Background: an optimization exercise with open tools, aiming at small area, a short achievable clock period and few clock cycles. Do not read the settings as production practice. At most, simulation tests tie the RTL to the original design; equivalence was not proved. Some runs may be left out. An edit can pass the tests and still lose a function that they never use. Function not checked in runs 5 to 10: the RTL went through the layout flow alone.

Fig. 1: run 1, met1 routing
Scale bar: 20 microns. Supply wires on this layer in gray. Cells faint in the background.
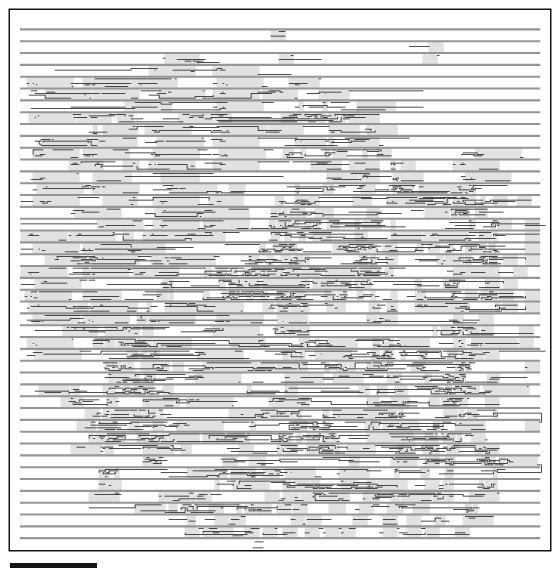
Fig. 2: run 1, signal wires on met2
Cells faint in the background.
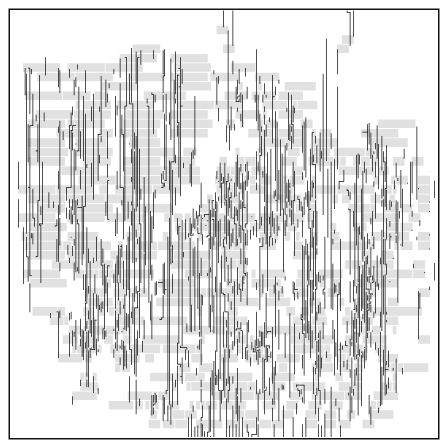
Fig. 3: run 1, metal 3
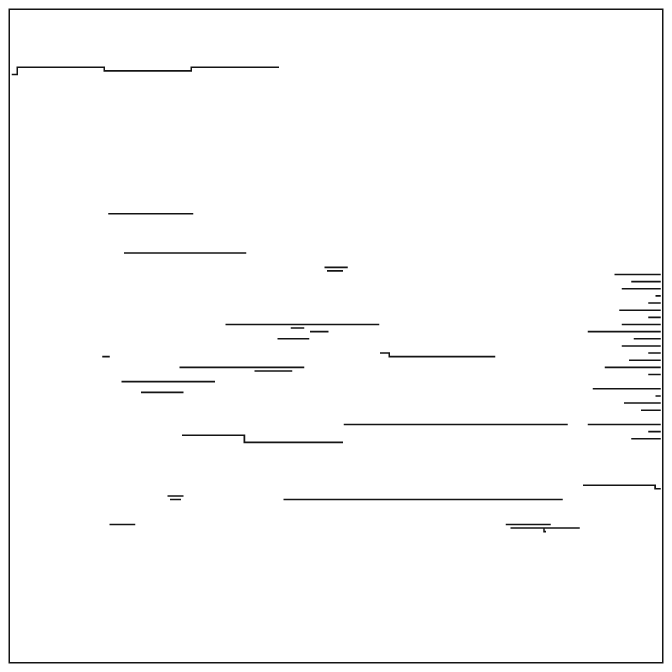
`design/flow/run.sh`:
```
#!/bin/bash
# synth_recipe.tcl (not shown) runs the flow's synth.tcl, then flattens the netlist and writes it again
# the make line also repeats each setting of config.mk as NAME=value (left out here)
make -C /OpenROAD-flow-scripts/flow DESIGN_CONFIG=/design/flow/config.mk WORK_HOME=/design/flow/orfs CLKGATE_MAP_FILE= SYNTH_SCRIPT=/design/flow/synth_recipe.tcl finish
```
`design/flow/config.mk`:
```
export PLATFORM = sky130hd
export DESIGN_NAME = Core
export DESIGN_NICKNAME = Core
export VERILOG_FILES = /design/flow/design.v
export SDC_FILE = /design/flow/constraint.sdc
export NUM_CORES = 4
export LEC_CHECK = 0
export CAP_MARGIN = 20
export CORE_MARGIN = 2
export CORE_UTILIZATION = 40
export SLEW_MARGIN = 20
```
`design/flow/constraint.sdc`:
```
create_clock -name core_clock -period 4.0 [get_ports {clk}]
set_input_delay 0.8000 -clock core_clock [delete_from_list [all_inputs] [get_ports {clk}]]
set_output_delay 0.8000 -clock core_clock [all_outputs]
set_load 0.01 [all_outputs]
```
`design/flow/design.v`:
```
module ALU (
    A,
    B,
    cin,
    ALUOP,
    product,
    cout,
    Zero
);
parameter TERMINAL_RANGE = 8;
input [TERMINAL_RANGE-1:0] A, B;
input cin, ALUOP;
output reg [TERMINAL_RANGE-1:0] product;
output reg cout, Zero;
wire [TERMINAL_RANGE-1:0] cleaned_B;
assign cleaned_B = ALUOP ? -B : B;
always @(*) begin
    {cout, product} = A + cleaned_B + cin;
    Zero = (product == 0);
end
endmodule
module MUX (
    select,
    a,
    b,
    out
);
parameter WORD_RANGE = 16;
input select;
input [WORD_RANGE-1:0] a;
input [WORD_RANGE-1:0] b;
output reg [WORD_RANGE-1:0] out;
always @(select, a, b) begin
    if (~select) begin
        out = a;
    end else begin
        out = b;
    end
end
endmodule
module Stack(Clk, RstN, Enable, Data_in, Push, Pop, Data_out, Full, Empty);
	parameter WORD_RANGE = 8;
	parameter WORD_COUNT = 8;
	localparam PTR_BITS = $clog2(WORD_COUNT + 1);
	input Clk, RstN, Enable, Push, Pop;
	input [WORD_RANGE-1:0] Data_in;
	output reg [WORD_RANGE-1:0] Data_out;
	output reg Full, Empty;
	reg [PTR_BITS-1:0] ptr;
	reg [WORD_RANGE-1:0] vars[WORD_COUNT-1:0];
	always @(posedge Clk) begin
		if(RstN) begin
			ptr <= 0;
			Empty <= 1;
			Full <= 0;
			Data_out <= 0;
		end
		else begin
			if (Enable) begin
				if(Pop) begin
					if(~Empty) begin
						Full <= 0;
						ptr <= ptr - 1;
						Data_out <= vars[ptr - 1];
						if(ptr == 1)
							Empty <= 1;
					end else begin
						Data_out <= 0;
					end
				end
				else if(Push & ~Full) begin
					Empty <= 0;
					vars[ptr] <= Data_in;
					ptr <= ptr + 1;
					if(ptr == WORD_COUNT - 1)
						Full <= 1;
				end
			end
		end
	end
endmodule
module DataPath (
    clk,
    rst,
    data_in,
    load_a,
    push_alu_not_data,
    ALUOP,
    pop_operand,
    push_result,
    update_flags,
    datapath_stack_out,
    flags
);
parameter WORD_RANGE = 8;
parameter STACK_WORD_COUNT = 8;
parameter FLAGS_COUNT = 2;
input clk, rst;
input [WORD_RANGE-1:0] data_in;
input load_a, push_alu_not_data, ALUOP, pop_operand;
input push_result, update_flags;
output [WORD_RANGE-1:0] datapath_stack_out;
output reg [FLAGS_COUNT-1:0] flags;
reg [WORD_RANGE-1:0] cache_a;
wire [WORD_RANGE-1:0] alu_out;
wire [WORD_RANGE-1:0] stack_out;
wire cout, zero;
ALU alu(
    cache_a,
    stack_out,
    1'b0,
    ALUOP,
    alu_out,
    cout,
    zero
);
defparam alu.TERMINAL_RANGE = WORD_RANGE;
always @(posedge clk) begin
    if (rst) begin
        cache_a <= {WORD_RANGE{1'b0}};
        flags <= {FLAGS_COUNT{1'b0}};
    end else begin
        if (load_a)
            cache_a <= stack_out;
        if (update_flags) begin
            flags[0] <= zero;
            flags[1] <= alu_out[WORD_RANGE-1];
        end
    end
end
wire stack_enable;
assign stack_enable = push_result || pop_operand;
wire [WORD_RANGE-1:0] stack_in;
MUX push_mux(
    push_alu_not_data,
    data_in,
    alu_out,
    stack_in
);
defparam push_mux.WORD_RANGE = WORD_RANGE;
wire stack_full, stack_empty;
Stack stack(
	clk, rst, stack_enable, stack_in, push_result, pop_operand, stack_out,
	stack_full, stack_empty
);
defparam stack.WORD_RANGE = WORD_RANGE;
defparam stack.WORD_COUNT = STACK_WORD_COUNT;
assign datapath_stack_out = stack_out;
endmodule
module ControlUnit (
    clk,
    rst,
    init_PC,
    imem_addr,
    imem_rdata,
    dmem_rdata,
    stack_out,
    flags,
    load_a,
    push_alu_not_data,
    ALUOP,
    pop_operand,
    push_result,
    update_flags,
    datapath_in,
    data_memory_addr,
    write_mem_result,
    halted
);
parameter DATA_RANGE = 8;
parameter INST_RANGE = 12;
parameter OP_CODE_RANGE = 4;
parameter FLAGS_COUNT = 2;
localparam FETCH = 3'b000;
localparam START = 3'b001;
localparam MID = 3'b010;
localparam END = 3'b100;
localparam HALT = 3'b111;
input clk, rst;
input [DATA_RANGE-1:0] init_PC;
output [DATA_RANGE-1:0] imem_addr;
input [INST_RANGE-1:0] imem_rdata;
input [DATA_RANGE-1:0] dmem_rdata;
input [DATA_RANGE-1:0] stack_out;
input [FLAGS_COUNT-1:0] flags;
output reg load_a, push_alu_not_data, ALUOP, pop_operand, push_result, update_flags;
output reg write_mem_result;
output reg [DATA_RANGE-1:0] datapath_in;
output [DATA_RANGE-1:0] data_memory_addr;
output reg halted;
reg [2:0] states;
reg [DATA_RANGE-1:0] PC;
reg [INST_RANGE-1:0] IR;
wire [INST_RANGE-1:0] inst;
assign inst = (states == START) ? imem_rdata : IR;
wire [OP_CODE_RANGE-1:0] op_code;
assign op_code = inst[INST_RANGE-1:INST_RANGE-OP_CODE_RANGE];
assign imem_addr = PC;
assign data_memory_addr = inst[DATA_RANGE-1:0];
always @(posedge clk) begin
    if (rst) begin
        states <= FETCH;
        PC <= init_PC;
        IR <= {INST_RANGE{1'b0}};
        halted <= 1'b0;
    end else begin
        case (states)
            FETCH: states <= START;
            START: begin
                IR <= imem_rdata;
                case (op_code)
                    4'b0000: begin
                        PC <= PC + 1;
                        states <= FETCH;
                    end
                    4'b0001, 4'b0010, 4'b0011, 4'b0100, 4'b0101, 4'b0110, 4'b0111:
                        states <= MID;
                    default: begin
                        halted <= 1'b1;
                        states <= HALT;
                    end
                endcase
            end
            MID: begin
                case (op_code)
                    4'b0001, 4'b0010: begin
                        PC <= PC + 1;
                        states <= FETCH;
                    end
                    4'b0011: begin
                        PC <= stack_out;
                        states <= FETCH;
                    end
                    4'b0100: begin
                        PC <= flags[0] ? stack_out : PC + 1;
                        states <= FETCH;
                    end
                    4'b0101: begin
                        PC <= flags[1] ? stack_out : PC + 1;
                        states <= FETCH;
                    end
                    default: states <= END;
                endcase
            end
            END: begin
                PC <= PC + 1;
                states <= FETCH;
            end
            default: states <= HALT;
        endcase
    end
end
always @(*) begin
    load_a = 0;
    push_alu_not_data = 0;
    ALUOP = op_code[0];
    pop_operand = 0;
    push_result = 0;
    update_flags = 0;
    write_mem_result = 0;
    datapath_in = inst[DATA_RANGE-1:0];
    case (states)
        START: begin
            case (op_code)
                4'b0000: push_result = 1;
                4'b0010, 4'b0011, 4'b0100, 4'b0101, 4'b0110, 4'b0111:
                    pop_operand = 1;
                default: ;
            endcase
        end
        MID: begin
            case (op_code)
                4'b0001: begin
                    datapath_in = dmem_rdata;
                    push_result = 1;
                end
                4'b0010: write_mem_result = 1;
                4'b0110, 4'b0111: begin
                    load_a = 1;
                    pop_operand = 1;
                end
                default: ;
            endcase
        end
        END: begin
            push_alu_not_data = 1;
            push_result = 1;
            update_flags = 1;
        end
        default: ;
    endcase
end
endmodule
module Core (
    clk,
    rst,
    init_PC,
    imem_addr,
    imem_rdata,
    dmem_addr,
    dmem_we,
    dmem_wdata,
    dmem_rdata,
    halted
);
parameter WORD_RANGE = 8;
parameter STACK_WORD_COUNT = 8;
parameter INST_RANGE = 12;
parameter OP_CODE_RANGE = 4;
input clk;
input rst;
input [WORD_RANGE-1:0] init_PC;
output [WORD_RANGE-1:0] imem_addr;
input [INST_RANGE-1:0] imem_rdata;
output [WORD_RANGE-1:0] dmem_addr;
output dmem_we;
output [WORD_RANGE-1:0] dmem_wdata;
input [WORD_RANGE-1:0] dmem_rdata;
output halted;
wire [WORD_RANGE-1:0] datapath_in, datapath_stack_out;
wire [1:0] flags;
wire load_a, push_alu_not_data, ALUOP, pop_operand, push_result, update_flags;
DataPath dp(
    clk,
    rst,
    datapath_in,
    load_a,
    push_alu_not_data,
    ALUOP,
    pop_operand,
    push_result,
    update_flags,
    datapath_stack_out,
    flags
);
defparam dp.WORD_RANGE = WORD_RANGE;
defparam dp.STACK_WORD_COUNT = STACK_WORD_COUNT;
ControlUnit cu(
    clk,
    rst,
    init_PC,
    imem_addr,
    imem_rdata,
    dmem_rdata,
    datapath_stack_out,
    flags,
    load_a,
    push_alu_not_data,
    ALUOP,
    pop_operand,
    push_result,
    update_flags,
    datapath_in,
    dmem_addr,
    dmem_we,
    halted
);
defparam cu.DATA_RANGE = WORD_RANGE;
defparam cu.INST_RANGE = INST_RANGE;
defparam cu.OP_CODE_RANGE = OP_CODE_RANGE;
assign dmem_wdata = datapath_stack_out;
endmodule
```
==> notes.md, run 1 <==
The die is 124 microns tall. In the final routed layout, each cell accounts on average for 18.1 microns. The maximum level of the CTS H-tree was 3. The number of nets handed over by synthesis was 543. Number of primary I/O pins: 56.

The measured slew at the worst slew-check pin is 0.849 ns, and the max-capacitance violation count is 0. For the final routed database, the setup TNS stands at 0 ns. The distinct cell type count after synthesis is 69. Routed signal wires occupy layers up through met4.

In this run, synthesis produced a sequential element count of 112. Required time reported for the critical path endpoint: 4.09 ns. Setup violations remaining at the end of the flow were counted as 0. edfxtp_1 takes more of the synthesized area than any other cell.

Global-route congestion overflow total: 0. In this run the clock root is driven by a clkbuf_16. The leading cell type in the layout, fill and taps excluded was edfxtp_1. The most used flip-flop cell after synthesis is edfxtp_1. The endpoint kind of the worst setup timing path is a flip-flop. After synthesis, the cell types taking the most area are edfxtp_1, dfxtp_1, mux4_2.

The run finished with no timing, DRC or antenna violations. Post-CTS repair changed the size of 0 cells. TritonCTS built the clock tree. The tools report the routed length on met3 as 522 microns. Setup repair after global routing left no endpoint under its margin. The share of final-layout standard cells stronger than drive strength 1 is 17.1%.

In this run the tightest slew margin relative to its limit is 43.4%. Measured along the x axis, the die boundary spans 124 microns. The first routing iteration left 249 violations.

After clock tree synthesis, the clock-pin slew on the worst setup and hold paths is 0.08 ns. The number of hold buffers added after cts was 0; the post-detailed-route via-to-cell ratio was 5.41. The final max-slew violation count was 0. The worst hold path belongs to the class reg2reg. Relative to the synthesized area, the layout overhead comes to 19.4%.

The sum of buffers and inverters on the critical path works out to 1. The top cell types in the final layout, fill and taps aside, are edfxtp_1, clkdlybuf4s50_1, nor2_1, dfxtp_1, buf_4. The cell with the most instances on the worst path is a21oi_1. The synthesized design devotes to its leading area cell type 37.5% of total area.

The endpoint arrival time on the critical path came out at 3.68 ns. Clock latency on the worst-skew pair, taken at its later pin, is 0.36 ns.

The combined area of all synthesized cells is 5770 sq um. The tools report the placed instance count as 731. Initial antenna violation count: 0. During synthesis, Yosys emitted a total of 5 warnings. By startpoint and endpoint, the worst setup path is classified as in2reg.

Averaged over all synthesized cells, the footprint is 11.5 sq um. Number of endpoints with negative hold slack in the final report: 0. On the critical path, the stage with the largest delay is an instance of a21oi_1.
Testbench counts for the RTL of run 1, summed over its fixed seeds: cycles 92,608.
-- Fig. 1 (at the start) --
- longest straight run: 42.3 microns
- share of all routed wire: 47%
- main direction: horizontal
- wire length on this layer: 6280 microns
- nets with wire on the layer: 565
met1 Usage GRT: 24.9%
via count of the routed design: 4038

-- Fig. 2 (at the start) --
- nets with wire on the layer: 513
- share of all routed wire: 49%
- main direction: vertical
- wire length on this layer: 6610 microns
- longest straight run: 56.9 microns
met2 usage: 31.6%
Routed WL: 13.5 mm

-- Fig. 3 (at the start) --
- longest straight run: 52.9 microns
- main direction: horizontal
M3 GR Usage: 3.30%

-- run 1: metal layers --
metal	vias to the layer above	GRT usage [%]
met5	-	0
met4	0	5.48
met2	70	31.6
met1	1986	24.9
met3	4	3.30
li1	1978	-
-- run 1: layout make-up --
| class | count | area (sq um) |
|---|---|---|
| timing repair buffer | 86 | 783 |
| multi-input combinational | 334 | 2550 |
| clock inverter | 7 | 75.1 |
| inverter | 19 | 71.3 |
| fill | 1285 | 7100 |
| clock buffer | 9 | 225 |
| sequential | 112 | 2960 |
| tap | 180 | 225 |
-- run 1: state kept, by name, indices dropped and copies added (netlist names) --
signal,flops
cu.states,3
dp.stack.ptr,4
dp.flags,2
cu.IR,12
cu.PC,8
dp.stack.Full,1
dp.cache_a,8
dp.stack.vars,64
dp.stack.Empty,1
dp.stack.Data_out,8
cu.halted,1
-- run 1: synth_stat cells (12+ instances only) --
| library cell | count |
|---|---|
| mux2_2 | 20 |
| edfxtp_1 | 72 |
| a21oi_1 | 27 |
| nand2_1 | 28 |
| dfxtp_1 | 40 |
| mux2i_1 | 14 |
| ha_1 | 12 |
| o21ai_0 | 14 |
| inv_1 | 19 |
| nor2_1 | 48 |
| nor3_1 | 20 |
| mux4_2 | 16 |
| clkbuf_1 | 17 |
-- run 1: metrics by stage --
step	hold slack [ns]	utilization (%)	worst slack, ns	instance area [sq um]
after floorplan	0.465	-	0.796	5770
after global placement	0.456	47.1	0.135	6590
after detailed placement	0.462	47.1	0.0869	6590
after CTS	0.489	49.3	0.448	6890
after global routing	0.531	49.3	0.110	6890
final	0.484	49.3	0.414	6890
-- run 1: cell families (layout without fill, tap and decap cells) --
| logic type | after synthesis | in the layout | synth area share, % |
|---|---|---|---|
| buffers and inverters | 54 | 121 | 4.55 |
| flip-flops | 112 | 112 | 51.3 |
| multiplexers | 52 | 52 | 13.0 |
| AO/OA/AOI/OAI | 96 | 96 | 11.4 |
| XOR/XNOR | 17 | 17 | 2.58 |
| AND/OR/NAND/NOR | 156 | 156 | 14.2 |
| adder cells (fa/ha/maj) | 13 | 13 | 2.95 |
-- run 1: final timing paths --
check                              startpoint             endpoint  cells after the start
worst min register to register      cu.halted            cu.halted                      2
worst max register to register   cu.states[0]  dp.stack.vars[4][7]                     10
worst max-delay path            imem_rdata[8]  dp.stack.vars[4][7]                     11
worst min-delay path                cu.halted            cu.halted                      2
==> inputs of run 2 (changes only) <==
==> design/flow/design.v (replaced) <==
module Core (
    clk,
    rst,
    init_PC,
    imem_addr,
    imem_rdata,
    dmem_addr,
    dmem_we,
    dmem_wdata,
    dmem_rdata,
    halted
);
input clk;
input rst;
input [7:0] init_PC;
output [7:0] imem_addr;
input [11:0] imem_rdata;
output [7:0] dmem_addr;
output dmem_we;
output [7:0] dmem_wdata;
input [7:0] dmem_rdata;
output reg halted;
reg [7:0] sa;        
reg fv;              
reg [3:0] op;
reg [7:0] imm;
reg xv;              
reg pend;            
reg z, n;
reg [3:0] cnt;       
reg [7:0] s0, s1, s2, s3, s4, s5, s6, s7;
wire full = cnt[3];
wire is_push = (op[3:1] == 3'b000);
wire is_ld   = (op == 4'd1);
wire is_st   = (op == 4'd2);
wire is_pop  = (op[3:1] == 3'b001) | (op[3:1] == 3'b010);
wire is_alu  = (op[3:1] == 3'b011);
wire uses_tos = is_pop | is_alu;
wire stall = pend & xv & uses_tos;
wire go = xv & ~stall;
wire taken = go & ((op == 4'd3) | ((op == 4'd4) & z) | ((op == 4'd5) & n));
assign imem_addr = taken ? s0 : sa;
assign dmem_addr = imm;
assign dmem_we = go & is_st;
assign dmem_wdata = s0;
wire [3:0] rop = imem_rdata[11:8];
wire capture = fv & ~stall & ~taken & ~halted;
wire r_halt = rop[3];
wire r_uses = (rop[3:1] != 3'b000);
wire push_go = go & is_push & ~full;
wire shift_up = go & (is_pop | is_alu);
wire stall_next = go & is_ld & ~full & capture & r_uses & ~r_halt;
wire [7:0] alu_r = op[0] ? (s0 - s1) : (s0 + s1);
always @(posedge clk) begin
    if (rst) begin
        sa <= init_PC;
        fv <= 1'b0;
        xv <= 1'b0;
        pend <= 1'b0;
        halted <= 1'b0;
        z <= 1'b0;
        n <= 1'b0;
        cnt <= 4'd0;
        s0 <= 8'd0;
        s1 <= 8'd0;
    end else begin
        fv <= 1'b1;
        if (taken)
            sa <= s0 + 8'd1;
        else if (!stall_next)
            sa <= sa + 8'd1;
        if (!stall) begin
            op <= rop;
            imm <= imem_rdata[7:0];
            xv <= capture & ~r_halt;
        end
        if (capture & r_halt)
            halted <= 1'b1;
        pend <= go & is_ld & ~full;
        if (push_go)
            cnt <= cnt + 4'd1;
        else if (go & is_pop & (cnt != 4'd0))
            cnt <= cnt - 4'd1;
        else if (go & is_alu & (cnt != 4'd1))
            cnt <= (cnt == 4'd0) ? 4'd1 : cnt - 4'd1;
        if (push_go)
            s0 <= imm;
        else if (go & is_pop)
            s0 <= s1;
        else if (go & is_alu)
            s0 <= alu_r;
        else if (pend)
            s0 <= dmem_rdata;
        if (push_go)
            s1 <= pend ? dmem_rdata : s0;
        else if (shift_up)
            s1 <= (cnt[3] | (cnt[1] & cnt[0]) | cnt[2]) ? s2 : 8'd0;
        if (go & is_alu) begin
            z <= (alu_r == 8'd0);
            n <= alu_r[7];
        end
    end
end
always @(posedge clk) begin
    if (push_go) begin
        s2 <= s1; s3 <= s2; s4 <= s3; s5 <= s4; s6 <= s5; s7 <= s6;
    end else if (shift_up) begin
        s2 <= s3; s3 <= s4; s4 <= s5; s5 <= s6; s6 <= s7;
    end
end
endmodule
--- a/design/flow/config.mk
+++ b/design/flow/config.mk
@@ -6,6 +6,8 @@
 export NUM_CORES = 4
 export LEC_CHECK = 0
+export ABC_CLOCK_PERIOD_IN_PS = 2500
 export CAP_MARGIN = 20
 export CORE_MARGIN = 2
 export CORE_UTILIZATION = 40
+export SETUP_SLACK_MARGIN = 1.5
 export SLEW_MARGIN = 20
==> run 2 against run 1 <==
Still clean on timing, DRC and antenna. Wire length decreased by 4.0%. Critical path depth is 5 lower. Die area shrank 13%. Synthesized area down 13%. Cell area shrank 5.7%. Worst hold slack got worse by 0.036 ns. Count of clock-buffer cells in the layout increased by 1. Clock skew is 0.0020 ns lower. Critical path type is now reg2out. Highest routed layer unchanged.
==> notes.md, run 2 <==
The post-detailed-route via-to-cell ratio was 5.40 (-0.12%); the routed length per placed instance was 16.7 microns (-7.4%). The tools report the setup slack after placement as 0.970 ns (+0.883 ns). The die span in x was 116 microns (-6.7%).

In the layout the commonest cells are nand2_1, edfxtp_1, clkdlybuf4s50_1, nor2_1, buf_4. The run gives 5000 sq um (-13%) as the combined area of all synthesized cells. The largest net degree at the start of global routing is 70, and the signed area change from the synthesized netlist to the final layout is 30.1%. The tree is rooted in a clkbuf_16.

The area share of xor/xnor cells in the synthesized design is 2.80% (+0.23 points), and the synthesized flop and latch total is 94 (-16%). The maximum level of the CTS H-tree was 3 (unchanged). The worst setup slack after layout came out at 1.32 ns (+0.907 ns). Global-route congestion overflow total: 0 (unchanged).

The share of the synthesized area in the top cell type works out to 40.9% (+3.4 points). Leading cell type in the layout, fill and taps excluded: nand2_1. The final cell count without fillers was 774. Worst slew margin relative to its limit: 53.2% (+9.9 points). The run gives 63 (-8.7%) as the distinct cell type count after synthesis. For this design, the sink count on the clock tree is 94. The number of endpoints with negative hold slack in the final report came out at 0 (unchanged). Multiplexer fraction of the synthesized cell area: 3.78% (-9.2 points). The tools report the final max-slew violation count as 0 (unchanged). Count of routing violations after the opening detailed-route iteration: 353 (+42%).

The max-capacitance violation count is 0 (unchanged). The type of the most critical hold path was reg2reg. The share of final-layout standard cells stronger than drive strength 1 works out to 18.5% (+1.4 points). TritonCTS built the clock tree. The required time reported for the critical path endpoint came out at 3.20 ns (-0.89 ns).

The average size of a mapped cell was 9.57 sq um (-17%). The critical path in this run is classified as reg2out. The number of primary I/O pins was 56 (unchanged); the clock latency on the worst-skew pair was 0.35 ns (about the same). The overall die height is 116 microns (-6.7%). The endpoint arrival time on the critical path came out at 1.88 ns (-1.80 ns).

Total nets after synthesis: 565 (+4.1%). The first global-routing pass estimated 20.1 mm of wire. In the post-synthesis netlist, the biggest area contributors are edfxtp_1, nand2_1, dfxtp_1.

For the final cell utilization of the core, the log shows 53.7% (+4.4 points). STA classifies the critical path endpoint as an output port. By area, the combinational part of the netlist is dominated by simple AND/OR/NAND/NOR gates. The run finished with no timing, DRC or antenna violations.

The tools report the sequential fraction of the synthesis area as 51.3%. After synthesis, the most frequently instantiated cells are nand2_1, edfxtp_1, nor2_1. Cell taking the most area after synthesis: edfxtp_1. The yosys synthesis warning count is 1 (-4).

The area fraction in and, or, nand and nor cells after synthesis is 20.7% (+6.5 points). The most repeated cell in the gate-level netlist after synthesis is nand2_1. The sum of negative setup slack was 0 ns (unchanged). The initial antenna violation count is 0 (unchanged), and the final setup violation count is 0 (unchanged). The synthesized-area fraction occupied by adder cells works out to 3.41% (+0.46 points). The share of the synthesized area in compound gates (AO/OA/AOI/OAI) works out to 14.0% (+2.6 points). Setup repair after global routing could not meet its margin everywhere. The dominant register cell in the synthesized netlist was edfxtp_1. The run gives 0.449 ns (-0.0358 ns) as the worst hold slack after final layout.
Testbench counts for the RTL of run 2, summed over its fixed seeds: cycles 39,427.
run 2: final cells by class:
class                           count  area, sq um
Fill cell                        1064         5610
Sequential cell                    94         2570
Multi-Input combinational cell    383         2430
Timing Repair Buffer               96          875
Clock buffer                       10          229
Tap cell                          168          210
Clock inverter                      6          116
Inverter                           17         63.8
run 2: logic make-up after synthesis:
family | Yosys count
XOR/XNOR | 16
multiplexers | 18
adder cells (fa/ha/maj) | 13
flip-flops | 94
AND/OR/NAND/NOR | 238
buffers and inverters | 45
AO/OA/AOI/OAI | 98
run 2: metal layers:
metal  GRT usage (%)  vias to the layer above  wire length [microns]
met3            4.18                       26                    736
li1                -                     2028                      -
met2            31.3                      142                   5970
met1            26.1                     1983                   5980
met5               0                        -                      0
met4            7.38                        0                    261
run 2: what timing repair did:
item	in CTS	in global routing
gates cloned	0	0
endpoints found under the hold margin	0	0
pin swaps	14	14
resized for setup	76	21
endpoints found under the setup margin	17	19
buffers inserted	28	8
hold buffers	0	0
run 2: per-stage QoR:
step                      cell area (sq um)
after floorplan                        5000
final                                  6500
after detailed placement               5660
after CTS                              6340
after global routing                   6500
after global placement                 5660
run 2: worst paths after layout:
kind,startpoint,to,cells past startpoint
setup reg to reg,op[0],s0[6],9
hold / removal,s6[0],s7[0],0
setup / recovery,op[2],imem_addr[1],6
hold reg to reg,s6[0],s7[0],0
run 2: worst max-delay path, stage by stage (launching register included):
cell	delay (ns)
edfxtp_1	0.44
o21a_2	0.26
nor2_4	0.18
nand2_4	0.10
buf_6	0.13
mux2_4	0.30
buf_6	0.12
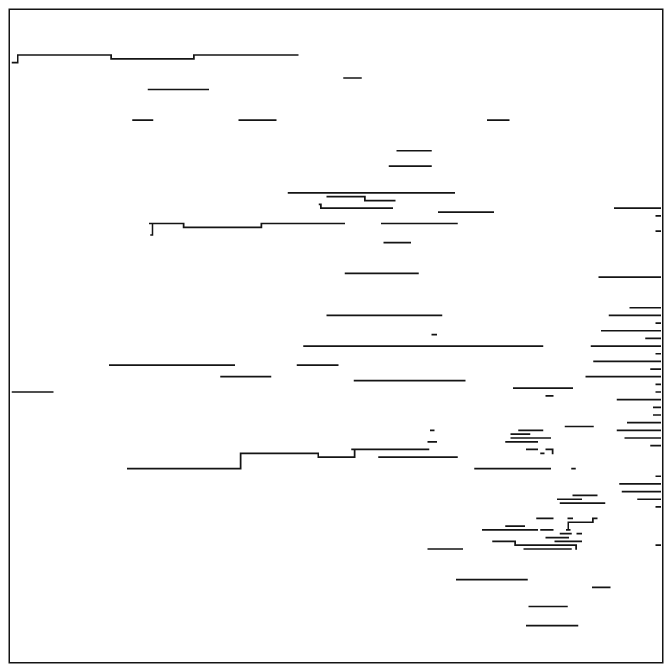
Fig. 4. Metal 3 (run 2).
- share of all routed wire: 5.7%
- nets with wire on the layer: 67
- longest straight run: 42.3 microns
via count of the routed design: 4179
Routed WL: 12.9 mm

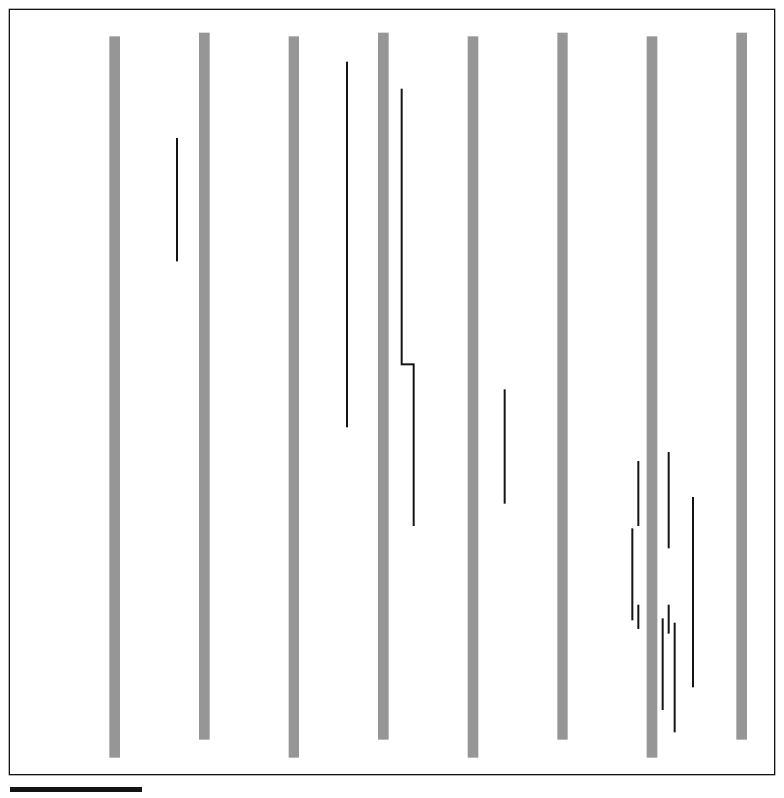
Fig. 5. M4 wires (run 2).
Scale bar: 20 microns. Supply wires on this layer in gray.
- share of all routed wire: 2.0%
- nets with wire on the layer: 11

==> inputs of run 3 (changes only) <==
--- a/design/flow/config.mk
+++ b/design/flow/config.mk
@@ -6,8 +6,6 @@
 export NUM_CORES = 4
 export LEC_CHECK = 0
-export ABC_CLOCK_PERIOD_IN_PS = 2500
 export CAP_MARGIN = 20
 export CORE_MARGIN = 2
 export CORE_UTILIZATION = 40
-export SETUP_SLACK_MARGIN = 1.5
 export SLEW_MARGIN = 20
==> run 3 against run 2 <==
Synthesized area stayed put. Still clean. Sequential cell count unchanged. Count of clock-buffer cells in the layout is 1 lower. Critical path depth down 1.
==> notes.md, run 3 <==
The flow ran to the end and the layout has no timing, DRC or antenna violations. By instance count, the leading cell after synthesis is nand2_1. The sequential fraction of the synthesis area is 51.3% (unchanged), and the biggest cell delay along the critical path is 0.61 ns (+0.17 ns). The combined area of all synthesized cells came out at 5000 sq um (unchanged). The final cell utilization of the core is 49.0% (-4.6 points). The commonest cells after synthesis are nand2_1, edfxtp_1, nor2_1. The global-route congestion overflow total is 0 (unchanged), and the number of hold buffers added after cts is 0 (unchanged).

Clock sink count: 94 (unchanged). Setup repair after global routing left no endpoint under its margin. The critical register-to-register path startpoint is op[0]. Average size of a mapped cell: 9.57 sq um (unchanged).

The kind of critical path is reg2out. The tools report the final cell count without fillers as 738 (-4.7%). The run gives 426 (+21%) as the count of routing violations after the opening detailed-route iteration. The worst setup path is captured at an output port. The tools report the max-capacitance violation count as 0 (unchanged).

The share of the synthesized area in the top cell type is 40.9% (unchanged), and the clock latency on the worst-skew pair is 0.35 ns (about the same). The tools report the final setup violation count as 0 (unchanged). The share of final-layout standard cells stronger than drive strength 1 is 6.49% (-12 points).

The sum of buffers and inverters on the critical path was 1 (-1); the maximum level of the CTS H-tree was 3 (unchanged). The cell family contributing the most delay on the critical path is compound AO/OA/AOI/OAI gates. The distinct cell type count after synthesis came out at 63 (unchanged). For the worst hold slack after final layout, the log shows 0.453 ns (+0.00490 ns). The slowest library cell on the worst path was clkdlybuf4s50_1.

The type of the most critical hold path was reg2reg. The dominant register cell in the synthesized netlist was edfxtp_1. The routed length per placed instance was 16.4 microns (-2.0%). The worst slew margin relative to its limit was 52.9% (-0.34 points).

The logs give 0 (unchanged) for the number of endpoints with negative hold slack in the final report and 0 (unchanged) for the initial antenna violation count. The overall die height is 116 microns (unchanged). The number of primary I/O pins is 56 (unchanged). The yosys synthesis warning count came out at 1 (unchanged). Of all cell types, the one taking the most synthesized area is edfxtp_1. For the post-CTS setup buffer count, the log shows 0 (-100%).

The quantity of gates resized following cts is 0 (-100%), and the HPWL after detailed placement is 8.46 mm. The startpoint identified for the worst hold timing path is s6[4]. The total nets after synthesis came out at 565 (unchanged). The master cell of the clock root buffer is clkbuf_16.

The most critical setup path has its startpoint at op[0]. The endpoint arrival time on the critical path was 2.64 ns (+0.76 ns).
run 3: changes by cell type in the layout (fill, tap and decap cells not counted), sizes merged:
cell           previous run  this run
buf                      49         5
clkdlybuf4s50            46        55
bufinv                    3         0
clkinv                    2         4
inv                      18        20
clkbuf                   10         9
clkdlybuf4s15             1         0
run 3: through the flow:
step                worst slack (ns)  area, sq um
global placement                1.00         5660
finish                         0.564         5940
global route                   0.366         5940
floorplan                       1.35         5000
CTS                            0.590         5940
detailed placement             0.974         5660
run 3: worst reg2reg max path, stage by stage, from the launching register on:
cell,delay [ns]
edfxtp_1,0.60
mux2i_1,0.18
o22ai_2,0.33
nand2_2,0.25
o21ai_0,0.34
ha_1,0.32
and3_1,0.19
nand3_1,0.10
a221oi_1,0.30
a311oi_1,0.08
run 3: cells by family after synthesis:
group                    count (synthesis)  share of synthesized area (%)
buffers and inverters                   45                           4.01
AO/OA/AOI/OAI                           98                           14.0
XOR/XNOR                                16                           2.80
flip-flops                              94                           51.3
AND/OR/NAND/NOR                        238                           20.7
multiplexers                            18                           3.78
adder cells (fa/ha/maj)                 13                           3.41
run 3: layout make-up:
class                      count  area [sq um]
clock buffer                   9           225
clock inverter                 7          55.1
timing repair buffer          60           588
sequential                    94          2560
fill                        1144          6170
inverter                      17          63.8
tap                          168           210
multi-input combinational    383          2230
run 3: path summary, 6_finish.rpt:
| path | end | slack, ns | cells past startpoint |
|---|---|---|---|
| worst min-delay path | s7[4] | 0.45 | 0 |
| worst min register to register | s7[4] | 0.45 | 0 |
| worst max-delay path | imem_addr[0] | 0.56 | 5 |
| worst max register to register | sa[6] | 1.04 | 9 |
run 3: per-layer routing:
layer,track usage (%),vias up,share of wire [%]
li1,-,1954,-
met1,25.1,1905,47
met2,29.0,126,46
met3,3.03,17,4.6
met4,8.49,0,2.4
met5,0,-,0
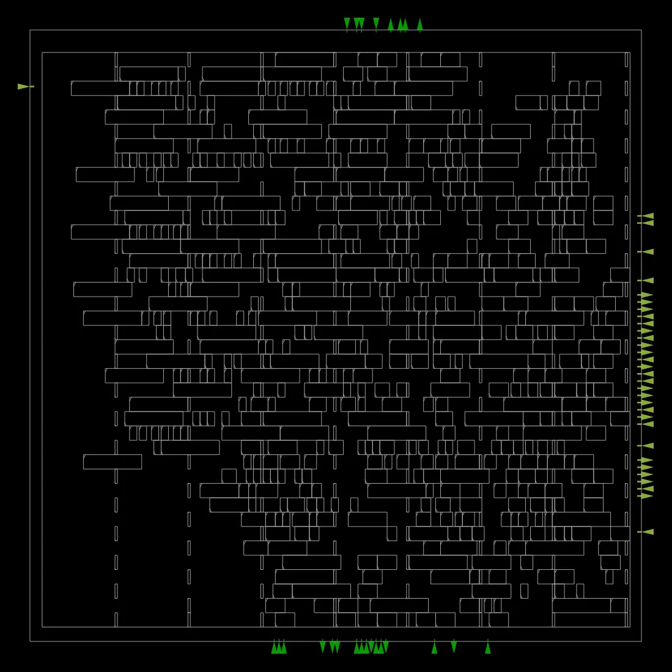
Fig. 6. Cell placement (run 3).
Seq/total area: 43.1%
count of filler cells inserted in the layout: 1144

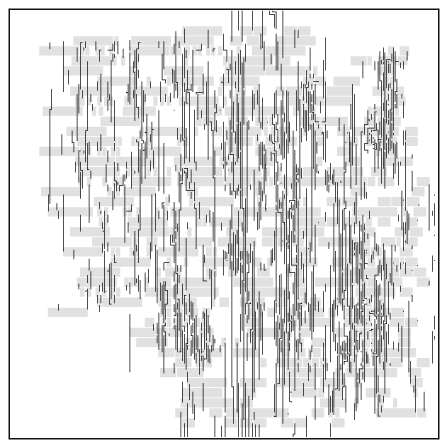
Fig. 7. Signal wires on met2 (run 3).
Cells faint in the background.
- main direction: vertical
- longest straight run: 40.8 microns
- wire length on this layer: 5550 microns
- share of all routed wire: 46%
met2 usage: 29.0%
Routed WL: 12.1 mm
via count of the routed design: 4002

==> inputs of run 4 (changes only) <==
--- a/design/flow/config.mk
+++ b/design/flow/config.mk
@@ -6,6 +6,8 @@
 export NUM_CORES = 4
 export LEC_CHECK = 0
+export ABC_CLOCK_PERIOD_IN_PS = 1799
 export CAP_MARGIN = 20
 export CORE_MARGIN = 2
 export CORE_UTILIZATION = 40
+export SETUP_SLACK_MARGIN = 2.2
 export SLEW_MARGIN = 20
==> run 4 against run 3 <==
Still clean on timing, DRC and antenna. Core utilization up 23 points. Wire length up 53%. Sequential share of layout area down 13 points. Fmax up 25%.
==> notes.md, run 4 <==
The critical path in this run is classified as reg2out. The clock sink count was 94 (unchanged).

The run gives 2600 sq um (+1.4%) as the area taken by flip-flops and latches. The endpoint arrival time on the critical path is 1.94 ns (-0.70 ns). The maximum level of the CTS H-tree came out at 3 (unchanged).

The synthesized design spends more area on one cell type than any other, namely edfxtp_1. The endpoint identified for the worst register-to-register timing path is sa[4]. The HPWL after detailed placement came out at 8.54 mm (+0.98%). The share of the synthesized area in the top cell type is 40.9% (unchanged).

The reg2reg setup slack was 1.36 ns (+0.32 ns). For the worst slew margin relative to its limit, the log shows 66.6% (+14 points). The worst setup path is captured at an output port. The layer flagged by global routing as most heavily used is met2. The flow ran to the end and the layout has no timing, DRC or antenna violations. The number of filler cells placed in the layout came out at 747 (-35%).

Area occupied by multi-input gates: 3210 sq um (+44%). The distinct cell type count after synthesis is 63 (unchanged), and the max-capacitance violation count is 0 (unchanged). The run gives 565 (unchanged) as the total nets after synthesis. Counting instances in the post-synthesis netlist gives the leading cell types as nand2_1, edfxtp_1, nor2_1.

The critical register-to-register path startpoint was op[0]. The sequential fraction of the synthesis area is 51.3% (unchanged). Among all cell types in the netlist, the one instantiated most often is nand2_1. Dominant register cell in the synthesized netlist: edfxtp_1.

Global-route congestion overflow total: 0 (unchanged). The count of routing violations after the opening detailed-route iteration is 389 (-8.7%). The tools report the yosys synthesis warning count as 1 (unchanged).

The combined area of all synthesized cells was 5000 sq um (unchanged).
[run 4: area by class of cell]
cell class | count | share of cell area [%]
timing repair buffer | 193 | 26.2
multi-input combinational | 383 | 37.0
sequential | 94 | 30.0
timing repair inverter | 1 | 0.101
inverter | 17 | 0.923
tap | 168 | 2.42
clock inverter | 7 | 0.837
clock buffer | 9 | 2.60
[run 4: critical path, cell delays in order, from the launching register on]
cell	delay (ns)
edfxtp_1	0.45
mux2i_2	0.34
o22ai_4	0.15
nand2_4	0.11
buf_6	0.11
mux2_4	0.30
buf_6	0.12
[run 4: kinds of logic (layout without fill, tap and decap cells)]
kind of cell             after synthesis  in the layout  share of synthesized area (%)
flip-flops                            94             94                           51.3
multiplexers                          18             18                           3.78
buffers and inverters                 45            227                           4.01
adder cells (fa/ha/maj)               13             13                           3.41
XOR/XNOR                              16             16                           2.80
AO/OA/AOI/OAI                         98             98                           14.0
AND/OR/NAND/NOR                      238            238                           20.7
[run 4: how the worst max path moves through the flow]
stage,from,endpoint,cells past startpoint
after detailed placement,op[0],imem_addr[3],5
final,op[0],imem_addr[1],6
after global placement,op[0],imem_addr[3],5
after CTS,op[0],imem_addr[5],6
after floorplan,op[1],sa[6],10
after global routing,op[0],imem_addr[1],6
[run 4: layer usage]
| metal | share of wire, % | wire length, microns |
|---|---|---|
| met3 | 6.2 | 1140 |
| met2 | 51 | 9360 |
| met4 | 4.7 | 872 |
| met1 | 38 | 7100 |
| met5 | 0 | 0 |
[run 4: metrics by stage]
stage | cell area [sq um] | worst slack (ns) | instances | utilization, %
after floorplan | 5180 | 1.78 | 522 | -
after global placement | 5810 | 1.12 | 722 | 47.9
after detailed placement | 5810 | 1.09 | 722 | 47.9
after CTS | 7950 | 1.34 | 837 | 65.7
after global routing | 8670 | 1.22 | 872 | 71.6
final | 8670 | 1.26 | 872 | 71.6
[run 4: timing repair]
| item | CTS | global route |
|---|---|---|
| gates resized for setup | 271 | 138 |
| setup buffers | 82 | 30 |
| pin swaps | 90 | 59 |
| endpoints found under the setup margin | 156 | 149 |
| gates cloned | 17 | 5 |
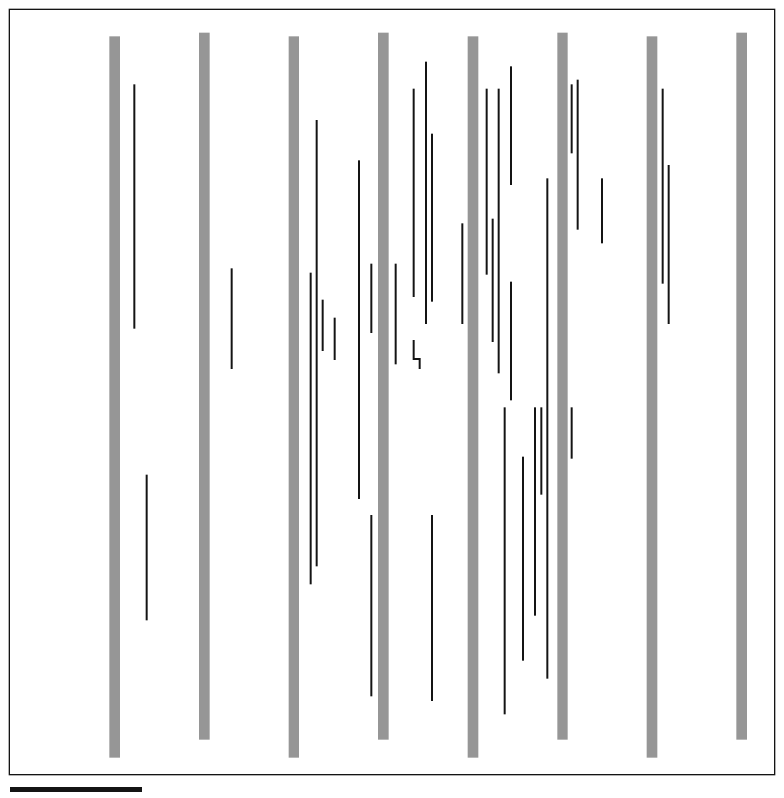
Fig. 8. M4 wires (run 4).
Scale bar: 20 microns. Supply wires on this layer in gray.
- main direction: vertical
- share of all routed wire: 4.7%
- longest straight run: 75.5 microns
- nets with wire on the layer: 30
- wire length on this layer: 872 microns
via count of the routed design: 4996
Routed WL: 18.5 mm

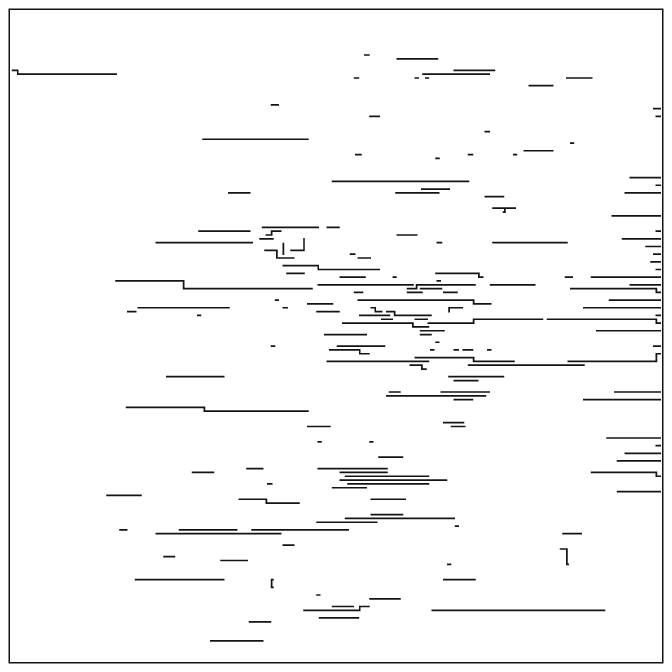
Fig. 9. Metal 3 (run 4).
- main direction: horizontal
- share of all routed wire: 6.2%
- longest straight run: 30.6 microns
M3 GR Usage: 5.07%

==> inputs of run 5 (changes only) <==
--- a/design/flow/design.v
+++ b/design/flow/design.v
@@ -23,7 +23,9 @@
 reg [7:0] sa;        
 reg fv;              
+reg kill;            
 reg [3:0] op;
 reg [7:0] imm;
 reg xv;              
+reg jres;            
 reg pend;            
 reg z, n;
@@ -31,4 +33,5 @@
 reg [7:0] s0, s1, s2, s3, s4, s5, s6, s7;
 wire full = cnt[3];
+wire is_pushi = (op == 4'd0);
 wire is_push = (op[3:1] == 3'b000);
 wire is_ld   = (op == 4'd1);
@@ -39,14 +42,20 @@
 wire stall = pend & xv & uses_tos;
 wire go = xv & ~stall;
-wire taken = go & ((op == 4'd3) | ((op == 4'd4) & z) | ((op == 4'd5) & n));
-assign imem_addr = taken ? s0 : sa;
+wire ex_taken = go & ~jres & ((op == 4'd3) | ((op == 4'd4) & z) | ((op == 4'd5) & n));
+assign imem_addr = sa;
 assign dmem_addr = imm;
 assign dmem_we = go & is_st;
 assign dmem_wdata = s0;
 wire [3:0] rop = imem_rdata[11:8];
-wire capture = fv & ~stall & ~taken & ~halted;
 wire r_halt = rop[3];
 wire r_uses = (rop[3:1] != 3'b000);
+wire r_jmp = (rop == 4'd3);
+wire r_jz = (rop == 4'd4);
+wire r_jn = (rop == 4'd5);
+wire capture = fv & ~kill & ~halted & ~stall & ~ex_taken;
 wire push_go = go & is_push & ~full;
+wire early_ok = capture & xv & is_pushi & ~full;
+wire early_res = early_ok & (r_jmp | r_jz | r_jn);
+wire early_taken = early_ok & (r_jmp | (r_jz & z) | (r_jn & n));
 wire shift_up = go & (is_pop | is_alu);
 wire stall_next = go & is_ld & ~full & capture & r_uses & ~r_halt;
@@ -56,4 +65,5 @@
         sa <= init_PC;
         fv <= 1'b0;
+        kill <= 1'b0;
         xv <= 1'b0;
         pend <= 1'b0;
@@ -66,6 +76,9 @@
     end else begin
         fv <= 1'b1;
-        if (taken)
-            sa <= s0 + 8'd1;
+        kill <= ex_taken | early_taken;
+        if (ex_taken)
+            sa <= s0;
+        else if (early_taken)
+            sa <= imm;
         else if (!stall_next)
             sa <= sa + 8'd1;
@@ -74,4 +87,5 @@
             imm <= imem_rdata[7:0];
             xv <= capture & ~r_halt;
+            jres <= early_res;
         end
         if (capture & r_halt)
@@ -95,5 +109,5 @@
             s1 <= pend ? dmem_rdata : s0;
         else if (shift_up)
-            s1 <= (cnt[3] | (cnt[1] & cnt[0]) | cnt[2]) ? s2 : 8'd0;
+            s1 <= (cnt[3] | cnt[2] | (cnt[1] & cnt[0])) ? s2 : 8'd0;
         if (go & is_alu) begin
             z <= (alu_r == 8'd0);
--- a/design/flow/config.mk
+++ b/design/flow/config.mk
@@ -6,8 +6,8 @@
 export NUM_CORES = 4
 export LEC_CHECK = 0
-export ABC_CLOCK_PERIOD_IN_PS = 1799
+export ABC_CLOCK_PERIOD_IN_PS = 2000
 export CAP_MARGIN = 20
 export CORE_MARGIN = 2
 export CORE_UTILIZATION = 40
-export SETUP_SLACK_MARGIN = 2.2
+export SETUP_SLACK_MARGIN = 2.0
 export SLEW_MARGIN = 20
==> run 5 against run 4 <==
Synthesized cell count down 5.6%. Die area decreased by 0.35%. Worst hold slack got worse by 0.014 ns. Cell area is 18% lower. Largest cell class is now sequential cells.
==> notes.md, run 5 <==
STA classifies the critical path endpoint as a flip-flop. The flow ran to the end and the layout has no timing, DRC or antenna violations. DRC violations left: 0. The most crowded layer after global routing is met2. The clock sink count was 96 (+2.1%). The share of the synthesized area in the top cell type was 41.6% (+0.75 points).

The count of routing violations after the opening detailed-route iteration was 335 (-14%). The run gives 9 as the TritonCTS buffer count. The commonest cells after synthesis are nand2_1, edfxtp_1, nor2_1. Endpoint arrival time on the critical path: 2.85 ns (+0.91 ns). The largest net degree at the start of global routing came out at 47. 56 I/O pins were placed.

The run gives 0 as the final setup violation count. The tools report the master cell of the clock root buffer as clkbuf_16. The global-route congestion overflow total is 0 (unchanged). The number of synthesized flops with an enable pin is 69, and the max-capacitance violation count is 0 (unchanged).

For the number of buffers on the longest clock path, the log shows 2. The floorplan has 40 rows. The final cell count without fillers is 784 (-10%), and the die span in x is 116 microns. The logs give 41.3% for the effective utilization at floorplan and 58.0% (-8.6 points) for the worst slew margin relative to its limit. Worst setup slack after layout: 1.45 ns (+0.192 ns). The tools report the final max-slew violation count as 0.

Setup slack after placement: 0.740 ns (-0.353 ns). The final RePlAce weighted congestion is 0.909. The HPWL after detailed placement is 8.17 mm (-4.3%). Yosys instantiated no cell more often than nand2_1. The upper clock frequency limit was 392 MHz; the total nets after synthesis was 536 (-5.1%). The fraction of registers with async set or reset after synthesis works out to 0%. In the final design database the tool counted 654 nets. The post-route netlist has 31.5% of its cells at a drive strength greater than 1. Of all cell types, the one taking the most synthesized area is edfxtp_1.

The sequential fraction of the synthesis area is 52.5% (+1.2 points). Dominant register cell in the synthesized netlist: edfxtp_1. The largest driver fanout on the critical path is 4, and the routed length per placed instance is 17.9 microns. For the final routed database, the setup TNS stands at 0 ns.

The core region is 12100 sq um. The combined area of all synthesized cells is 4980 sq um (-0.35%), and the reg2reg setup slack is 1.45 ns (+0.09 ns). Quantity of I/O buffers inserted on ports: 55.

The yosys synthesis warning count was 1 (unchanged). The placed instance count came out at 693 (-4.0%). Leaving out fill and tap cells, the most frequent cells in the layout are nand2_1, edfxtp_1, buf_4, nor2_1, clkdlybuf4s50_1. The run gives 1006 (+35%) as the number of filler cells placed in the layout. Using the TritonRoute via totals, the vias-per-cell ratio works out to 5.36.

The met3 track demand over resource in global routing is 4.92% (-0.16 points). The startpoint type of the worst setup path is a flip-flop. The min-delay analysis places its worst path in the category reg2reg. The number of endpoints with negative hold slack in the final report is 0, and the number of inserted diodes is 0. The critical path is of the reg2reg type.

The maximum level of the CTS H-tree is 3 (unchanged), and the distinct cell type count after synthesis is 70 (+11%). Setup repair after global routing could not meet its margin everywhere. The floorplan step defined a die boundary enclosing 13400 sq um.
[run 5: timing repair]
action                                 4_1_cts  5_1_grt
endpoints found under the hold margin        0        0
pin swaps                                   46       36
buffers inserted                            49       16
setup endpoints to repair                  164      127
gates resized for setup                    100       63
gates cloned                                 6        4
[run 5: logic make-up (layout without fill, tap and decap cells)]
logic type | after synthesis | after routing | synth area share [%]
multiplexers | 17 | 17 | 3.64
buffers and inverters | 37 | 159 | 3.59
AND/OR/NAND/NOR | 227 | 228 | 21.1
XOR/XNOR | 19 | 19 | 3.34
adder cells (fa/ha/maj) | 13 | 13 | 3.42
AO/OA/AOI/OAI | 84 | 84 | 12.5
flip-flops | 96 | 96 | 52.5
[run 5: layout make-up]
cell class                 count  area, sq um  share of cell area (%)
clock buffer                   9          225                    3.16
clock inverter                 7         70.1                   0.982
inverter                      11         57.6                   0.806
multi-input combinational    361         2620                    36.7
sequential                    96         2630                    36.9
tap                          168          210                    2.94
timing repair buffer         126         1280                    17.9
timing repair inverter         6         45.0                   0.631
[run 5: worst max-delay path: stages (launching register included)]
cell and delay [ns]:
edfxtp_1 0.55, buf_6 0.20, a21oi_4 0.13, xnor2_2 0.08, ha_1 0.33, nor2b_4 0.14, a221o_1 0.31, a211oi_2 0.28
buf_4 0.17, buf_6 0.08, buf_6 0.07, a41o_1 0.14
[run 5: per-stage QoR]
step	hold slack, ns	area, sq um	util [%]
after floorplan	0.426	5120	-
after global placement	0.432	5740	47.6
after detailed placement	0.437	5740	47.6
after CTS	0.457	6710	55.6
after global routing	0.468	7140	59.2
final	0.454	7140	59.2
[run 5: metal layers]
metal | up-vias | wire (microns)
li1 | 2011 | -
met1 | 2062 | 6350
met2 | 103 | 6810
met3 | 24 | 619
met4 | 0 | 256
met5 | - | 0
[run 5: final timing paths]
kind / startpoint / depth (start not counted) / endpoint
max: op[0] / 11 / z
min: s6[5] / 0 / s7[5]
max reg2reg: op[0] / 11 / z
min reg2reg: s6[5] / 0 / s7[5]
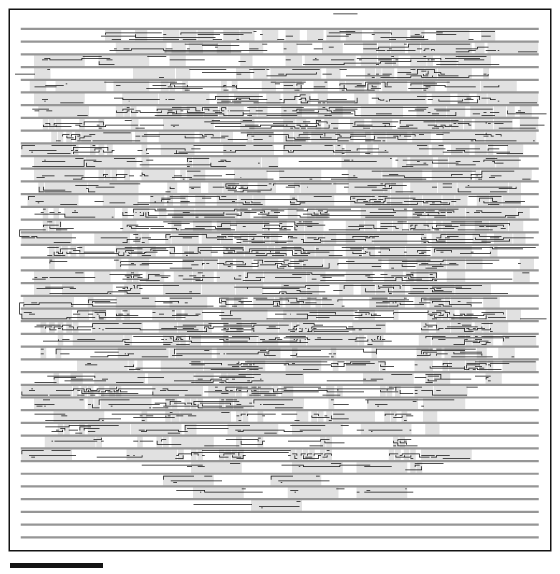
Fig. 10. Met1 routing (run 5).
Scale bar: 20 microns. Supply wires on this layer in gray. Cells faint in the background.
- longest straight run: 40.5 microns
- share of all routed wire: 45%
- main direction: horizontal
- nets with wire on the layer: 612
- wire length on this layer: 6350 microns
Routed WL: 14.0 mm
via count of the routed design: 4200
met1 Usage GRT: 28.0%

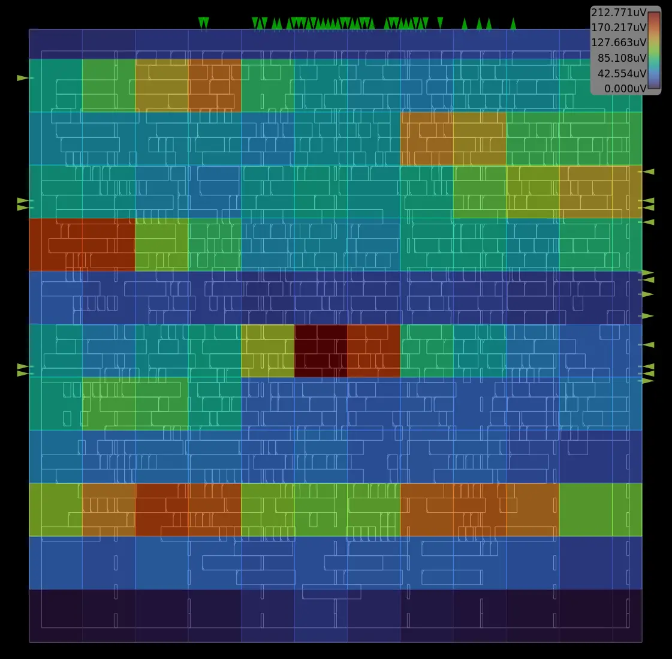
Fig. 11. Static IR drop (run 5).

==> inputs of run 6 (changes only) <==
--- a/design/flow/config.mk
+++ b/design/flow/config.mk
@@ -6,8 +6,8 @@
 export NUM_CORES = 4
 export LEC_CHECK = 0
-export ABC_CLOCK_PERIOD_IN_PS = 2000
+export ABC_CLOCK_PERIOD_IN_PS = 1500
 export CAP_MARGIN = 20
 export CORE_MARGIN = 2
 export CORE_UTILIZATION = 40
-export SETUP_SLACK_MARGIN = 2.0
+export SETUP_SLACK_MARGIN = 2.5
 export SLEW_MARGIN = 20
==> run 6 against run 5 <==
Critical endpoint is now s0[5]. Highest routed layer unchanged. First-iteration DRC count rose by 49%. Register-to-register slack improved by 0.10 ns. Critical path depth rose by 1. Global-route usage rose by 4.9 points. Core utilization rose by 9.7 points. Count of clock-buffer cells in the layout did not move.
==> notes.md, run 6 <==
The tools report the distinct cell type count after synthesis as 70 (unchanged). In the synthesized netlist the dominant register cell turns out to be edfxtp_1. The tools report the max-capacitance violation count as 0 (unchanged). The clock sink count is 96 (unchanged), and the number of synthesized flops with an enable pin is 69 (unchanged). The final setup violation count was 0 (unchanged); the biggest cell delay along the critical path was 0.39 ns (-0.16 ns).

The top cell types in the final layout, fill and taps aside, are edfxtp_1, buf_4, nand2_2, nand2_1, buf_6. Length in cells of the worst reg-to-reg path: 12 (+1). The post-layout net count came out at 716 (+9.5%).

The largest driver fanout on the critical path was 4 (unchanged); the TritonCTS buffer count was 9 (unchanged). The run gives 0 ns (unchanged) as the sum of negative setup slack. The die span in x was 116 microns (unchanged).

Die area: 13400 sq um (unchanged). Endpoint kind of the worst setup timing path: a flip-flop. The maximum level of the CTS H-tree came out at 3 (unchanged). The run gives 2.69 ns (-0.16 ns) as the endpoint arrival time on the critical path. On the critical path, the stage with the largest delay is an instance of dfxtp_4. The tree is rooted in a clkbuf_16. The yosys synthesis warning count was 1 (unchanged).

The routed length per placed instance works out to 20.9 microns (+17%). The final max-slew violation count came out at 0 (unchanged). Setup repair after global routing could not meet its margin everywhere. The sum of met2 wire segment lengths after detailed routing was 8.94 mm (+31%). The effective utilization at floorplan was 41.3% (unchanged).

The worst hold slack after final layout was 0.448 ns (-0.00599 ns). Total nets after synthesis: 536 (unchanged). Most repeated cell in the gate-level netlist after synthesis: nand2_1. The run gives 12100 sq um (unchanged) as the placeable core region. The commonest cells after synthesis are nand2_1, edfxtp_1, nor2_1.

The share of final-layout standard cells stronger than drive strength 1 is 53.6% (+22 points). The biggest area contributor in the post-synthesis netlist is edfxtp_1. The count of routing violations after the opening detailed-route iteration is 498 (+49%). The tools report the final RePlAce weighted congestion as 0.865 (-4.9%). The number of primary I/O pins is 56 (unchanged), and the post-detailed-route via-to-cell ratio is 5.66 (+5.6%). For the sequential fraction of the synthesis area, the log shows 52.5% (unchanged). The DRC violations left came out at 0 (unchanged). The number of buffers on the longest clock path was 2 (unchanged). The run finished with no timing, DRC or antenna violations. The critical path goes through inv_4 > ha_4 > a21oi_4 > xnor2_1 > ha_1 > buf_4 > nor3b_2 > a221o_1 > a211oi_2 > a211oi_1 > a211oi_1 > nor3_1.

The worst slew margin relative to its limit is 70.4% (+12 points), and the share of the synthesized area in the top cell type is 41.6% (unchanged). The clock period minus final worst setup slack came out at 2.45 ns. Highest routing layer actually used: met4. The worst hold path belongs to the class reg2reg. The global-route congestion overflow total was 0 (unchanged). The cell with the most instances on the worst path was a211oi_1. The tools report the area occupied by multi-input gates as 2960 sq um (+13%). The worst setup path is launched from a flip-flop.

The combined area of all synthesized cells came out at 4980 sq um (unchanged). Upper clock frequency limit: 409 MHz (+4.1%). Site row count: 40 (unchanged).
run 6: cell counts after synthesis:
Identical to the previous run, type by type.
run 6: layout make-up:
cell class                 instances  area share [%]
multi-input combinational        367            35.6
sequential                        96            32.0
timing repair buffer             187            25.5
clock buffer                       9            2.71
tap                              168            2.53
clock inverter                     6           0.813
inverter                          11           0.753
timing repair inverter             1           0.105
run 6: repair_timing:
item,4_1_cts,5_1_grt
buffers inserted,91,21
pin swaps,99,64
resized for setup,281,103
endpoints found under the setup margin,170,170
gates cloned,22,1
run 6: cell families (layout without fill, tap and decap cells):
| kind of cell | count (synthesis) | in the layout | share of synthesized area (%) |
|---|---|---|---|
| buffers and inverters | 37 | 214 | 3.59 |
| AO/OA/AOI/OAI | 84 | 84 | 12.5 |
| multiplexers | 17 | 17 | 3.64 |
| AND/OR/NAND/NOR | 227 | 234 | 21.1 |
| XOR/XNOR | 19 | 19 | 3.34 |
| adder cells (fa/ha/maj) | 13 | 13 | 3.42 |
| flip-flops | 96 | 96 | 52.5 |
run 6: layer usage:
metal / global-route usage (%) / up-vias
li1: - / 2150
met1: 31.3 / 2368
met2: 44.4 / 218
met3: 5.39 / 44
met4: 12.4 / 0
met5: 0 / -
run 6: metrics by stage:
step / utilization, % / setup WS, ns / cell area (sq um) / cells
floorplan: - / 1.56 / 5250 / 493
global placement: 48.1 / 0.812 / 5800 / 695
detailed placement: 48.1 / 0.784 / 5800 / 695
CTS: 64.3 / 1.58 / 7760 / 823
global route: 68.9 / 1.46 / 8310 / 845
finish: 68.9 / 1.55 / 8310 / 845
run 6: path summary, 6_finish.rpt:
check | slack (ns) | start | to
worst max-delay path | 1.55 | s1[0] | s0[5]
worst min-delay path | 0.45 | s6[6] | s7[6]
worst min register to register | 0.45 | s6[6] | s7[6]
worst max register to register | 1.55 | s1[0] | s0[5]
run 6: worst max-delay path: cells and delay by family, from the launching register on:
family	cells	cell delay, ns
buf+inv	2	0.20
compound gates	5	1.00
simple gates	2	0.11
xor+xnor	1	0.09
flops	1	0.39
fa+ha+maj	2	0.53
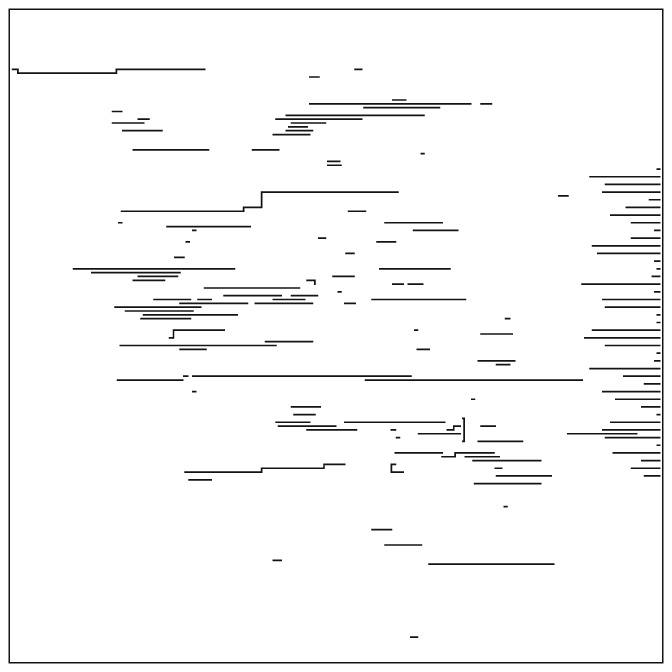
Fig. 12. Metal 3 (run 6).
- longest straight run: 38.6 microns
- main direction: horizontal
- wire length on this layer: 1120 microns
Routed WL: 17.7 mm
via count of the routed design: 4780
M3 GR Usage: 5.39%

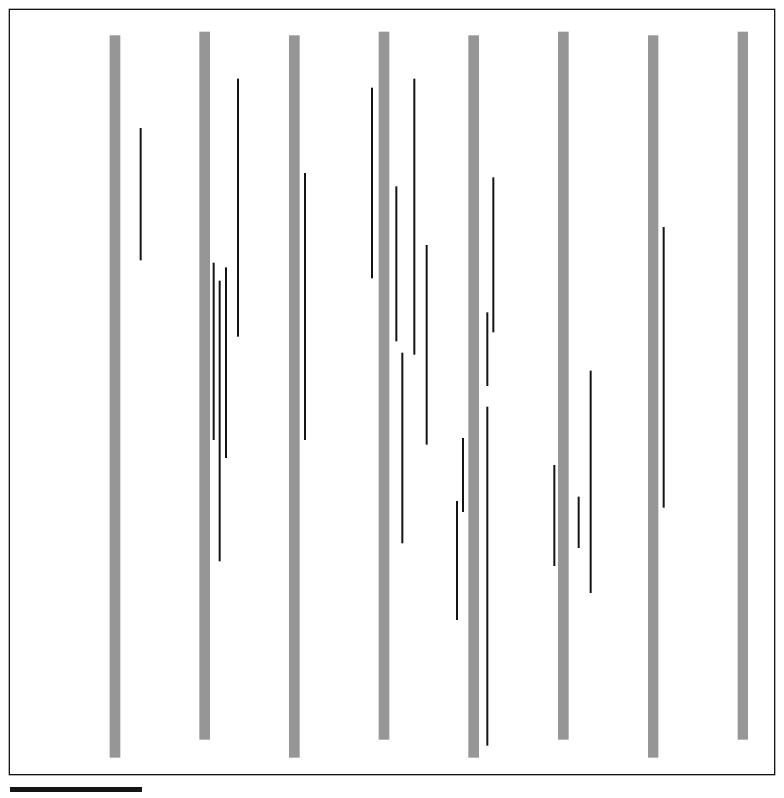
Fig. 13. M4 wires (run 6).
Scale bar: 20 microns. Supply wires on this layer in gray.
- wire length on this layer: 559 microns
- share of all routed wire: 3.2%
- longest straight run: 51.0 microns
- nets with wire on the layer: 16

==> inputs of run 7 (changes only) <==
==> design/flow/design.v (replaced) <==
module Core (
    clk,
    rst,
    init_PC,
    imem_addr,
    imem_rdata,
    dmem_addr,
    dmem_we,
    dmem_wdata,
    dmem_rdata,
    halted
);
input clk;
input rst;
input [7:0] init_PC;
output [7:0] imem_addr;
input [11:0] imem_rdata;
output [7:0] dmem_addr;
output dmem_we;
output [7:0] dmem_wdata;
input [7:0] dmem_rdata;
output reg halted;
reg [7:0] sa;        
reg fv;              
reg kill;            
reg [3:0] op;        
reg [7:0] imm;
reg jres;            
reg stall;           
reg pend;            
reg z, n;
reg [3:0] cnt;       
reg [7:0] s0, s1;
reg [7:0] below;     
reg e_push;          
reg e_pushi;         
reg e_ld;            
reg e_pop;           
reg e_st;
reg e_alu;
reg e_sub;
reg e_jmp, e_jz, e_jn;   
wire ex_taken = e_jmp | (e_jz & z) | (e_jn & n);
assign imem_addr = sa;
assign dmem_addr = imm;
assign dmem_we = e_st;
assign dmem_wdata = s0;
wire [3:0] rop = imem_rdata[11:8];
wire r_halt = rop[3];
wire r_jmp = (rop == 4'd3);
wire r_jz = (rop == 4'd4);
wire r_jn = (rop == 4'd5);
wire capture = fv & ~kill & ~halted & ~stall & ~ex_taken;
wire early_ok = capture & e_pushi;
wire early_res = early_ok & (r_jmp | r_jz | r_jn);
wire early_taken = early_ok & (r_jmp | (r_jz & z) | (r_jn & n));
wire [3:0] nop = stall ? op : rop;
wire nv = stall | (capture & ~r_halt);
wire njres = stall ? jres : early_res;
wire n_uses = (nop[3:1] != 3'b000);
wire n_stall = e_ld & nv & n_uses;
wire ngo = nv & ~n_stall;
wire n_full = e_push ? (cnt == 4'd7) : ((e_pop | e_alu) ? 1'b0 : cnt[3]);
wire [7:0] alu_b = e_sub ? ~s1 : s1;
wire [7:0] alu_r = s0 + alu_b + {7'd0, e_sub};
wire [7:0] cz = {s0[6:0] | s1[6:0], 1'b0};
wire z_add = &((s0 ^ s1) ~^ cz);
wire z_sub = (s0 == s1);
always @(posedge clk) begin
    if (rst) begin
        sa <= init_PC;
        fv <= 1'b0;
        kill <= 1'b0;
        stall <= 1'b0;
        pend <= 1'b0;
        halted <= 1'b0;
        z <= 1'b0;
        n <= 1'b0;
        cnt <= 4'd0;
        s0 <= 8'd0;
        s1 <= 8'd0;
        e_push <= 1'b0;
        e_pushi <= 1'b0;
        e_ld <= 1'b0;
        e_pop <= 1'b0;
        e_st <= 1'b0;
        e_alu <= 1'b0;
        e_jmp <= 1'b0;
        e_jz <= 1'b0;
        e_jn <= 1'b0;
    end else begin
        fv <= 1'b1;
        kill <= ex_taken | early_taken;
        if (ex_taken)
            sa <= s0;
        else if (early_taken)
            sa <= imm;
        else if (!n_stall)
            sa <= sa + 8'd1;
        if (!stall) begin
            op <= rop;
            imm <= imem_rdata[7:0];
            jres <= early_res;
        end
        if (capture & r_halt)
            halted <= 1'b1;
        stall <= n_stall;
        pend <= e_ld;
        e_push <= ngo & (nop[3:1] == 3'b000) & ~n_full;
        e_pushi <= ngo & (nop == 4'd0) & ~n_full;
        e_ld <= ngo & (nop == 4'd1) & ~n_full;
        e_pop <= ngo & ((nop[3:1] == 3'b001) | (nop[3:1] == 3'b010));
        e_st <= ngo & (nop == 4'd2);
        e_alu <= ngo & (nop[3:1] == 3'b011);
        e_jmp <= ngo & ~njres & (nop == 4'd3);
        e_jz <= ngo & ~njres & (nop == 4'd4);
        e_jn <= ngo & ~njres & (nop == 4'd5);
        if (e_push)
            cnt <= cnt + 4'd1;
        else if (e_pop & (cnt != 4'd0))
            cnt <= cnt - 4'd1;
        else if (e_alu & (cnt != 4'd1))
            cnt <= (cnt == 4'd0) ? 4'd1 : cnt - 4'd1;
        if (e_pushi)
            s0 <= imm;
        else if (e_pop)
            s0 <= s1;
        else if (e_alu)
            s0 <= alu_r;
        else if (pend)
            s0 <= dmem_rdata;
        if (e_push)
            s1 <= pend ? dmem_rdata : s0;
        else if (e_pop | e_alu)
            s1 <= below;
        if (e_alu) begin
            z <= e_sub ? z_sub : z_add;
            n <= alu_r[7];
        end
    end
end
always @(posedge clk)
    e_sub <= (nop == 4'd7);
reg [7:0] f0, f1, f2, f3, f4, f5;
always @(posedge clk) begin
    if (e_push) begin
        case (cnt)
            4'd2: f0 <= s1;
            4'd3: f1 <= s1;
            4'd4: f2 <= s1;
            4'd5: f3 <= s1;
            4'd6: f4 <= s1;
            4'd7: f5 <= s1;
            default: ;
        endcase
    end
end
always @(*) begin
    case (cnt)
        4'd3: below = f0;
        4'd4: below = f1;
        4'd5: below = f2;
        4'd6: below = f3;
        4'd7: below = f4;
        4'd8: below = f5;
        default: below = 8'd0;
    endcase
end
endmodule
==> run 7 against run 6 <==
Synthesized area up 5.3%. Non-clock buffer count decreased by 45. Via count shrank 7.4%.
==> notes.md, run 7 <==
The run finished with no timing, DRC or antenna violations. Setup repair after global routing could not meet its margin everywhere. The final max-slew violation count is 0 (unchanged).

Startpoint of the most critical hold path: s1[6]. The area fraction in and, or, nand and nor cells after synthesis is 14.7% (-6.3 points). The worst slew margin relative to its limit is 71.1% (+0.66 points).

For the placeable core region, the log shows 12700 sq um (+5.5%). For the upper clock frequency limit, the log shows 433 MHz (+6.0%). The tools report the global-route congestion overflow total as 0 (unchanged). Area share of xor/xnor cells in the synthesized design: 4.51% (+1.2 points). The tools report the startpoint type of the worst setup path as a flip-flop. The total nets after synthesis is 530 (-1.1%), and the routed length per placed instance is 19.5 microns (-6.7%).

For the TritonCTS buffer count, the log shows 9 (unchanged). The path with the worst hold slack has its endpoint at f5[6]. By instance count, the leading cell after synthesis is edfxtp_1. The critical path goes through or3b_1 > or4_4 > a2111oi_4 > buf_6 > buf_6 > mux2i_1 > a21oi_1. The post-detailed-route via-to-cell ratio works out to 5.65 (about the same).

The library cells used most frequently in the layout, excluding fill and tap cells, are edfxtp_1, buf_4, buf_6, a21oi_1, dfxtp_4. The endpoint arrival time on the critical path is 2.42 ns (-0.27 ns). The DRC violations left is 0 (unchanged), and the effective utilization at floorplan is 41.2% (-0.059 points).

The share of final-layout standard cells stronger than drive strength 1 came out at 42.4% (-11 points). In this run the critical register-to-register path is captured at sa[1]. The placed instance count is 681 (-2.0%). The run gives 1 (unchanged) as the yosys synthesis warning count.

The cell with the most instances on the worst path is buf_6. The length in cells of the worst reg-to-reg path was 7 (-5). The path class of the tightest hold or removal check is reg2reg.

The multiplexer fraction of the synthesized cell area was 3.67% (+0.030 points); the sum of negative setup slack was 0 ns (unchanged). Dominant register cell in the synthesized netlist: edfxtp_1. Biggest cell delay along the critical path: 0.54 ns (+0.15 ns). The largest driver fanout on the critical path was 8 (+4). The tools report the worst setup slack after layout as 1.69 ns (+0.139 ns).
run 7: cell types whose count changed after synthesis, sizes merged, moves of 11 or more:
cell    previous run  this run
nand2            138        26
clkbuf            12        28
buf               14         0
a21oi             13        31
inv               10        23
and3               4        15
nor3               9        20
run 7: layer usage:
layer | global-route usage [%] | wire length (microns)
met1 | 27.8 | 6630
met2 | 34.6 | 7420
met3 | 4.92 | 930
met4 | 7.66 | 288
met5 | 0 | 0
run 7: final cells by class:
class                      count  area (sq um)  area share, %
clock buffer                   9           225           2.96
inverter                      24           108           1.41
multi-input combinational    323          2810           36.9
clock inverter                 7          80.1           1.05
tap                          172           215           2.83
sequential                   106          2910           38.2
timing repair buffer         142          1270           16.7
run 7: kinds of logic (layout without fill, tap and decap cells):
group,Yosys count,after routing
fa+ha+maj,19,19
flops,106,106
simple gates,143,143
mux,19,19
compound gates,115,115
xor+xnor,27,27
buf+inv,52,182
run 7: timing repair:
action	in CTS	in global routing
setup endpoints to repair	144	104
buffers inserted	69	16
gates cloned	1	0
pin swaps	51	49
gates resized for setup	232	63
run 7: worst max-delay path, delay by kind of cell (launching register included):
kind / cells / cell delay (ns)
compound gates: 2 / 0.32
buf+inv: 2 / 0.31
flops: 1 / 0.35
mux: 1 / 0.19
simple gates: 2 / 0.90
run 7: how the worst max path moves through the flow:
stage / from / to / slack [ns]
after floorplan: imem_rdata[11] / sa[4] / 1.39
after global routing: stall / sa[2] / 1.61
after global placement: imem_rdata[11] / sa[4] / 0.78
final: stall / sa[1] / 1.69
after CTS: z / sa[4] / 1.64
after detailed placement: imem_rdata[11] / sa[4] / 0.72
run 7: stage by stage:
stage	instance area, sq um	hold slack, ns
after floorplan	5460	0.463
after global placement	6050	0.492
after detailed placement	6050	0.481
after CTS	7210	0.499
after global routing	7620	0.484
final	7620	0.483
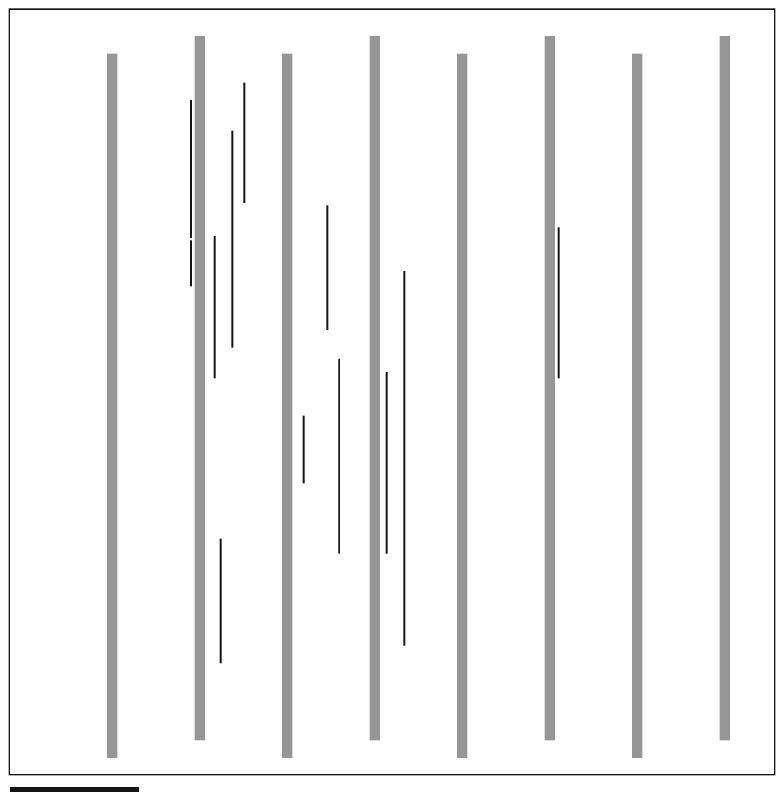
Fig. 14. M4 wires (run 7).
Scale bar: 20 microns. Supply wires on this layer in gray.
- longest straight run: 57.8 microns
- wire length on this layer: 288 microns
- nets with wire on the layer: 11
- main direction: vertical
- share of all routed wire: 1.9%
Routed WL: 15.3 mm
via count of the routed design: 4425

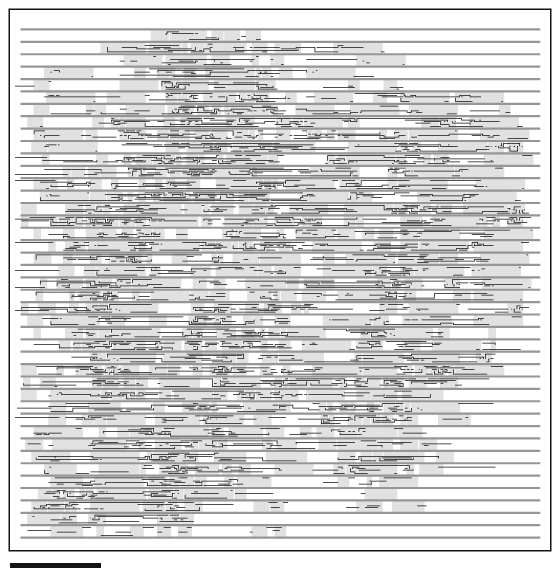
Fig. 15. Met1 routing (run 7).
Scale bar: 20 microns. Supply wires on this layer in gray. Cells faint in the background.
- nets with wire on the layer: 605
- wire length on this layer: 6630 microns
met1 Usage GRT: 27.8%

==> inputs of run 8 (changes only) <==
--- a/design/flow/config.mk
+++ b/design/flow/config.mk
@@ -6,8 +6,8 @@
 export NUM_CORES = 4
 export LEC_CHECK = 0
-export ABC_CLOCK_PERIOD_IN_PS = 1500
+export ABC_CLOCK_PERIOD_IN_PS = 4000
 export CAP_MARGIN = 20
 export CORE_MARGIN = 2
 export CORE_UTILIZATION = 40
-export SETUP_SLACK_MARGIN = 2.5
+export SETUP_SLACK_MARGIN = 0
 export SLEW_MARGIN = 20
==> run 8 against run 7 <==
Sequential cell count stayed put. Sequential share of layout area increased by 7.2 points. Global-route usage decreased by 2.3 points. Clock skew decreased by 0.00066 ns. Synthesized area unchanged. Critical path depth down 1. Critical endpoint is now e_ld.
==> notes.md, run 8 <==
Setup repair after global routing left no endpoint under its margin. The global-route congestion overflow total is 0 (unchanged). Synthesis instantiated 58 different standard cells from the library. For the number of inserted diodes, the log shows 0. The type of the most critical hold path is reg2reg. For the sum of negative setup slack, the log shows 0 ns (unchanged). edfxtp_1 is the most common cell in the netlist. Of all flip-flops after synthesis, the portion carrying an async set or reset was 0%.

The DRC violations left is 0 (unchanged). The endpoint arrival time on the critical path was 3.04 ns (+0.62 ns). Area occupied by multi-input gates: 2240 sq um (-20%).

The worst setup path is launched from a flip-flop. The routed length per placed instance was 18.5 microns (-4.9%). STA classifies the critical path endpoint as a flip-flop. The total nets after synthesis was 530 (unchanged); the share of final-layout standard cells stronger than drive strength 1 was 4.74% (-38 points). Number of endpoints with negative hold slack in the final report: 0. The largest driver fanout on the critical path is 10 (+2). The cell taking the most area after synthesis was edfxtp_1. For this run, the detailed router's first-pass iteration total came to 5. The run gives 358 MHz (-17%) as the upper clock frequency limit. The run gives 0 (unchanged) as the final max-slew violation count. The worst hold slack after final layout is 0.504 ns (+0.0207 ns). The number of buffers on the longest clock path is 2, and the quantity of gates resized following cts is 0 (-100%).

The post-detailed-route via-to-cell ratio came out at 5.62 (-0.59%). The post-layout net count is 571. The run finished with no timing, DRC or antenna violations.

The area taken by flip-flops and latches was 2810 sq um (-3.4%). The library cell used most frequently in the layout, excluding fill and tap cells, is edfxtp_1. The tools report the worst slew margin relative to its limit as 36.7% (-34 points). The most used flip-flop cell after synthesis is edfxtp_1. The area growth from synthesis to layout is 18.2%. Global routing used 19.0% of the available tracks across all layers. The critical path is of the reg2reg type. The placeable core region was 12700 sq um (unchanged); the TritonCTS buffer count was 9 (unchanged). TritonCTS built the clock tree.

Leaving out fill and tap cells, the most frequent cells in the layout are edfxtp_1, clkdlybuf4s50_1, dfxtp_1, a21oi_1, nand2_1. The effective utilization at floorplan was 41.2% (unchanged); the quantity of I/O buffers inserted on ports was 55. The yosys synthesis warning count was 1 (unchanged); the die span in x was 119 microns. The tools report the post-CTS setup buffer count as 0 (-100%). Counting every sink on the clock net gives 106.
-- run 8: stage by stage --
stage	worst slack, ns	cells	cell area, sq um
after floorplan	1.32	481	5250
after global placement	0.952	683	5930
after detailed placement	0.870	683	5930
after CTS	1.20	699	6200
after global routing	0.948	699	6200
final	1.21	699	6200
-- run 8: critical path: stages (launching register included) --
cell	delay [ns]
dfxtp_1	0.37
inv_1	0.13
ha_1	0.43
or3b_2	0.48
a221oi_1	0.83
a211oi_1	0.24
and2_1	0.21
-- run 8: logic make-up after synthesis --
logic type      after synthesis  share of synthesized area [%]
compound gates              115                           15.1
xor+xnor                     27                           4.51
fa+ha+maj                    19                           4.68
buf+inv                      52                           3.72
flops                       106                           53.6
mux                          19                           3.67
simple gates                143                           14.7
-- run 8: layout make-up --
class                           count  area share, %
Sequential cell                   106           45.4
Clock inverter                      6          0.666
Timing Repair Buffer               58           9.25
Multi-Input combinational cell    323           36.1
Tap cell                          172           3.47
Inverter                           24           1.45
Clock buffer                       10           3.69
-- run 8: final timing paths --
path	from	end	slack [ns]	cells past startpoint
setup / recovery	cnt[1]	e_ld	1.21	6
hold / removal	halted	halted	0.50	1
setup reg to reg	cnt[1]	e_ld	1.21	6
hold reg to reg	halted	halted	0.50	1
-- run 8: routing by layer --
metal  up-vias  global-route usage (%)  routed length (microns)  share of wire (%)
met5         -                       0                        0                  0
met4         0                    4.99                      142                1.1
met3        12                    5.31                      859                6.6
met2       138                    30.6                     6160                 48
met1      1901                    25.1                     5790                 45
li1       1876                       -                        -                  -
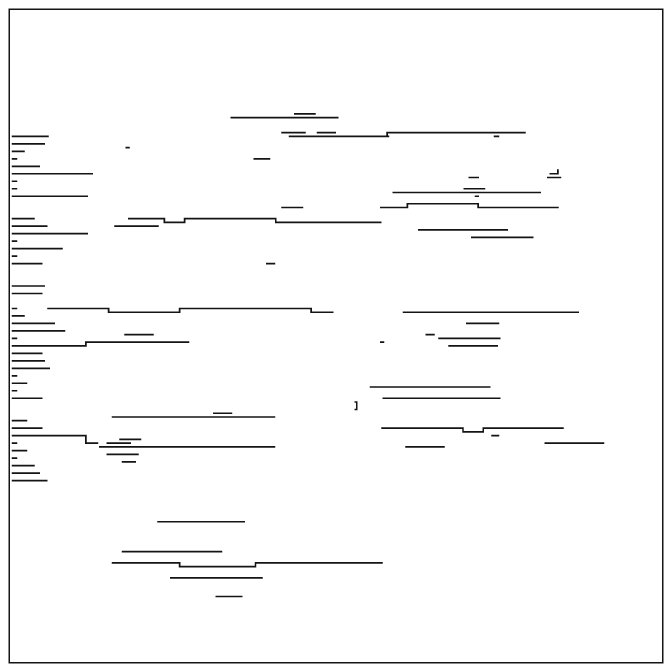
Fig. 16. Metal 3 (run 8).
- nets with wire on the layer: 76
- share of all routed wire: 6.6%
- main direction: horizontal
- longest straight run: 31.7 microns
- wire length on this layer: 859 microns
Routed WL: 13.0 mm
via count of the routed design: 3927
M3 GR Usage: 5.31%

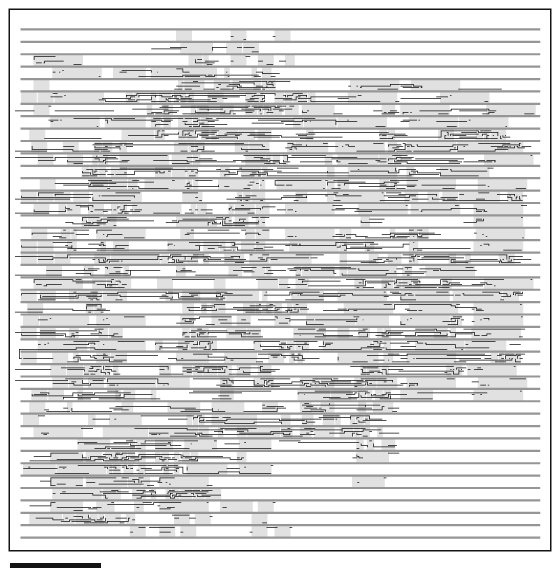
Fig. 17. Met1 routing (run 8).
Scale bar: 20 microns. Supply wires on this layer in gray. Cells faint in the background.
- nets with wire on the layer: 520
- wire length on this layer: 5790 microns
- share of all routed wire: 45%
- main direction: horizontal
met1 Usage GRT: 25.1%

==> inputs of run 9 (changes only) <==
--- a/design/flow/config.mk
+++ b/design/flow/config.mk
@@ -6,8 +6,8 @@
 export NUM_CORES = 4
 export LEC_CHECK = 0
-export ABC_CLOCK_PERIOD_IN_PS = 4000
+export ABC_CLOCK_PERIOD_IN_PS = 2500
 export CAP_MARGIN = 20
 export CORE_MARGIN = 2
 export CORE_UTILIZATION = 40
-export SETUP_SLACK_MARGIN = 0
+export SETUP_SLACK_MARGIN = 1.5
 export SLEW_MARGIN = 20
==> run 9 against run 8 <==
First-iteration DRC count decreased by 6.0%. Final cell count increased by 1.1%. Register-to-register slack gained 0.44 ns. Worst hold slack gained 0.0029 ns. Global-route usage up 0.86 points. Wire length increased by 3.0%. Core utilization up 0.95 points. Die area stayed put. Critical path depth rose by 1.
==> notes.md, run 9 <==
The logs give 12700 sq um (unchanged) for the placeable core region and 19.8% (+0.86 points) for the all-layer global routing usage. The worst slew margin relative to its limit is 47.3% (+11 points), and the largest driver fanout on the critical path is 8 (-2). The tools report the critical path launch point as z. The worst register-to-register path begins at z. The global-route congestion overflow total is 0 (unchanged). Leaving out fill and tap cells, the most frequent cell in the layout is edfxtp_1.

The effective utilization at floorplan was 41.2% (unchanged). The tools report the first-pass iteration count of the detailed router as 5 (unchanged). The type of the most critical hold path was reg2reg. The endpoint arrival time on the critical path is 2.45 ns (-0.59 ns), and the biggest cell delay along the critical path is 0.53 ns (-0.30 ns). The multiplexer fraction of the synthesized cell area works out to 3.67% (unchanged).

The area share of xor/xnor cells in the synthesized design was 4.51% (unchanged). The flow ran to the end and the layout has no timing, DRC or antenna violations. The worst register-to-register path ends at sa[2]. Total nets after synthesis: 530 (unchanged). The critical path goes through a221o_2 > or4_4 > a2111oi_4 > buf_6 > buf_4 > mux2i_1 > o21ai_0. Clock sink count: 106 (unchanged). In the layout the commonest cells are edfxtp_1, clkdlybuf4s50_1, dfxtp_1, a21oi_1. For the sum of negative setup slack, the log shows 0 ns (unchanged). STA classifies the critical path startpoint as a flip-flop. The end point of the critical path is sa[2]. Share of the synthesized area in compound gates (AO/OA/AOI/OAI): 15.1% (unchanged). The tools report the TritonCTS buffer count as 9 (unchanged). The biggest area contributor in the post-synthesis netlist is edfxtp_1.
run 9: cells by family (layout without fill, tap and decap cells):
kind of cell    Yosys count  in the layout
simple gates            143            143
fa+ha+maj                19             19
mux                      19             19
flops                   106            106
compound gates          115            115
buf+inv                  52            106
xor+xnor                 27             27
run 9: layer usage:
metal	vias to the layer above	wire, microns	GRT usage, %
met1	1917	5960	26.2
met2	120	6470	32.3
met5	-	0	0
li1	1902	-	-
met3	15	762	4.20
met4	0	159	6.62
run 9: through the flow:
stage / instance area, sq um
final: 6320
after CTS: 6280
after floorplan: 5250
after detailed placement: 5920
after global placement: 5920
after global routing: 6320
run 9: final cells by class:
type,count,area [sq um]
Inverter,24,93.8
Multi-Input combinational cell,323,2270
Fill cell,1201,6400
Tap cell,172,215
Sequential cell,106,2820
Timing Repair Buffer,66,646
Clock inverter,6,48.8
Clock buffer,10,229
run 9: how the worst min path moves through the flow:
| stage | startpoint | end | slack, ns | cells after the start |
|---|---|---|---|---|
| 2_1_floorplan | e_ld | pend | 0.46 | 1 |
| 3_3_place_gp | halted | halted | 0.50 | 1 |
| 3_5_place_dp | e_ld | pend | 0.50 | 1 |
| 4_1_cts | e_ld | pend | 0.51 | 1 |
| 5_1_grt | e_ld | pend | 0.52 | 1 |
| 6_report | halted | halted | 0.51 | 1 |
run 9: what timing repair did:
item | CTS | global route
pin swaps | 3 | 2
buffers inserted | 9 | 0
endpoints found under the hold margin | 0 | 0
resized for setup | 7 | 11
endpoints found under the setup margin | 22 | 16
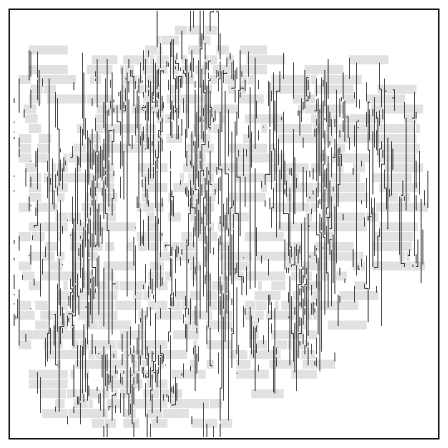
Fig. 18. Signal wires on met2 (run 9).
Cells faint in the background.
- share of all routed wire: 48%
- main direction: vertical
- longest straight run: 70.5 microns
- wire length on this layer: 6470 microns
via count of the routed design: 3954
met2 usage: 32.3%
Routed WL: 13.4 mm

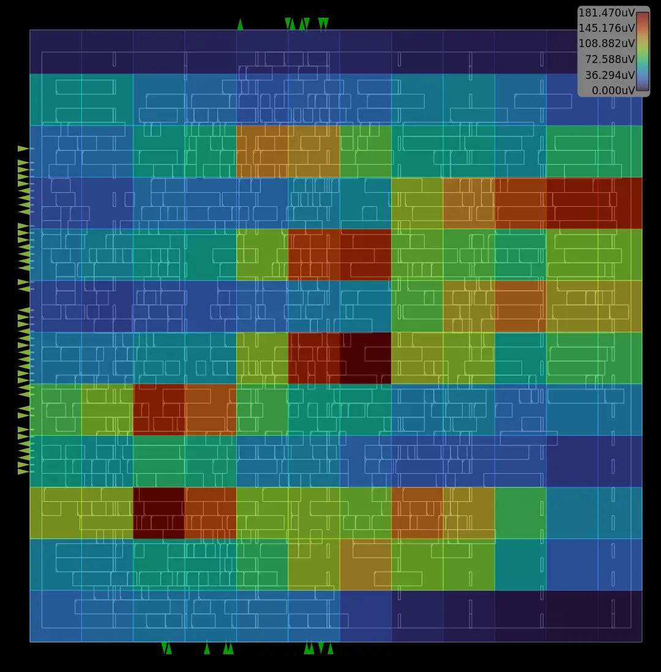
Fig. 19. Static IR drop (run 9).

==> inputs of run 10 (changes only) <==
--- a/design/flow/config.mk
+++ b/design/flow/config.mk
@@ -6,8 +6,8 @@
 export NUM_CORES = 4
 export LEC_CHECK = 0
-export ABC_CLOCK_PERIOD_IN_PS = 2500
+export ABC_CLOCK_PERIOD_IN_PS = 2000
 export CAP_MARGIN = 20
 export CORE_MARGIN = 2
 export CORE_UTILIZATION = 40
-export SETUP_SLACK_MARGIN = 1.5
+export SETUP_SLACK_MARGIN = 2.0
 export SLEW_MARGIN = 20
==> run 10 against run 9 <==
Still clean. Clock skew increased by 0.0046 ns. Sequential share of layout area decreased by 2.1 points. Wire length up 2.8%. Critical endpoint is now sa[4]. Highest routed layer unchanged.
==> notes.md, run 10 <==
The most repeated cell in the gate-level netlist after synthesis is edfxtp_1. The kind of critical path was reg2reg. The die area came out at 14000 sq um. The clock period minus final worst setup slack is 2.37 ns, and the max-capacitance violation count is 0. The share of the synthesized area in the top cell type is 39.5%.

The placeable core region is 12700 sq um (unchanged). Sorting the synthesized cells by how often they occur yields edfxtp_1, dfxtp_1, a21oi_1. The run gives 26.5% (+0.33 points) as the global-route met1 utilization.

Startpoint type of the worst setup path: a flip-flop. For the wire length of the first global-routing pass, the log shows 22.1 mm. Global-route congestion overflow total: 0 (unchanged). The total nets after synthesis was 530 (unchanged).

The effective utilization at floorplan is 41.2% (unchanged). The largest total area in the synthesized netlist belongs to edfxtp_1. The TritonCTS buffer count is 9 (unchanged), and the area taken by flip-flops and latches is 2840 sq um (+0.89%). Worst slew margin relative to its limit: 46.0% (-1.3 points). The sum of negative setup slack came out at 0 ns (unchanged). Based on the critical path, the design can be clocked at up to 422 MHz. Leaving out fill and tap cells, the most frequent cell in the layout is edfxtp_1. The biggest cell delay along the critical path came out at 0.52 ns (about the same). The initial antenna violation count is 0. The library cells used most frequently in the layout, excluding fill and tap cells, are edfxtp_1, a21oi_1, dlygate4sd2_1, nand2_1, clkdlybuf4s50_1. The synthesized flop and latch total was 106. The all-layer global routing usage is 20.0% (+0.16 points). The critical path goes through or3b_4 > or4_4 > a2111oi_4 > buf_4 > buf_12 > mux2i_1 > a221o_1. The run finished with no timing, DRC or antenna violations. In the finished design, the share of the clock period the worst path needs comes to 59.2%.

For the number of endpoints with negative hold slack in the final report, the log shows 0. The min-delay analysis places its worst path in the category reg2reg. The run gives 4.25% (+0.048 points) as the met3 track demand over resource in global routing. The first routing iteration left 338 violations.

The tools report the clock sink count as 106 (unchanged). The clock transition at the registers of the reported paths is 0.08 ns. In this run the remaining antenna-violating nets after routing total 0. The area occupied by multi-input gates is 2420 sq um (+6.8%). The endpoint arrival time on the critical path is 2.48 ns (+0.03 ns), and the cell count after synthesis is 481. At the end of the flow the core is filled with cells to 52.6%. The largest driver fanout on the critical path works out to 5 (-3). The distinct cell type count after synthesis is 58. For the first-pass iteration count of the detailed router, the log shows 4 (-1).

The number of filler cells placed in the layout came out at 1155 (-3.8%). The most crowded layer after global routing is met2. The signed area change from the synthesized netlist to the final layout came out at 27.6%.

For this design the top-level I/O count stands at 56. After synthesis, the share of flip-flops with an asynchronous set or reset is 0%.
==> run 10: cell counts after synthesis <==
No cell type changed its count.
==> run 10: final timing paths <==
kind,from,to,cells past startpoint
worst min register to register,e_ld,pend,1
worst min-delay path,e_ld,pend,1
worst max-delay path,stall,sa[4],7
worst max register to register,stall,sa[4],7
==> run 10: cell families (layout without fill, tap and decap cells) <==
logic type      after synthesis  in the layout  share of synthesized area, %
xor+xnor                     27             27                          4.51
simple gates                143            143                          14.7
flops                       106            106                          53.6
compound gates              115            115                          15.1
buf+inv                      52            127                          3.72
fa+ha+maj                    19             19                          4.68
mux                          19             19                          3.67
==> run 10: cell type report <==
class	count	share of cell area (%)
Clock inverter	7	1.07
Multi-Input combinational cell	323	36.2
Timing Repair Buffer	87	12.3
Clock buffer	9	3.37
Sequential cell	106	42.5
Inverter	24	1.35
Tap cell	172	3.22
==> run 10: what timing repair did <==
item | CTS | global route
gates resized for setup | 69 | 32
pin swaps | 9 | 12
buffers inserted | 21 | 7
gates cloned | 1 | 0
endpoints found under the hold margin | 0 | 0
hold buffers | 0 | 0
endpoints found under the setup margin | 115 | 49
==> run 10: critical path, delay by kind of cell, from the launching register on <==
kind            cells  cell delay (ns)
flops               1             0.36
mux                 1             0.07
compound gates      2             0.52
simple gates        2             0.89
buf+inv             2             0.29
==> run 10: layer usage <==
| metal | up-vias | part of all wire [%] | routed length, microns |
|---|---|---|---|
| met2 | 142 | 48 | 6610 |
| met4 | 0 | 1.0 | 142 |
| met5 | - | 0 | 0 |
| li1 | 1948 | - | - |
| met3 | 16 | 5.3 | 722 |
| met1 | 2014 | 46 | 6250 |
==> run 10: metrics by stage <==
step / hold WS, ns / cell area [sq um] / instances / setup WS (ns)
after floorplan: 0.463 / 5290 / 481 / 1.39
after global placement: 0.493 / 5960 / 683 / 0.758
after detailed placement: 0.488 / 5960 / 683 / 0.735
after CTS: 0.505 / 6550 / 721 / 1.50
after global routing: 0.521 / 6690 / 728 / 1.52
final: 0.510 / 6690 / 728 / 1.63
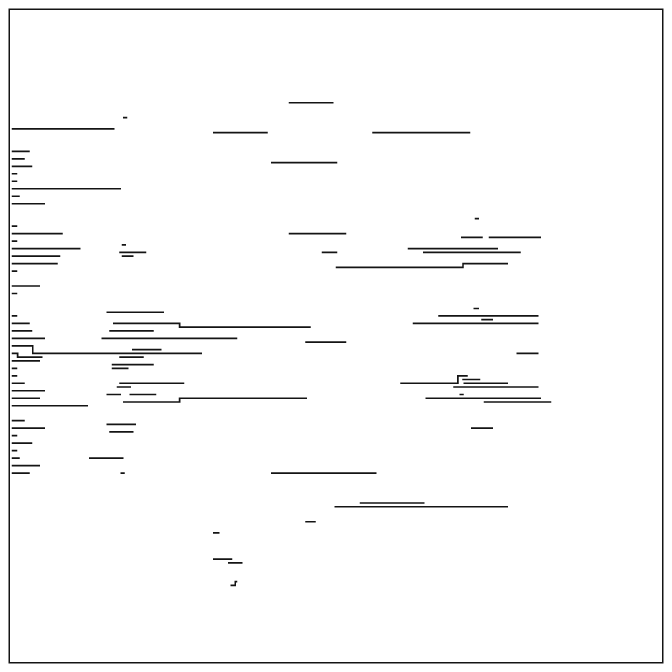
Fig. 20. Metal 3 (run 10).
- main direction: horizontal
- longest straight run: 31.3 microns
- share of all routed wire: 5.3%
- nets with wire on the layer: 75
- wire length on this layer: 722 microns
via count of the routed design: 4120
Routed WL: 13.7 mm

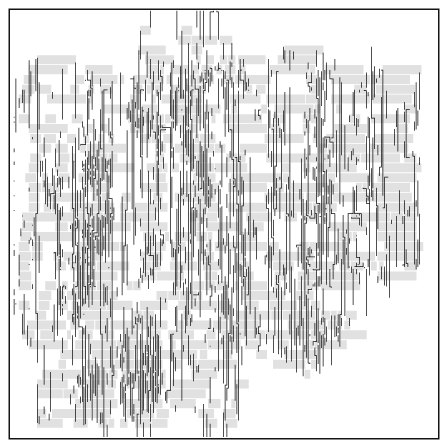
Fig. 21. Signal wires on met2 (run 10).
Cells faint in the background.
- nets with wire on the layer: 509
- share of all routed wire: 48%
- wire length on this layer: 6610 microns
- main direction: vertical
- longest straight run: 56.8 microns
met2 usage: 32.6%

==> inputs of run 11 (changes only) <==
--- a/design/flow/design.v
+++ b/design/flow/design.v
@@ -22,9 +22,7 @@
 output reg halted;
 reg [7:0] sa;        
-reg fv;              
 reg kill;            
 reg [3:0] op;        
 reg [7:0] imm;
-reg jres;            
 reg stall;           
 reg pend;            
@@ -33,5 +31,4 @@
 reg [7:0] s0, s1;
 reg [7:0] below;     
-reg e_push;          
 reg e_pushi;         
 reg e_ld;            
@@ -41,4 +38,5 @@
 reg e_sub;
 reg e_jmp, e_jz, e_jn;   
+wire e_push = e_pushi | e_ld;    
 wire ex_taken = e_jmp | (e_jz & z) | (e_jn & n);
 assign imem_addr = sa;
@@ -51,15 +49,14 @@
 wire r_jz = (rop == 4'd4);
 wire r_jn = (rop == 4'd5);
-wire capture = fv & ~kill & ~halted & ~stall & ~ex_taken;
-wire early_ok = capture & e_pushi;
-wire early_res = early_ok & (r_jmp | r_jz | r_jn);
-wire early_taken = early_ok & (r_jmp | (r_jz & z) | (r_jn & n));
+wire capture = ~kill & ~halted & ~stall & ~ex_taken;
+wire early_res = e_pushi & (r_jmp | r_jz | r_jn);
+wire early_taken = e_pushi & (r_jmp | (r_jz & z) | (r_jn & n));
 wire [3:0] nop = stall ? op : rop;
 wire nv = stall | (capture & ~r_halt);
-wire njres = stall ? jres : early_res;
-wire n_uses = (nop[3:1] != 3'b000);
-wire n_stall = e_ld & nv & n_uses;
+wire njres = ~stall & early_res;    
+wire n_stall = e_ld & ~r_halt & (rop[3:1] != 3'b000);
 wire ngo = nv & ~n_stall;
 wire n_full = e_push ? (cnt == 4'd7) : ((e_pop | e_alu) ? 1'b0 : cnt[3]);
+wire [7:0] sa_inc = sa + 8'd1;
 wire [7:0] alu_b = e_sub ? ~s1 : s1;
 wire [7:0] alu_r = s0 + alu_b + {7'd0, e_sub};
@@ -70,6 +67,5 @@
     if (rst) begin
         sa <= init_PC;
-        fv <= 1'b0;
-        kill <= 1'b0;
+        kill <= 1'b1;
         stall <= 1'b0;
         pend <= 1'b0;
@@ -80,5 +76,4 @@
         s0 <= 8'd0;
         s1 <= 8'd0;
-        e_push <= 1'b0;
         e_pushi <= 1'b0;
         e_ld <= 1'b0;
@@ -90,16 +85,10 @@
         e_jn <= 1'b0;
     end else begin
-        fv <= 1'b1;
         kill <= ex_taken | early_taken;
-        if (ex_taken)
-            sa <= s0;
-        else if (early_taken)
-            sa <= imm;
-        else if (!n_stall)
-            sa <= sa + 8'd1;
+        sa <= ({8{ex_taken}} & s0) | ({8{early_taken}} & imm) |
+              ({8{n_stall}} & sa) | ({8{~(ex_taken | early_taken | n_stall)}} & sa_inc);
         if (!stall) begin
             op <= rop;
             imm <= imem_rdata[7:0];
-            jres <= early_res;
         end
         if (capture & r_halt)
@@ -107,5 +96,4 @@
         stall <= n_stall;
         pend <= e_ld;
-        e_push <= ngo & (nop[3:1] == 3'b000) & ~n_full;
         e_pushi <= ngo & (nop == 4'd0) & ~n_full;
         e_ld <= ngo & (nop == 4'd1) & ~n_full;
--- a/design/flow/config.mk
+++ b/design/flow/config.mk
@@ -6,8 +6,8 @@
 export NUM_CORES = 4
 export LEC_CHECK = 0
-export ABC_CLOCK_PERIOD_IN_PS = 2000
+export ABC_CLOCK_PERIOD_IN_PS = 2500
 export CAP_MARGIN = 20
 export CORE_MARGIN = 2
 export CORE_UTILIZATION = 40
-export SETUP_SLACK_MARGIN = 2.0
+export SETUP_SLACK_MARGIN = 1.5
 export SLEW_MARGIN = 20
==> run 11 against run 10 <==
Still clean on timing, DRC and antenna. Wire length down 3.3%. Clock skew down 0.0048 ns. Count of clock-buffer cells in the layout unchanged. Critical path depth down 1. Synthesized area down 2.4%. Worst hold slack worse by 0.0034 ns. Die area down 2.3%. Setup slack better by 0.019 ns. Global-route usage up 0.31 points.
==> notes.md, run 11 <==
Worst setup slack after layout: 1.65 ns (+0.0186 ns). The flow ran to the end and the layout has no timing, DRC or antenna violations. Synthesized flop and latch total: 103 (-2.8%). Sum of met2 wire segment lengths after detailed routing: 6.31 mm (-4.5%). The tools report the count of routing violations after the opening detailed-route iteration as 401 (+19%). The clock period minus final worst setup slack is 2.35 ns (-0.0186 ns).

The synthesized-area fraction occupied by adder cells is 5.04% (+0.36 points). The detailed-routing wirelength on met1 came out at 6.27 mm (+0.40%). The logs give 426 MHz (+0.79%) for the upper clock frequency limit and 1.29 ns (+0.558 ns) for the setup slack after placement. Of all cell types, the one taking the most synthesized area is edfxtp_1. The worst setup path is of the in2reg kind. The worst slew margin relative to its limit was 46.0% (about the same); the die area was 13700 sq um (-2.3%). For the total nets after synthesis, the log shows 532 (+0.38%). The period utilization came out at 58.7% (-0.47 points).

The first-pass iteration count of the detailed router came out at 6 (+2). STA classifies the critical path startpoint as a primary input.

In the synthesized netlist, the cells that appear most often are edfxtp_1, dfxtp_1, a21oi_1. Sum of negative setup slack: 0 ns (unchanged). The type of the most critical hold path was reg2reg. Clock sink count: 103 (-2.8%).

Endpoint arrival time on the critical path: 2.56 ns (+0.08 ns). The initial antenna violation count is 0 (unchanged). In the layout the commonest cells are edfxtp_1, clkdlybuf4s50_1, dfxtp_1, a21oi_1, nand2_1.
Testbench counts for the RTL of run 11, summed over its fixed seeds: cycles 39,427.
-- run 11: cell count changes in the layout (fill, tap and decap cells not counted), moves of 10 or more --
cell	change
clkdlybuf4s50_1	+30
dlygate4sd2_1	-26
dfxtp_1	+24
buf_4	-19
dfxtp_2	-16
a221oi_1	+13
inv_1	+11
nand2_1	+11
mux2i_1	-10
-- run 11: cells by family (layout without fill, tap and decap cells) --
logic type / after synthesis / after routing
AOI/OAI and AO/OA: 137 / 137
and+or+nand+nor: 124 / 124
DFF: 103 / 103
buffers and inverters: 59 / 106
xor gates and xnor gates: 28 / 28
adders and majority gates: 20 / 20
muxes: 11 / 11
-- run 11: cell type report --
cell class	instances	area (sq um)	area share (%)
inverter	32	120	1.97
tap	172	215	3.53
clock inverter	7	63.8	1.05
multi-input combinational	320	2230	36.6
clock buffer	9	225	3.70
sequential	103	2670	43.8
timing repair buffer	58	573	9.41
-- run 11: path summary, 6_finish.rpt --
path	slack, ns	cells past startpoint	startpoint	end
min	0.51	2	halted	halted
max	1.65	6	imem_rdata[11]	e_st
min reg2reg	0.51	2	halted	halted
max reg2reg	1.67	8	s1[0]	s0[6]
-- run 11: worst max-delay path: stages --
cell and delay [ns]:
clkdlybuf4s50_1 0.53, nand2b_1 0.23, nor2_1 0.49, nor2_1 0.07, o21ai_1 0.32, nor4_1 0.11
-- run 11: stage by stage --
step                      hold WS [ns]  instance area, sq um  utilization [%]
after global placement           0.501                  5800             46.1
final                            0.507                  6090             48.5
after CTS                        0.512                  6080             48.4
after floorplan                  0.470                  5120                -
after detailed placement         0.494                  5800             46.1
after global routing             0.540                  6090             48.5
-- run 11: timing repair --
item | CTS | global route
resized for setup | 0 | 3
endpoints found under the hold margin | 0 | 0
setup endpoints to repair | 0 | 27
hold buffers | 0 | 0
-- run 11: per-layer routing --
metal	global-route usage, %	up-vias
li1	-	1906
met1	29.4	1989
met2	31.0	92
met3	4.48	9
met4	5.10	0
met5	0	-
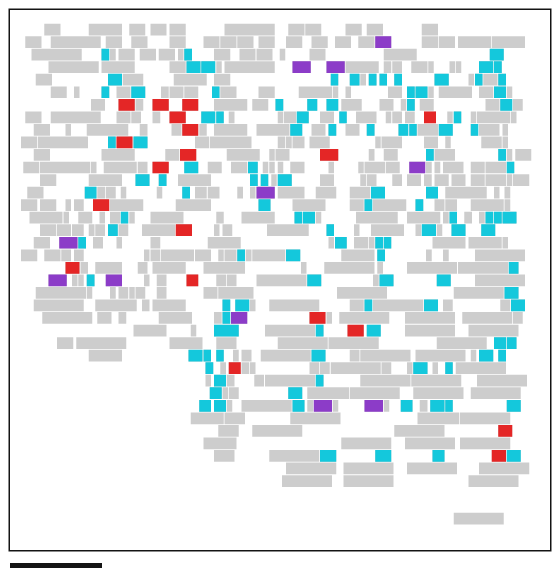
Fig. 22. Selected gate families (run 11).
Scale bar: 20 microns.
- mux cells: purple (cells 11; most used mux2_2)
- non-inverting ao/oa cells: red (cells 19; most used a221o_1)
- aoi and oai cells: cyan (cells 118; most used a21oi_1)
Final Instance Count excl. Fillers: 701
most common cell after layout, fill and taps aside: edfxtp_1
fraction of area in multi-input gates: 36.6%

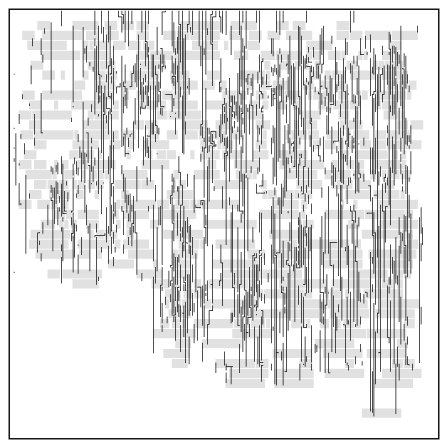
Fig. 23. Signal wires on met2 (run 11).
Cells faint in the background.
- longest straight run: 50.0 microns
- wire length on this layer: 6310 microns
- main direction: vertical
- nets with wire on the layer: 485
Routed WL: 13.3 mm
met2 usage: 31.0%
via count of the routed design: 3996

==> inputs of run 12 (changes only) <==
--- a/design/flow/config.mk
+++ b/design/flow/config.mk
@@ -9,5 +9,6 @@
 export CAP_MARGIN = 20
 export CORE_MARGIN = 2
-export CORE_UTILIZATION = 40
+export CORE_UTILIZATION = 65
+export CTS_BUF_LIST = sky130_fd_sc_hd__clkbuf_4 sky130_fd_sc_hd__clkbuf_8
 export SETUP_SLACK_MARGIN = 1.5
 export SLEW_MARGIN = 20
==> run 12 against run 11 <==
Still clean. Global-route usage up 9.5 points. Fmax is 2.0% lower. Die area is 37% lower.
==> notes.md, run 12 <==
The tools report the area occupied by multi-input gates as 2230 sq um (unchanged). The kind of cell adding the most delay to the critical path was simple AND/OR/NAND/NOR gates. The tools report the sum of negative setup slack as 0 ns (unchanged). The endpoint arrival time on the critical path was 2.62 ns (+0.06 ns).

For this run, asynchronously set or reset flops after synthesis account for 0%. The count of routing violations after the opening detailed-route iteration is 318 (-21%). The global-route met1 utilization was 39.0% (+9.5 points). By instance count, the cell type seen most on the critical path is nor2_1. The run gives 7690 sq um as the placeable core region. The tools report the first-pass iteration count of the detailed router as 5 (-1). The cell taking the most area after synthesis was edfxtp_1.

The run gives 2660 sq um (about the same) as the area taken by flip-flops and latches. Walking the worst path, the cells encountered are clkdlybuf4s50_1 > nand2b_1 > nor2_1 > nor2_1 > o21ai_1 > nor4_1.

The most critical setup path has its startpoint at imem_rdata[11]. Buffers placed on the I/O ports in this run total 55. The number of endpoints with negative hold slack in the final report came out at 0.

For the total nets after synthesis, the log shows 532 (unchanged). The kind of critical path is in2reg. In this run the most critical hold path is launched from halted. The period utilization came out at 59.9% (+1.2 points). Entering global routing, the biggest net connects 23 pins. The slowest stage of the critical path is the clkdlybuf4s50_1 cell.

The die area is 8600 sq um (-37%). The most crowded layer after global routing was met2. The fraction of met2 tracks used by global routing is 49.3% (+18 points). The DRC violations left was 0; the yosys synthesis warning count was 1. The clock sink count is 103 (unchanged), and the upper clock frequency limit is 417 MHz (-2.0%). The sum of buffers and inverters on the critical path is 1 (unchanged), and the final cell utilization of the core is 77.2% (+29 points). The critical register-to-register path startpoint is s1[0].

The final cell area excluding filler cells is 5940 sq um (-2.5%). By count the netlist is led by edfxtp_1, dfxtp_1, a21oi_1. For the initial antenna violation count, the log shows 0 (unchanged). The tools report the number of hold buffers added after cts as 0 (unchanged). Across the run, the number of max-cap violations was 0. The post-detailed-placement cell area is 5710 sq um (-1.5%), and the synthesized flop and latch total is 103 (unchanged). The clock period minus final worst setup slack is 2.40 ns (+0.0478 ns). The synthesized-area fraction occupied by adder cells is 5.04% (unchanged).

Worst hold slack after final layout: 0.516 ns (+0.00931 ns). Leading cell type in the layout, fill and taps excluded: edfxtp_1. Share of the synthesized area in compound gates (AO/OA/AOI/OAI): 19.1%. The run finished with no timing, DRC or antenna violations.

The total routed wirelength is 12.1 mm (-8.9%).
## run 12: cell count changes in the layout (fill, tap and decap cells not counted), sizes merged
cell | before | now
inv | 36 | 34
bufinv | 0 | 2
clkinvlp | 1 | 0
clkinv | 2 | 3
## run 12: cells by family (layout without fill, tap and decap cells)
logic type | count (synthesis) | after routing
AO/OA/AOI/OAI | 137 | 137
AND/OR/NAND/NOR | 124 | 124
flip-flops | 103 | 103
buffers and inverters | 59 | 106
XOR/XNOR | 28 | 28
adder cells (fa/ha/maj) | 20 | 20
multiplexers | 11 | 11
## run 12: worst min-delay path: cells and delay by family (launching register included)
family | cells | cell delay, ns
flops | 1 | 0.33
simple gates | 2 | 0.15
## run 12: final timing paths
| kind | end | slack (ns) | cells after the start |
|---|---|---|---|
| setup reg to reg | s0[6] | 1.69 | 8 |
| setup / recovery | e_pushi | 1.60 | 6 |
| hold / removal | halted | 0.52 | 2 |
| hold reg to reg | halted | 0.52 | 2 |
## run 12: cell type report
class	count	share of cell area, %
tap	102	2.15
timing repair buffer	58	9.65
clock buffer	9	2.09
sequential	103	44.9
clock inverter	7	1.73
multi-input combinational	320	37.5
inverter	32	2.02
## run 12: per-stage QoR
stage | worst slack [ns] | instances
finish | 1.60 | 631
global route | 1.50 | 631
CTS | 1.53 | 631
detailed placement | 1.26 | 615
global placement | 1.31 | 615
floorplan | 2.06 | 482
## run 12: metal layers
| layer | vias up | share of wire (%) |
|---|---|---|
| met5 | - | 0 |
| met4 | 0 | 2.2 |
| met3 | 25 | 7.9 |
| met2 | 207 | 49 |
| met1 | 1933 | 40 |
| li1 | 1901 | - |
## run 12: repair_timing
item	CTS	global route
hold endpoints to repair	0	0
gates resized for setup	0	2
endpoints found under the setup margin	0	10
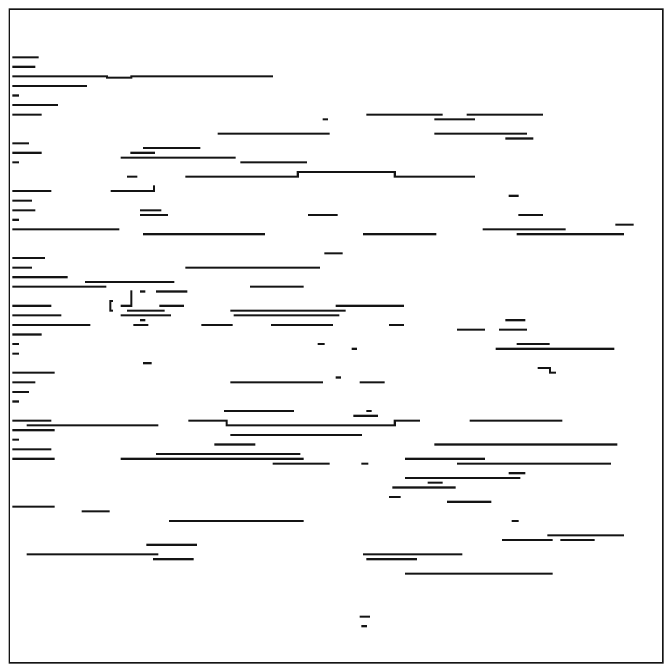
Fig. 24. Metal 3 (run 12).
- wire length on this layer: 955 microns
- nets with wire on the layer: 102
- main direction: horizontal
- longest straight run: 25.8 microns
- share of all routed wire: 7.9%
via count of the routed design: 4066
M3 GR Usage: 5.61%

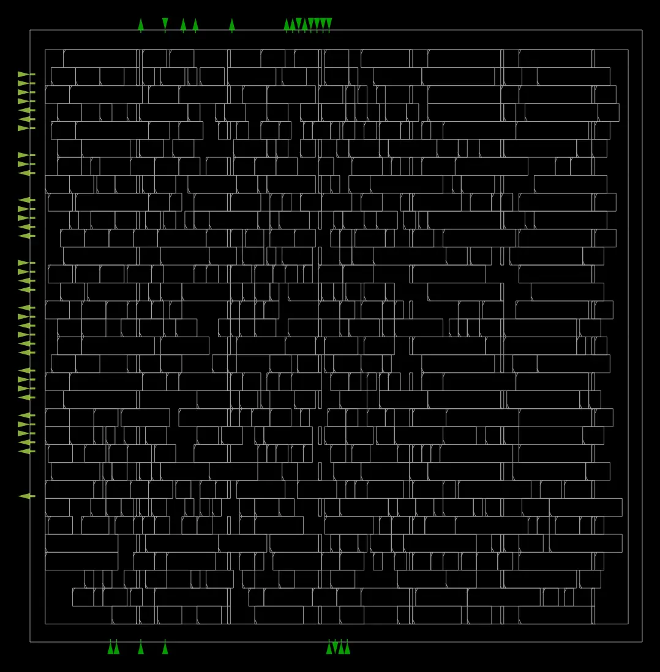
Fig. 25. Cell placement (run 12).
# rows: 32
Seq/total area: 44.9%
count of inserted tapcells: 102


==> screenshots <==
Cell placement.
image #1
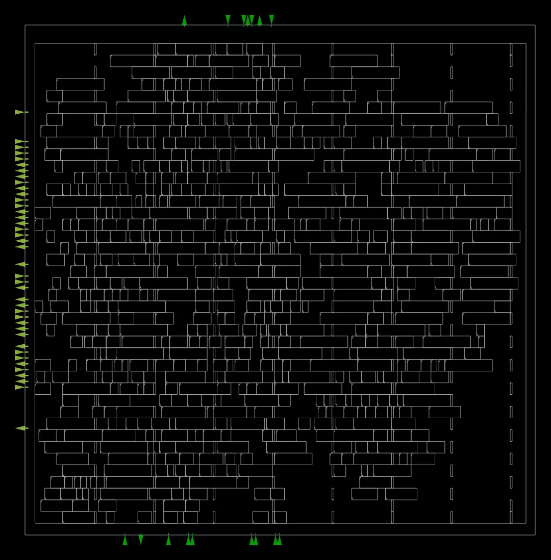
image #2
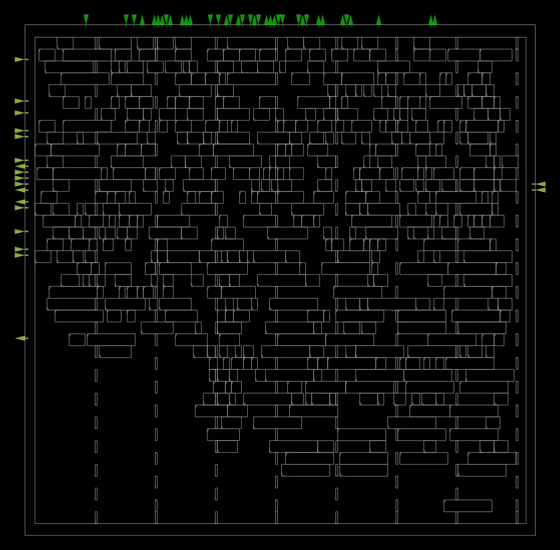
image #3
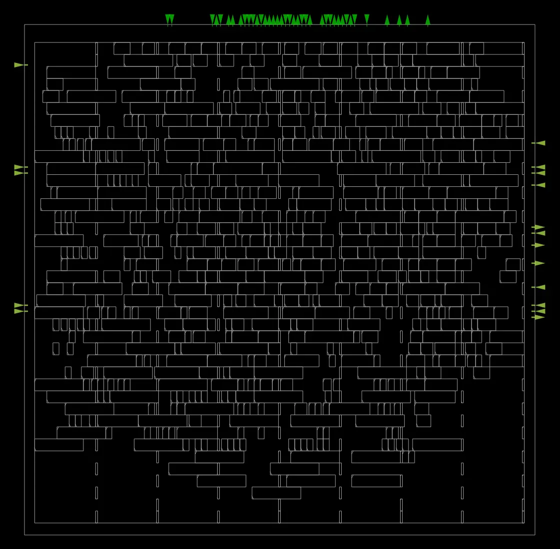
image #4
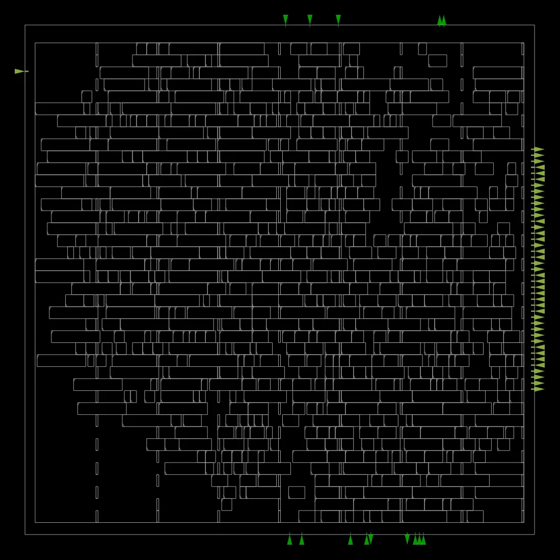
image #5
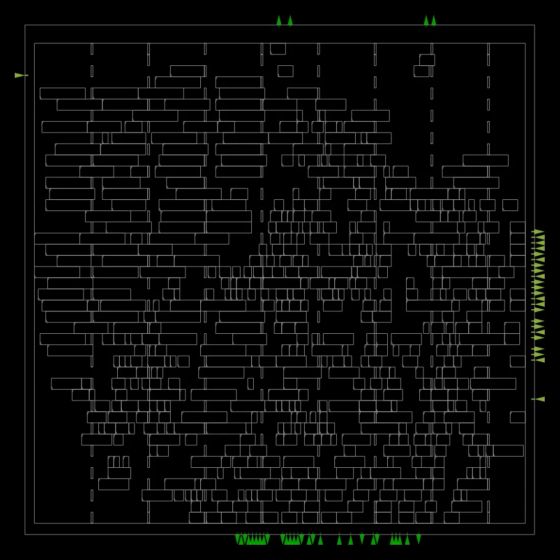
image #6
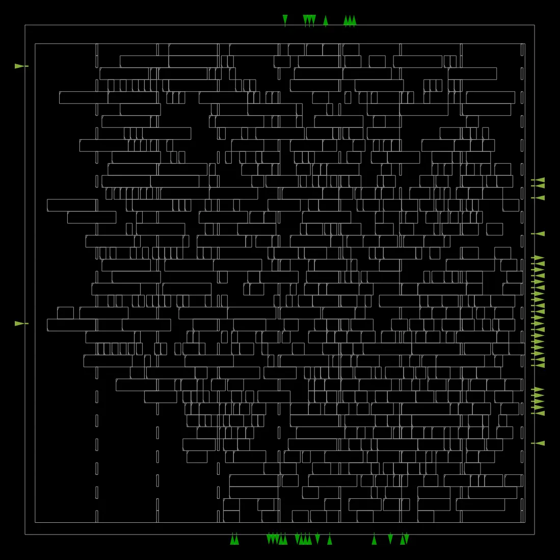
- image #6 = run 2
- image #5 = run 1
- image #1 = run 7
- image #2 = run 11
- image #3 = run 5
- image #4 = run 6
Of these, highest utilization: image #4


==> gallery <==
Signal wires on met2.
Cells faint in the background.
shot_01.png
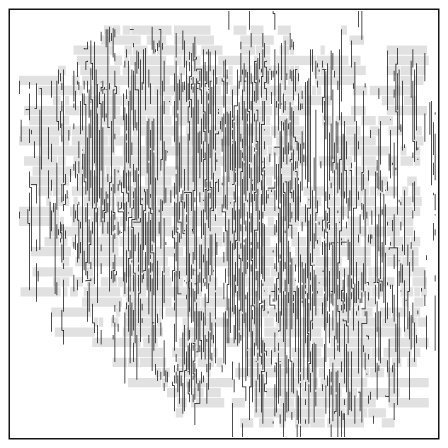
shot_02.png
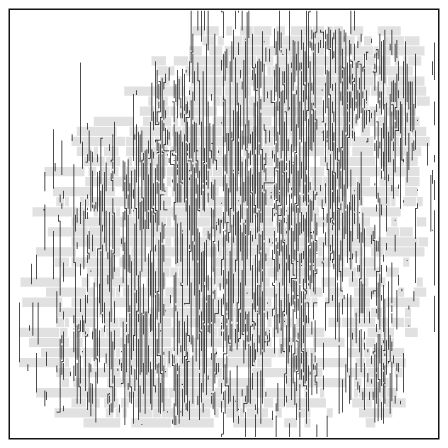
shot_03.png
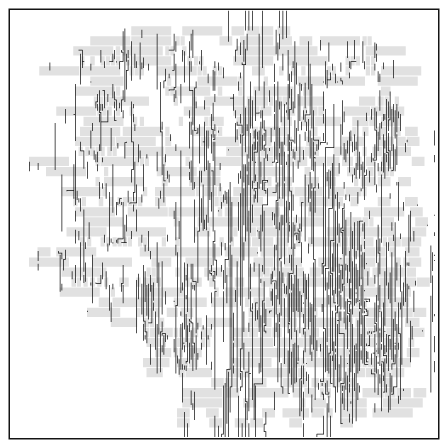
shot_04.png
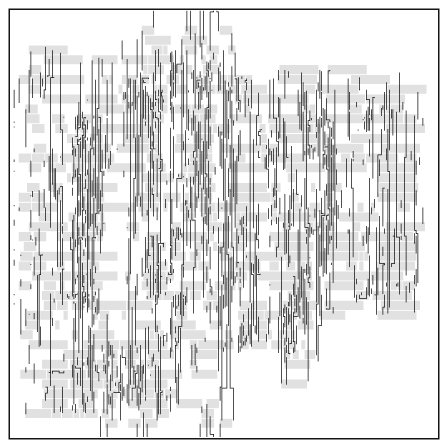
shot_05.png
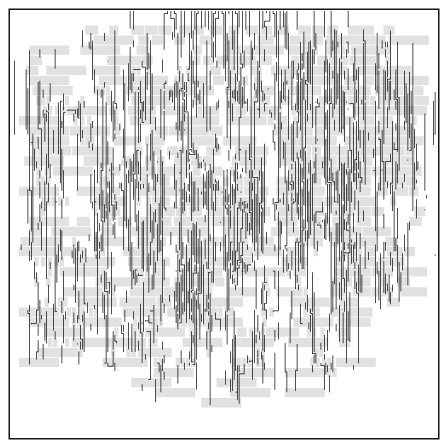
Run 8 is shot_04.png.
Run 2 is shot_03.png.
Run 6 is shot_01.png.
Run 4 is shot_02.png.
Run 5 is shot_05.png.

Key to shot_03.png:
- wire length on this layer: 5970 microns
- nets with wire on the layer: 532

-- port drivers added, routing unchanged --
In the flow no input, the clock included, has a driving cell. The finished layouts below were timed again as built, in two steps. Step 1, drivers: a clkbuf_16 drives clk and a buf_2 each remaining input, both assumed. Step 2, shift: input delay + t, output delay - t, t = (earliest + latest rising clock arrival at the registers) / 2. This alone moves slack from input paths to output paths. Three values: no drivers, after step 1, after step 2; two values: the first two.
run | shift t [ns] | setup slack, ns | worst setup path at the end | cell pins on the clock port's net
run 1 | 0.392 | 0.414 / 0.425 / 0.033 | input to register | 1
run 2 | 0.387 | 1.321 / 1.278 / 1.425 | input to register | 1
run 3 | 0.380 | 0.564 / 0.524 / 0.904 | register to output | 1
run 4 | 0.388 | 1.260 / 1.222 / 1.359 | register to register | 1
run 5 | 0.391 | 1.451 / 1.451 / 1.232 | input to register | 1
run 6 | 0.393 | 1.552 / 1.552 / 1.341 | input to register | 1
run 7 | 0.388 | 1.692 / 1.692 / 1.407 | input to register | 1
run 8 | 0.390 | 1.208 / 1.208 / 0.873 | input to register | 1
run 9 | 0.387 | 1.650 / 1.650 / 1.289 | input to register | 1
run 10 | 0.386 | 1.632 / 1.632 / 1.360 | input to register | 1
run 11 | 0.389 | 1.650 / 1.655 / 1.281 | input to register | 1
run 12 | 0.388 | 1.603 / 1.613 / 1.226 | input to register | 1
After both steps every run listed still meets setup and hold. For run 1, which loses most, drivers alone change the setup slack by +0.011 ns; drivers and shift together by -0.381 ns.
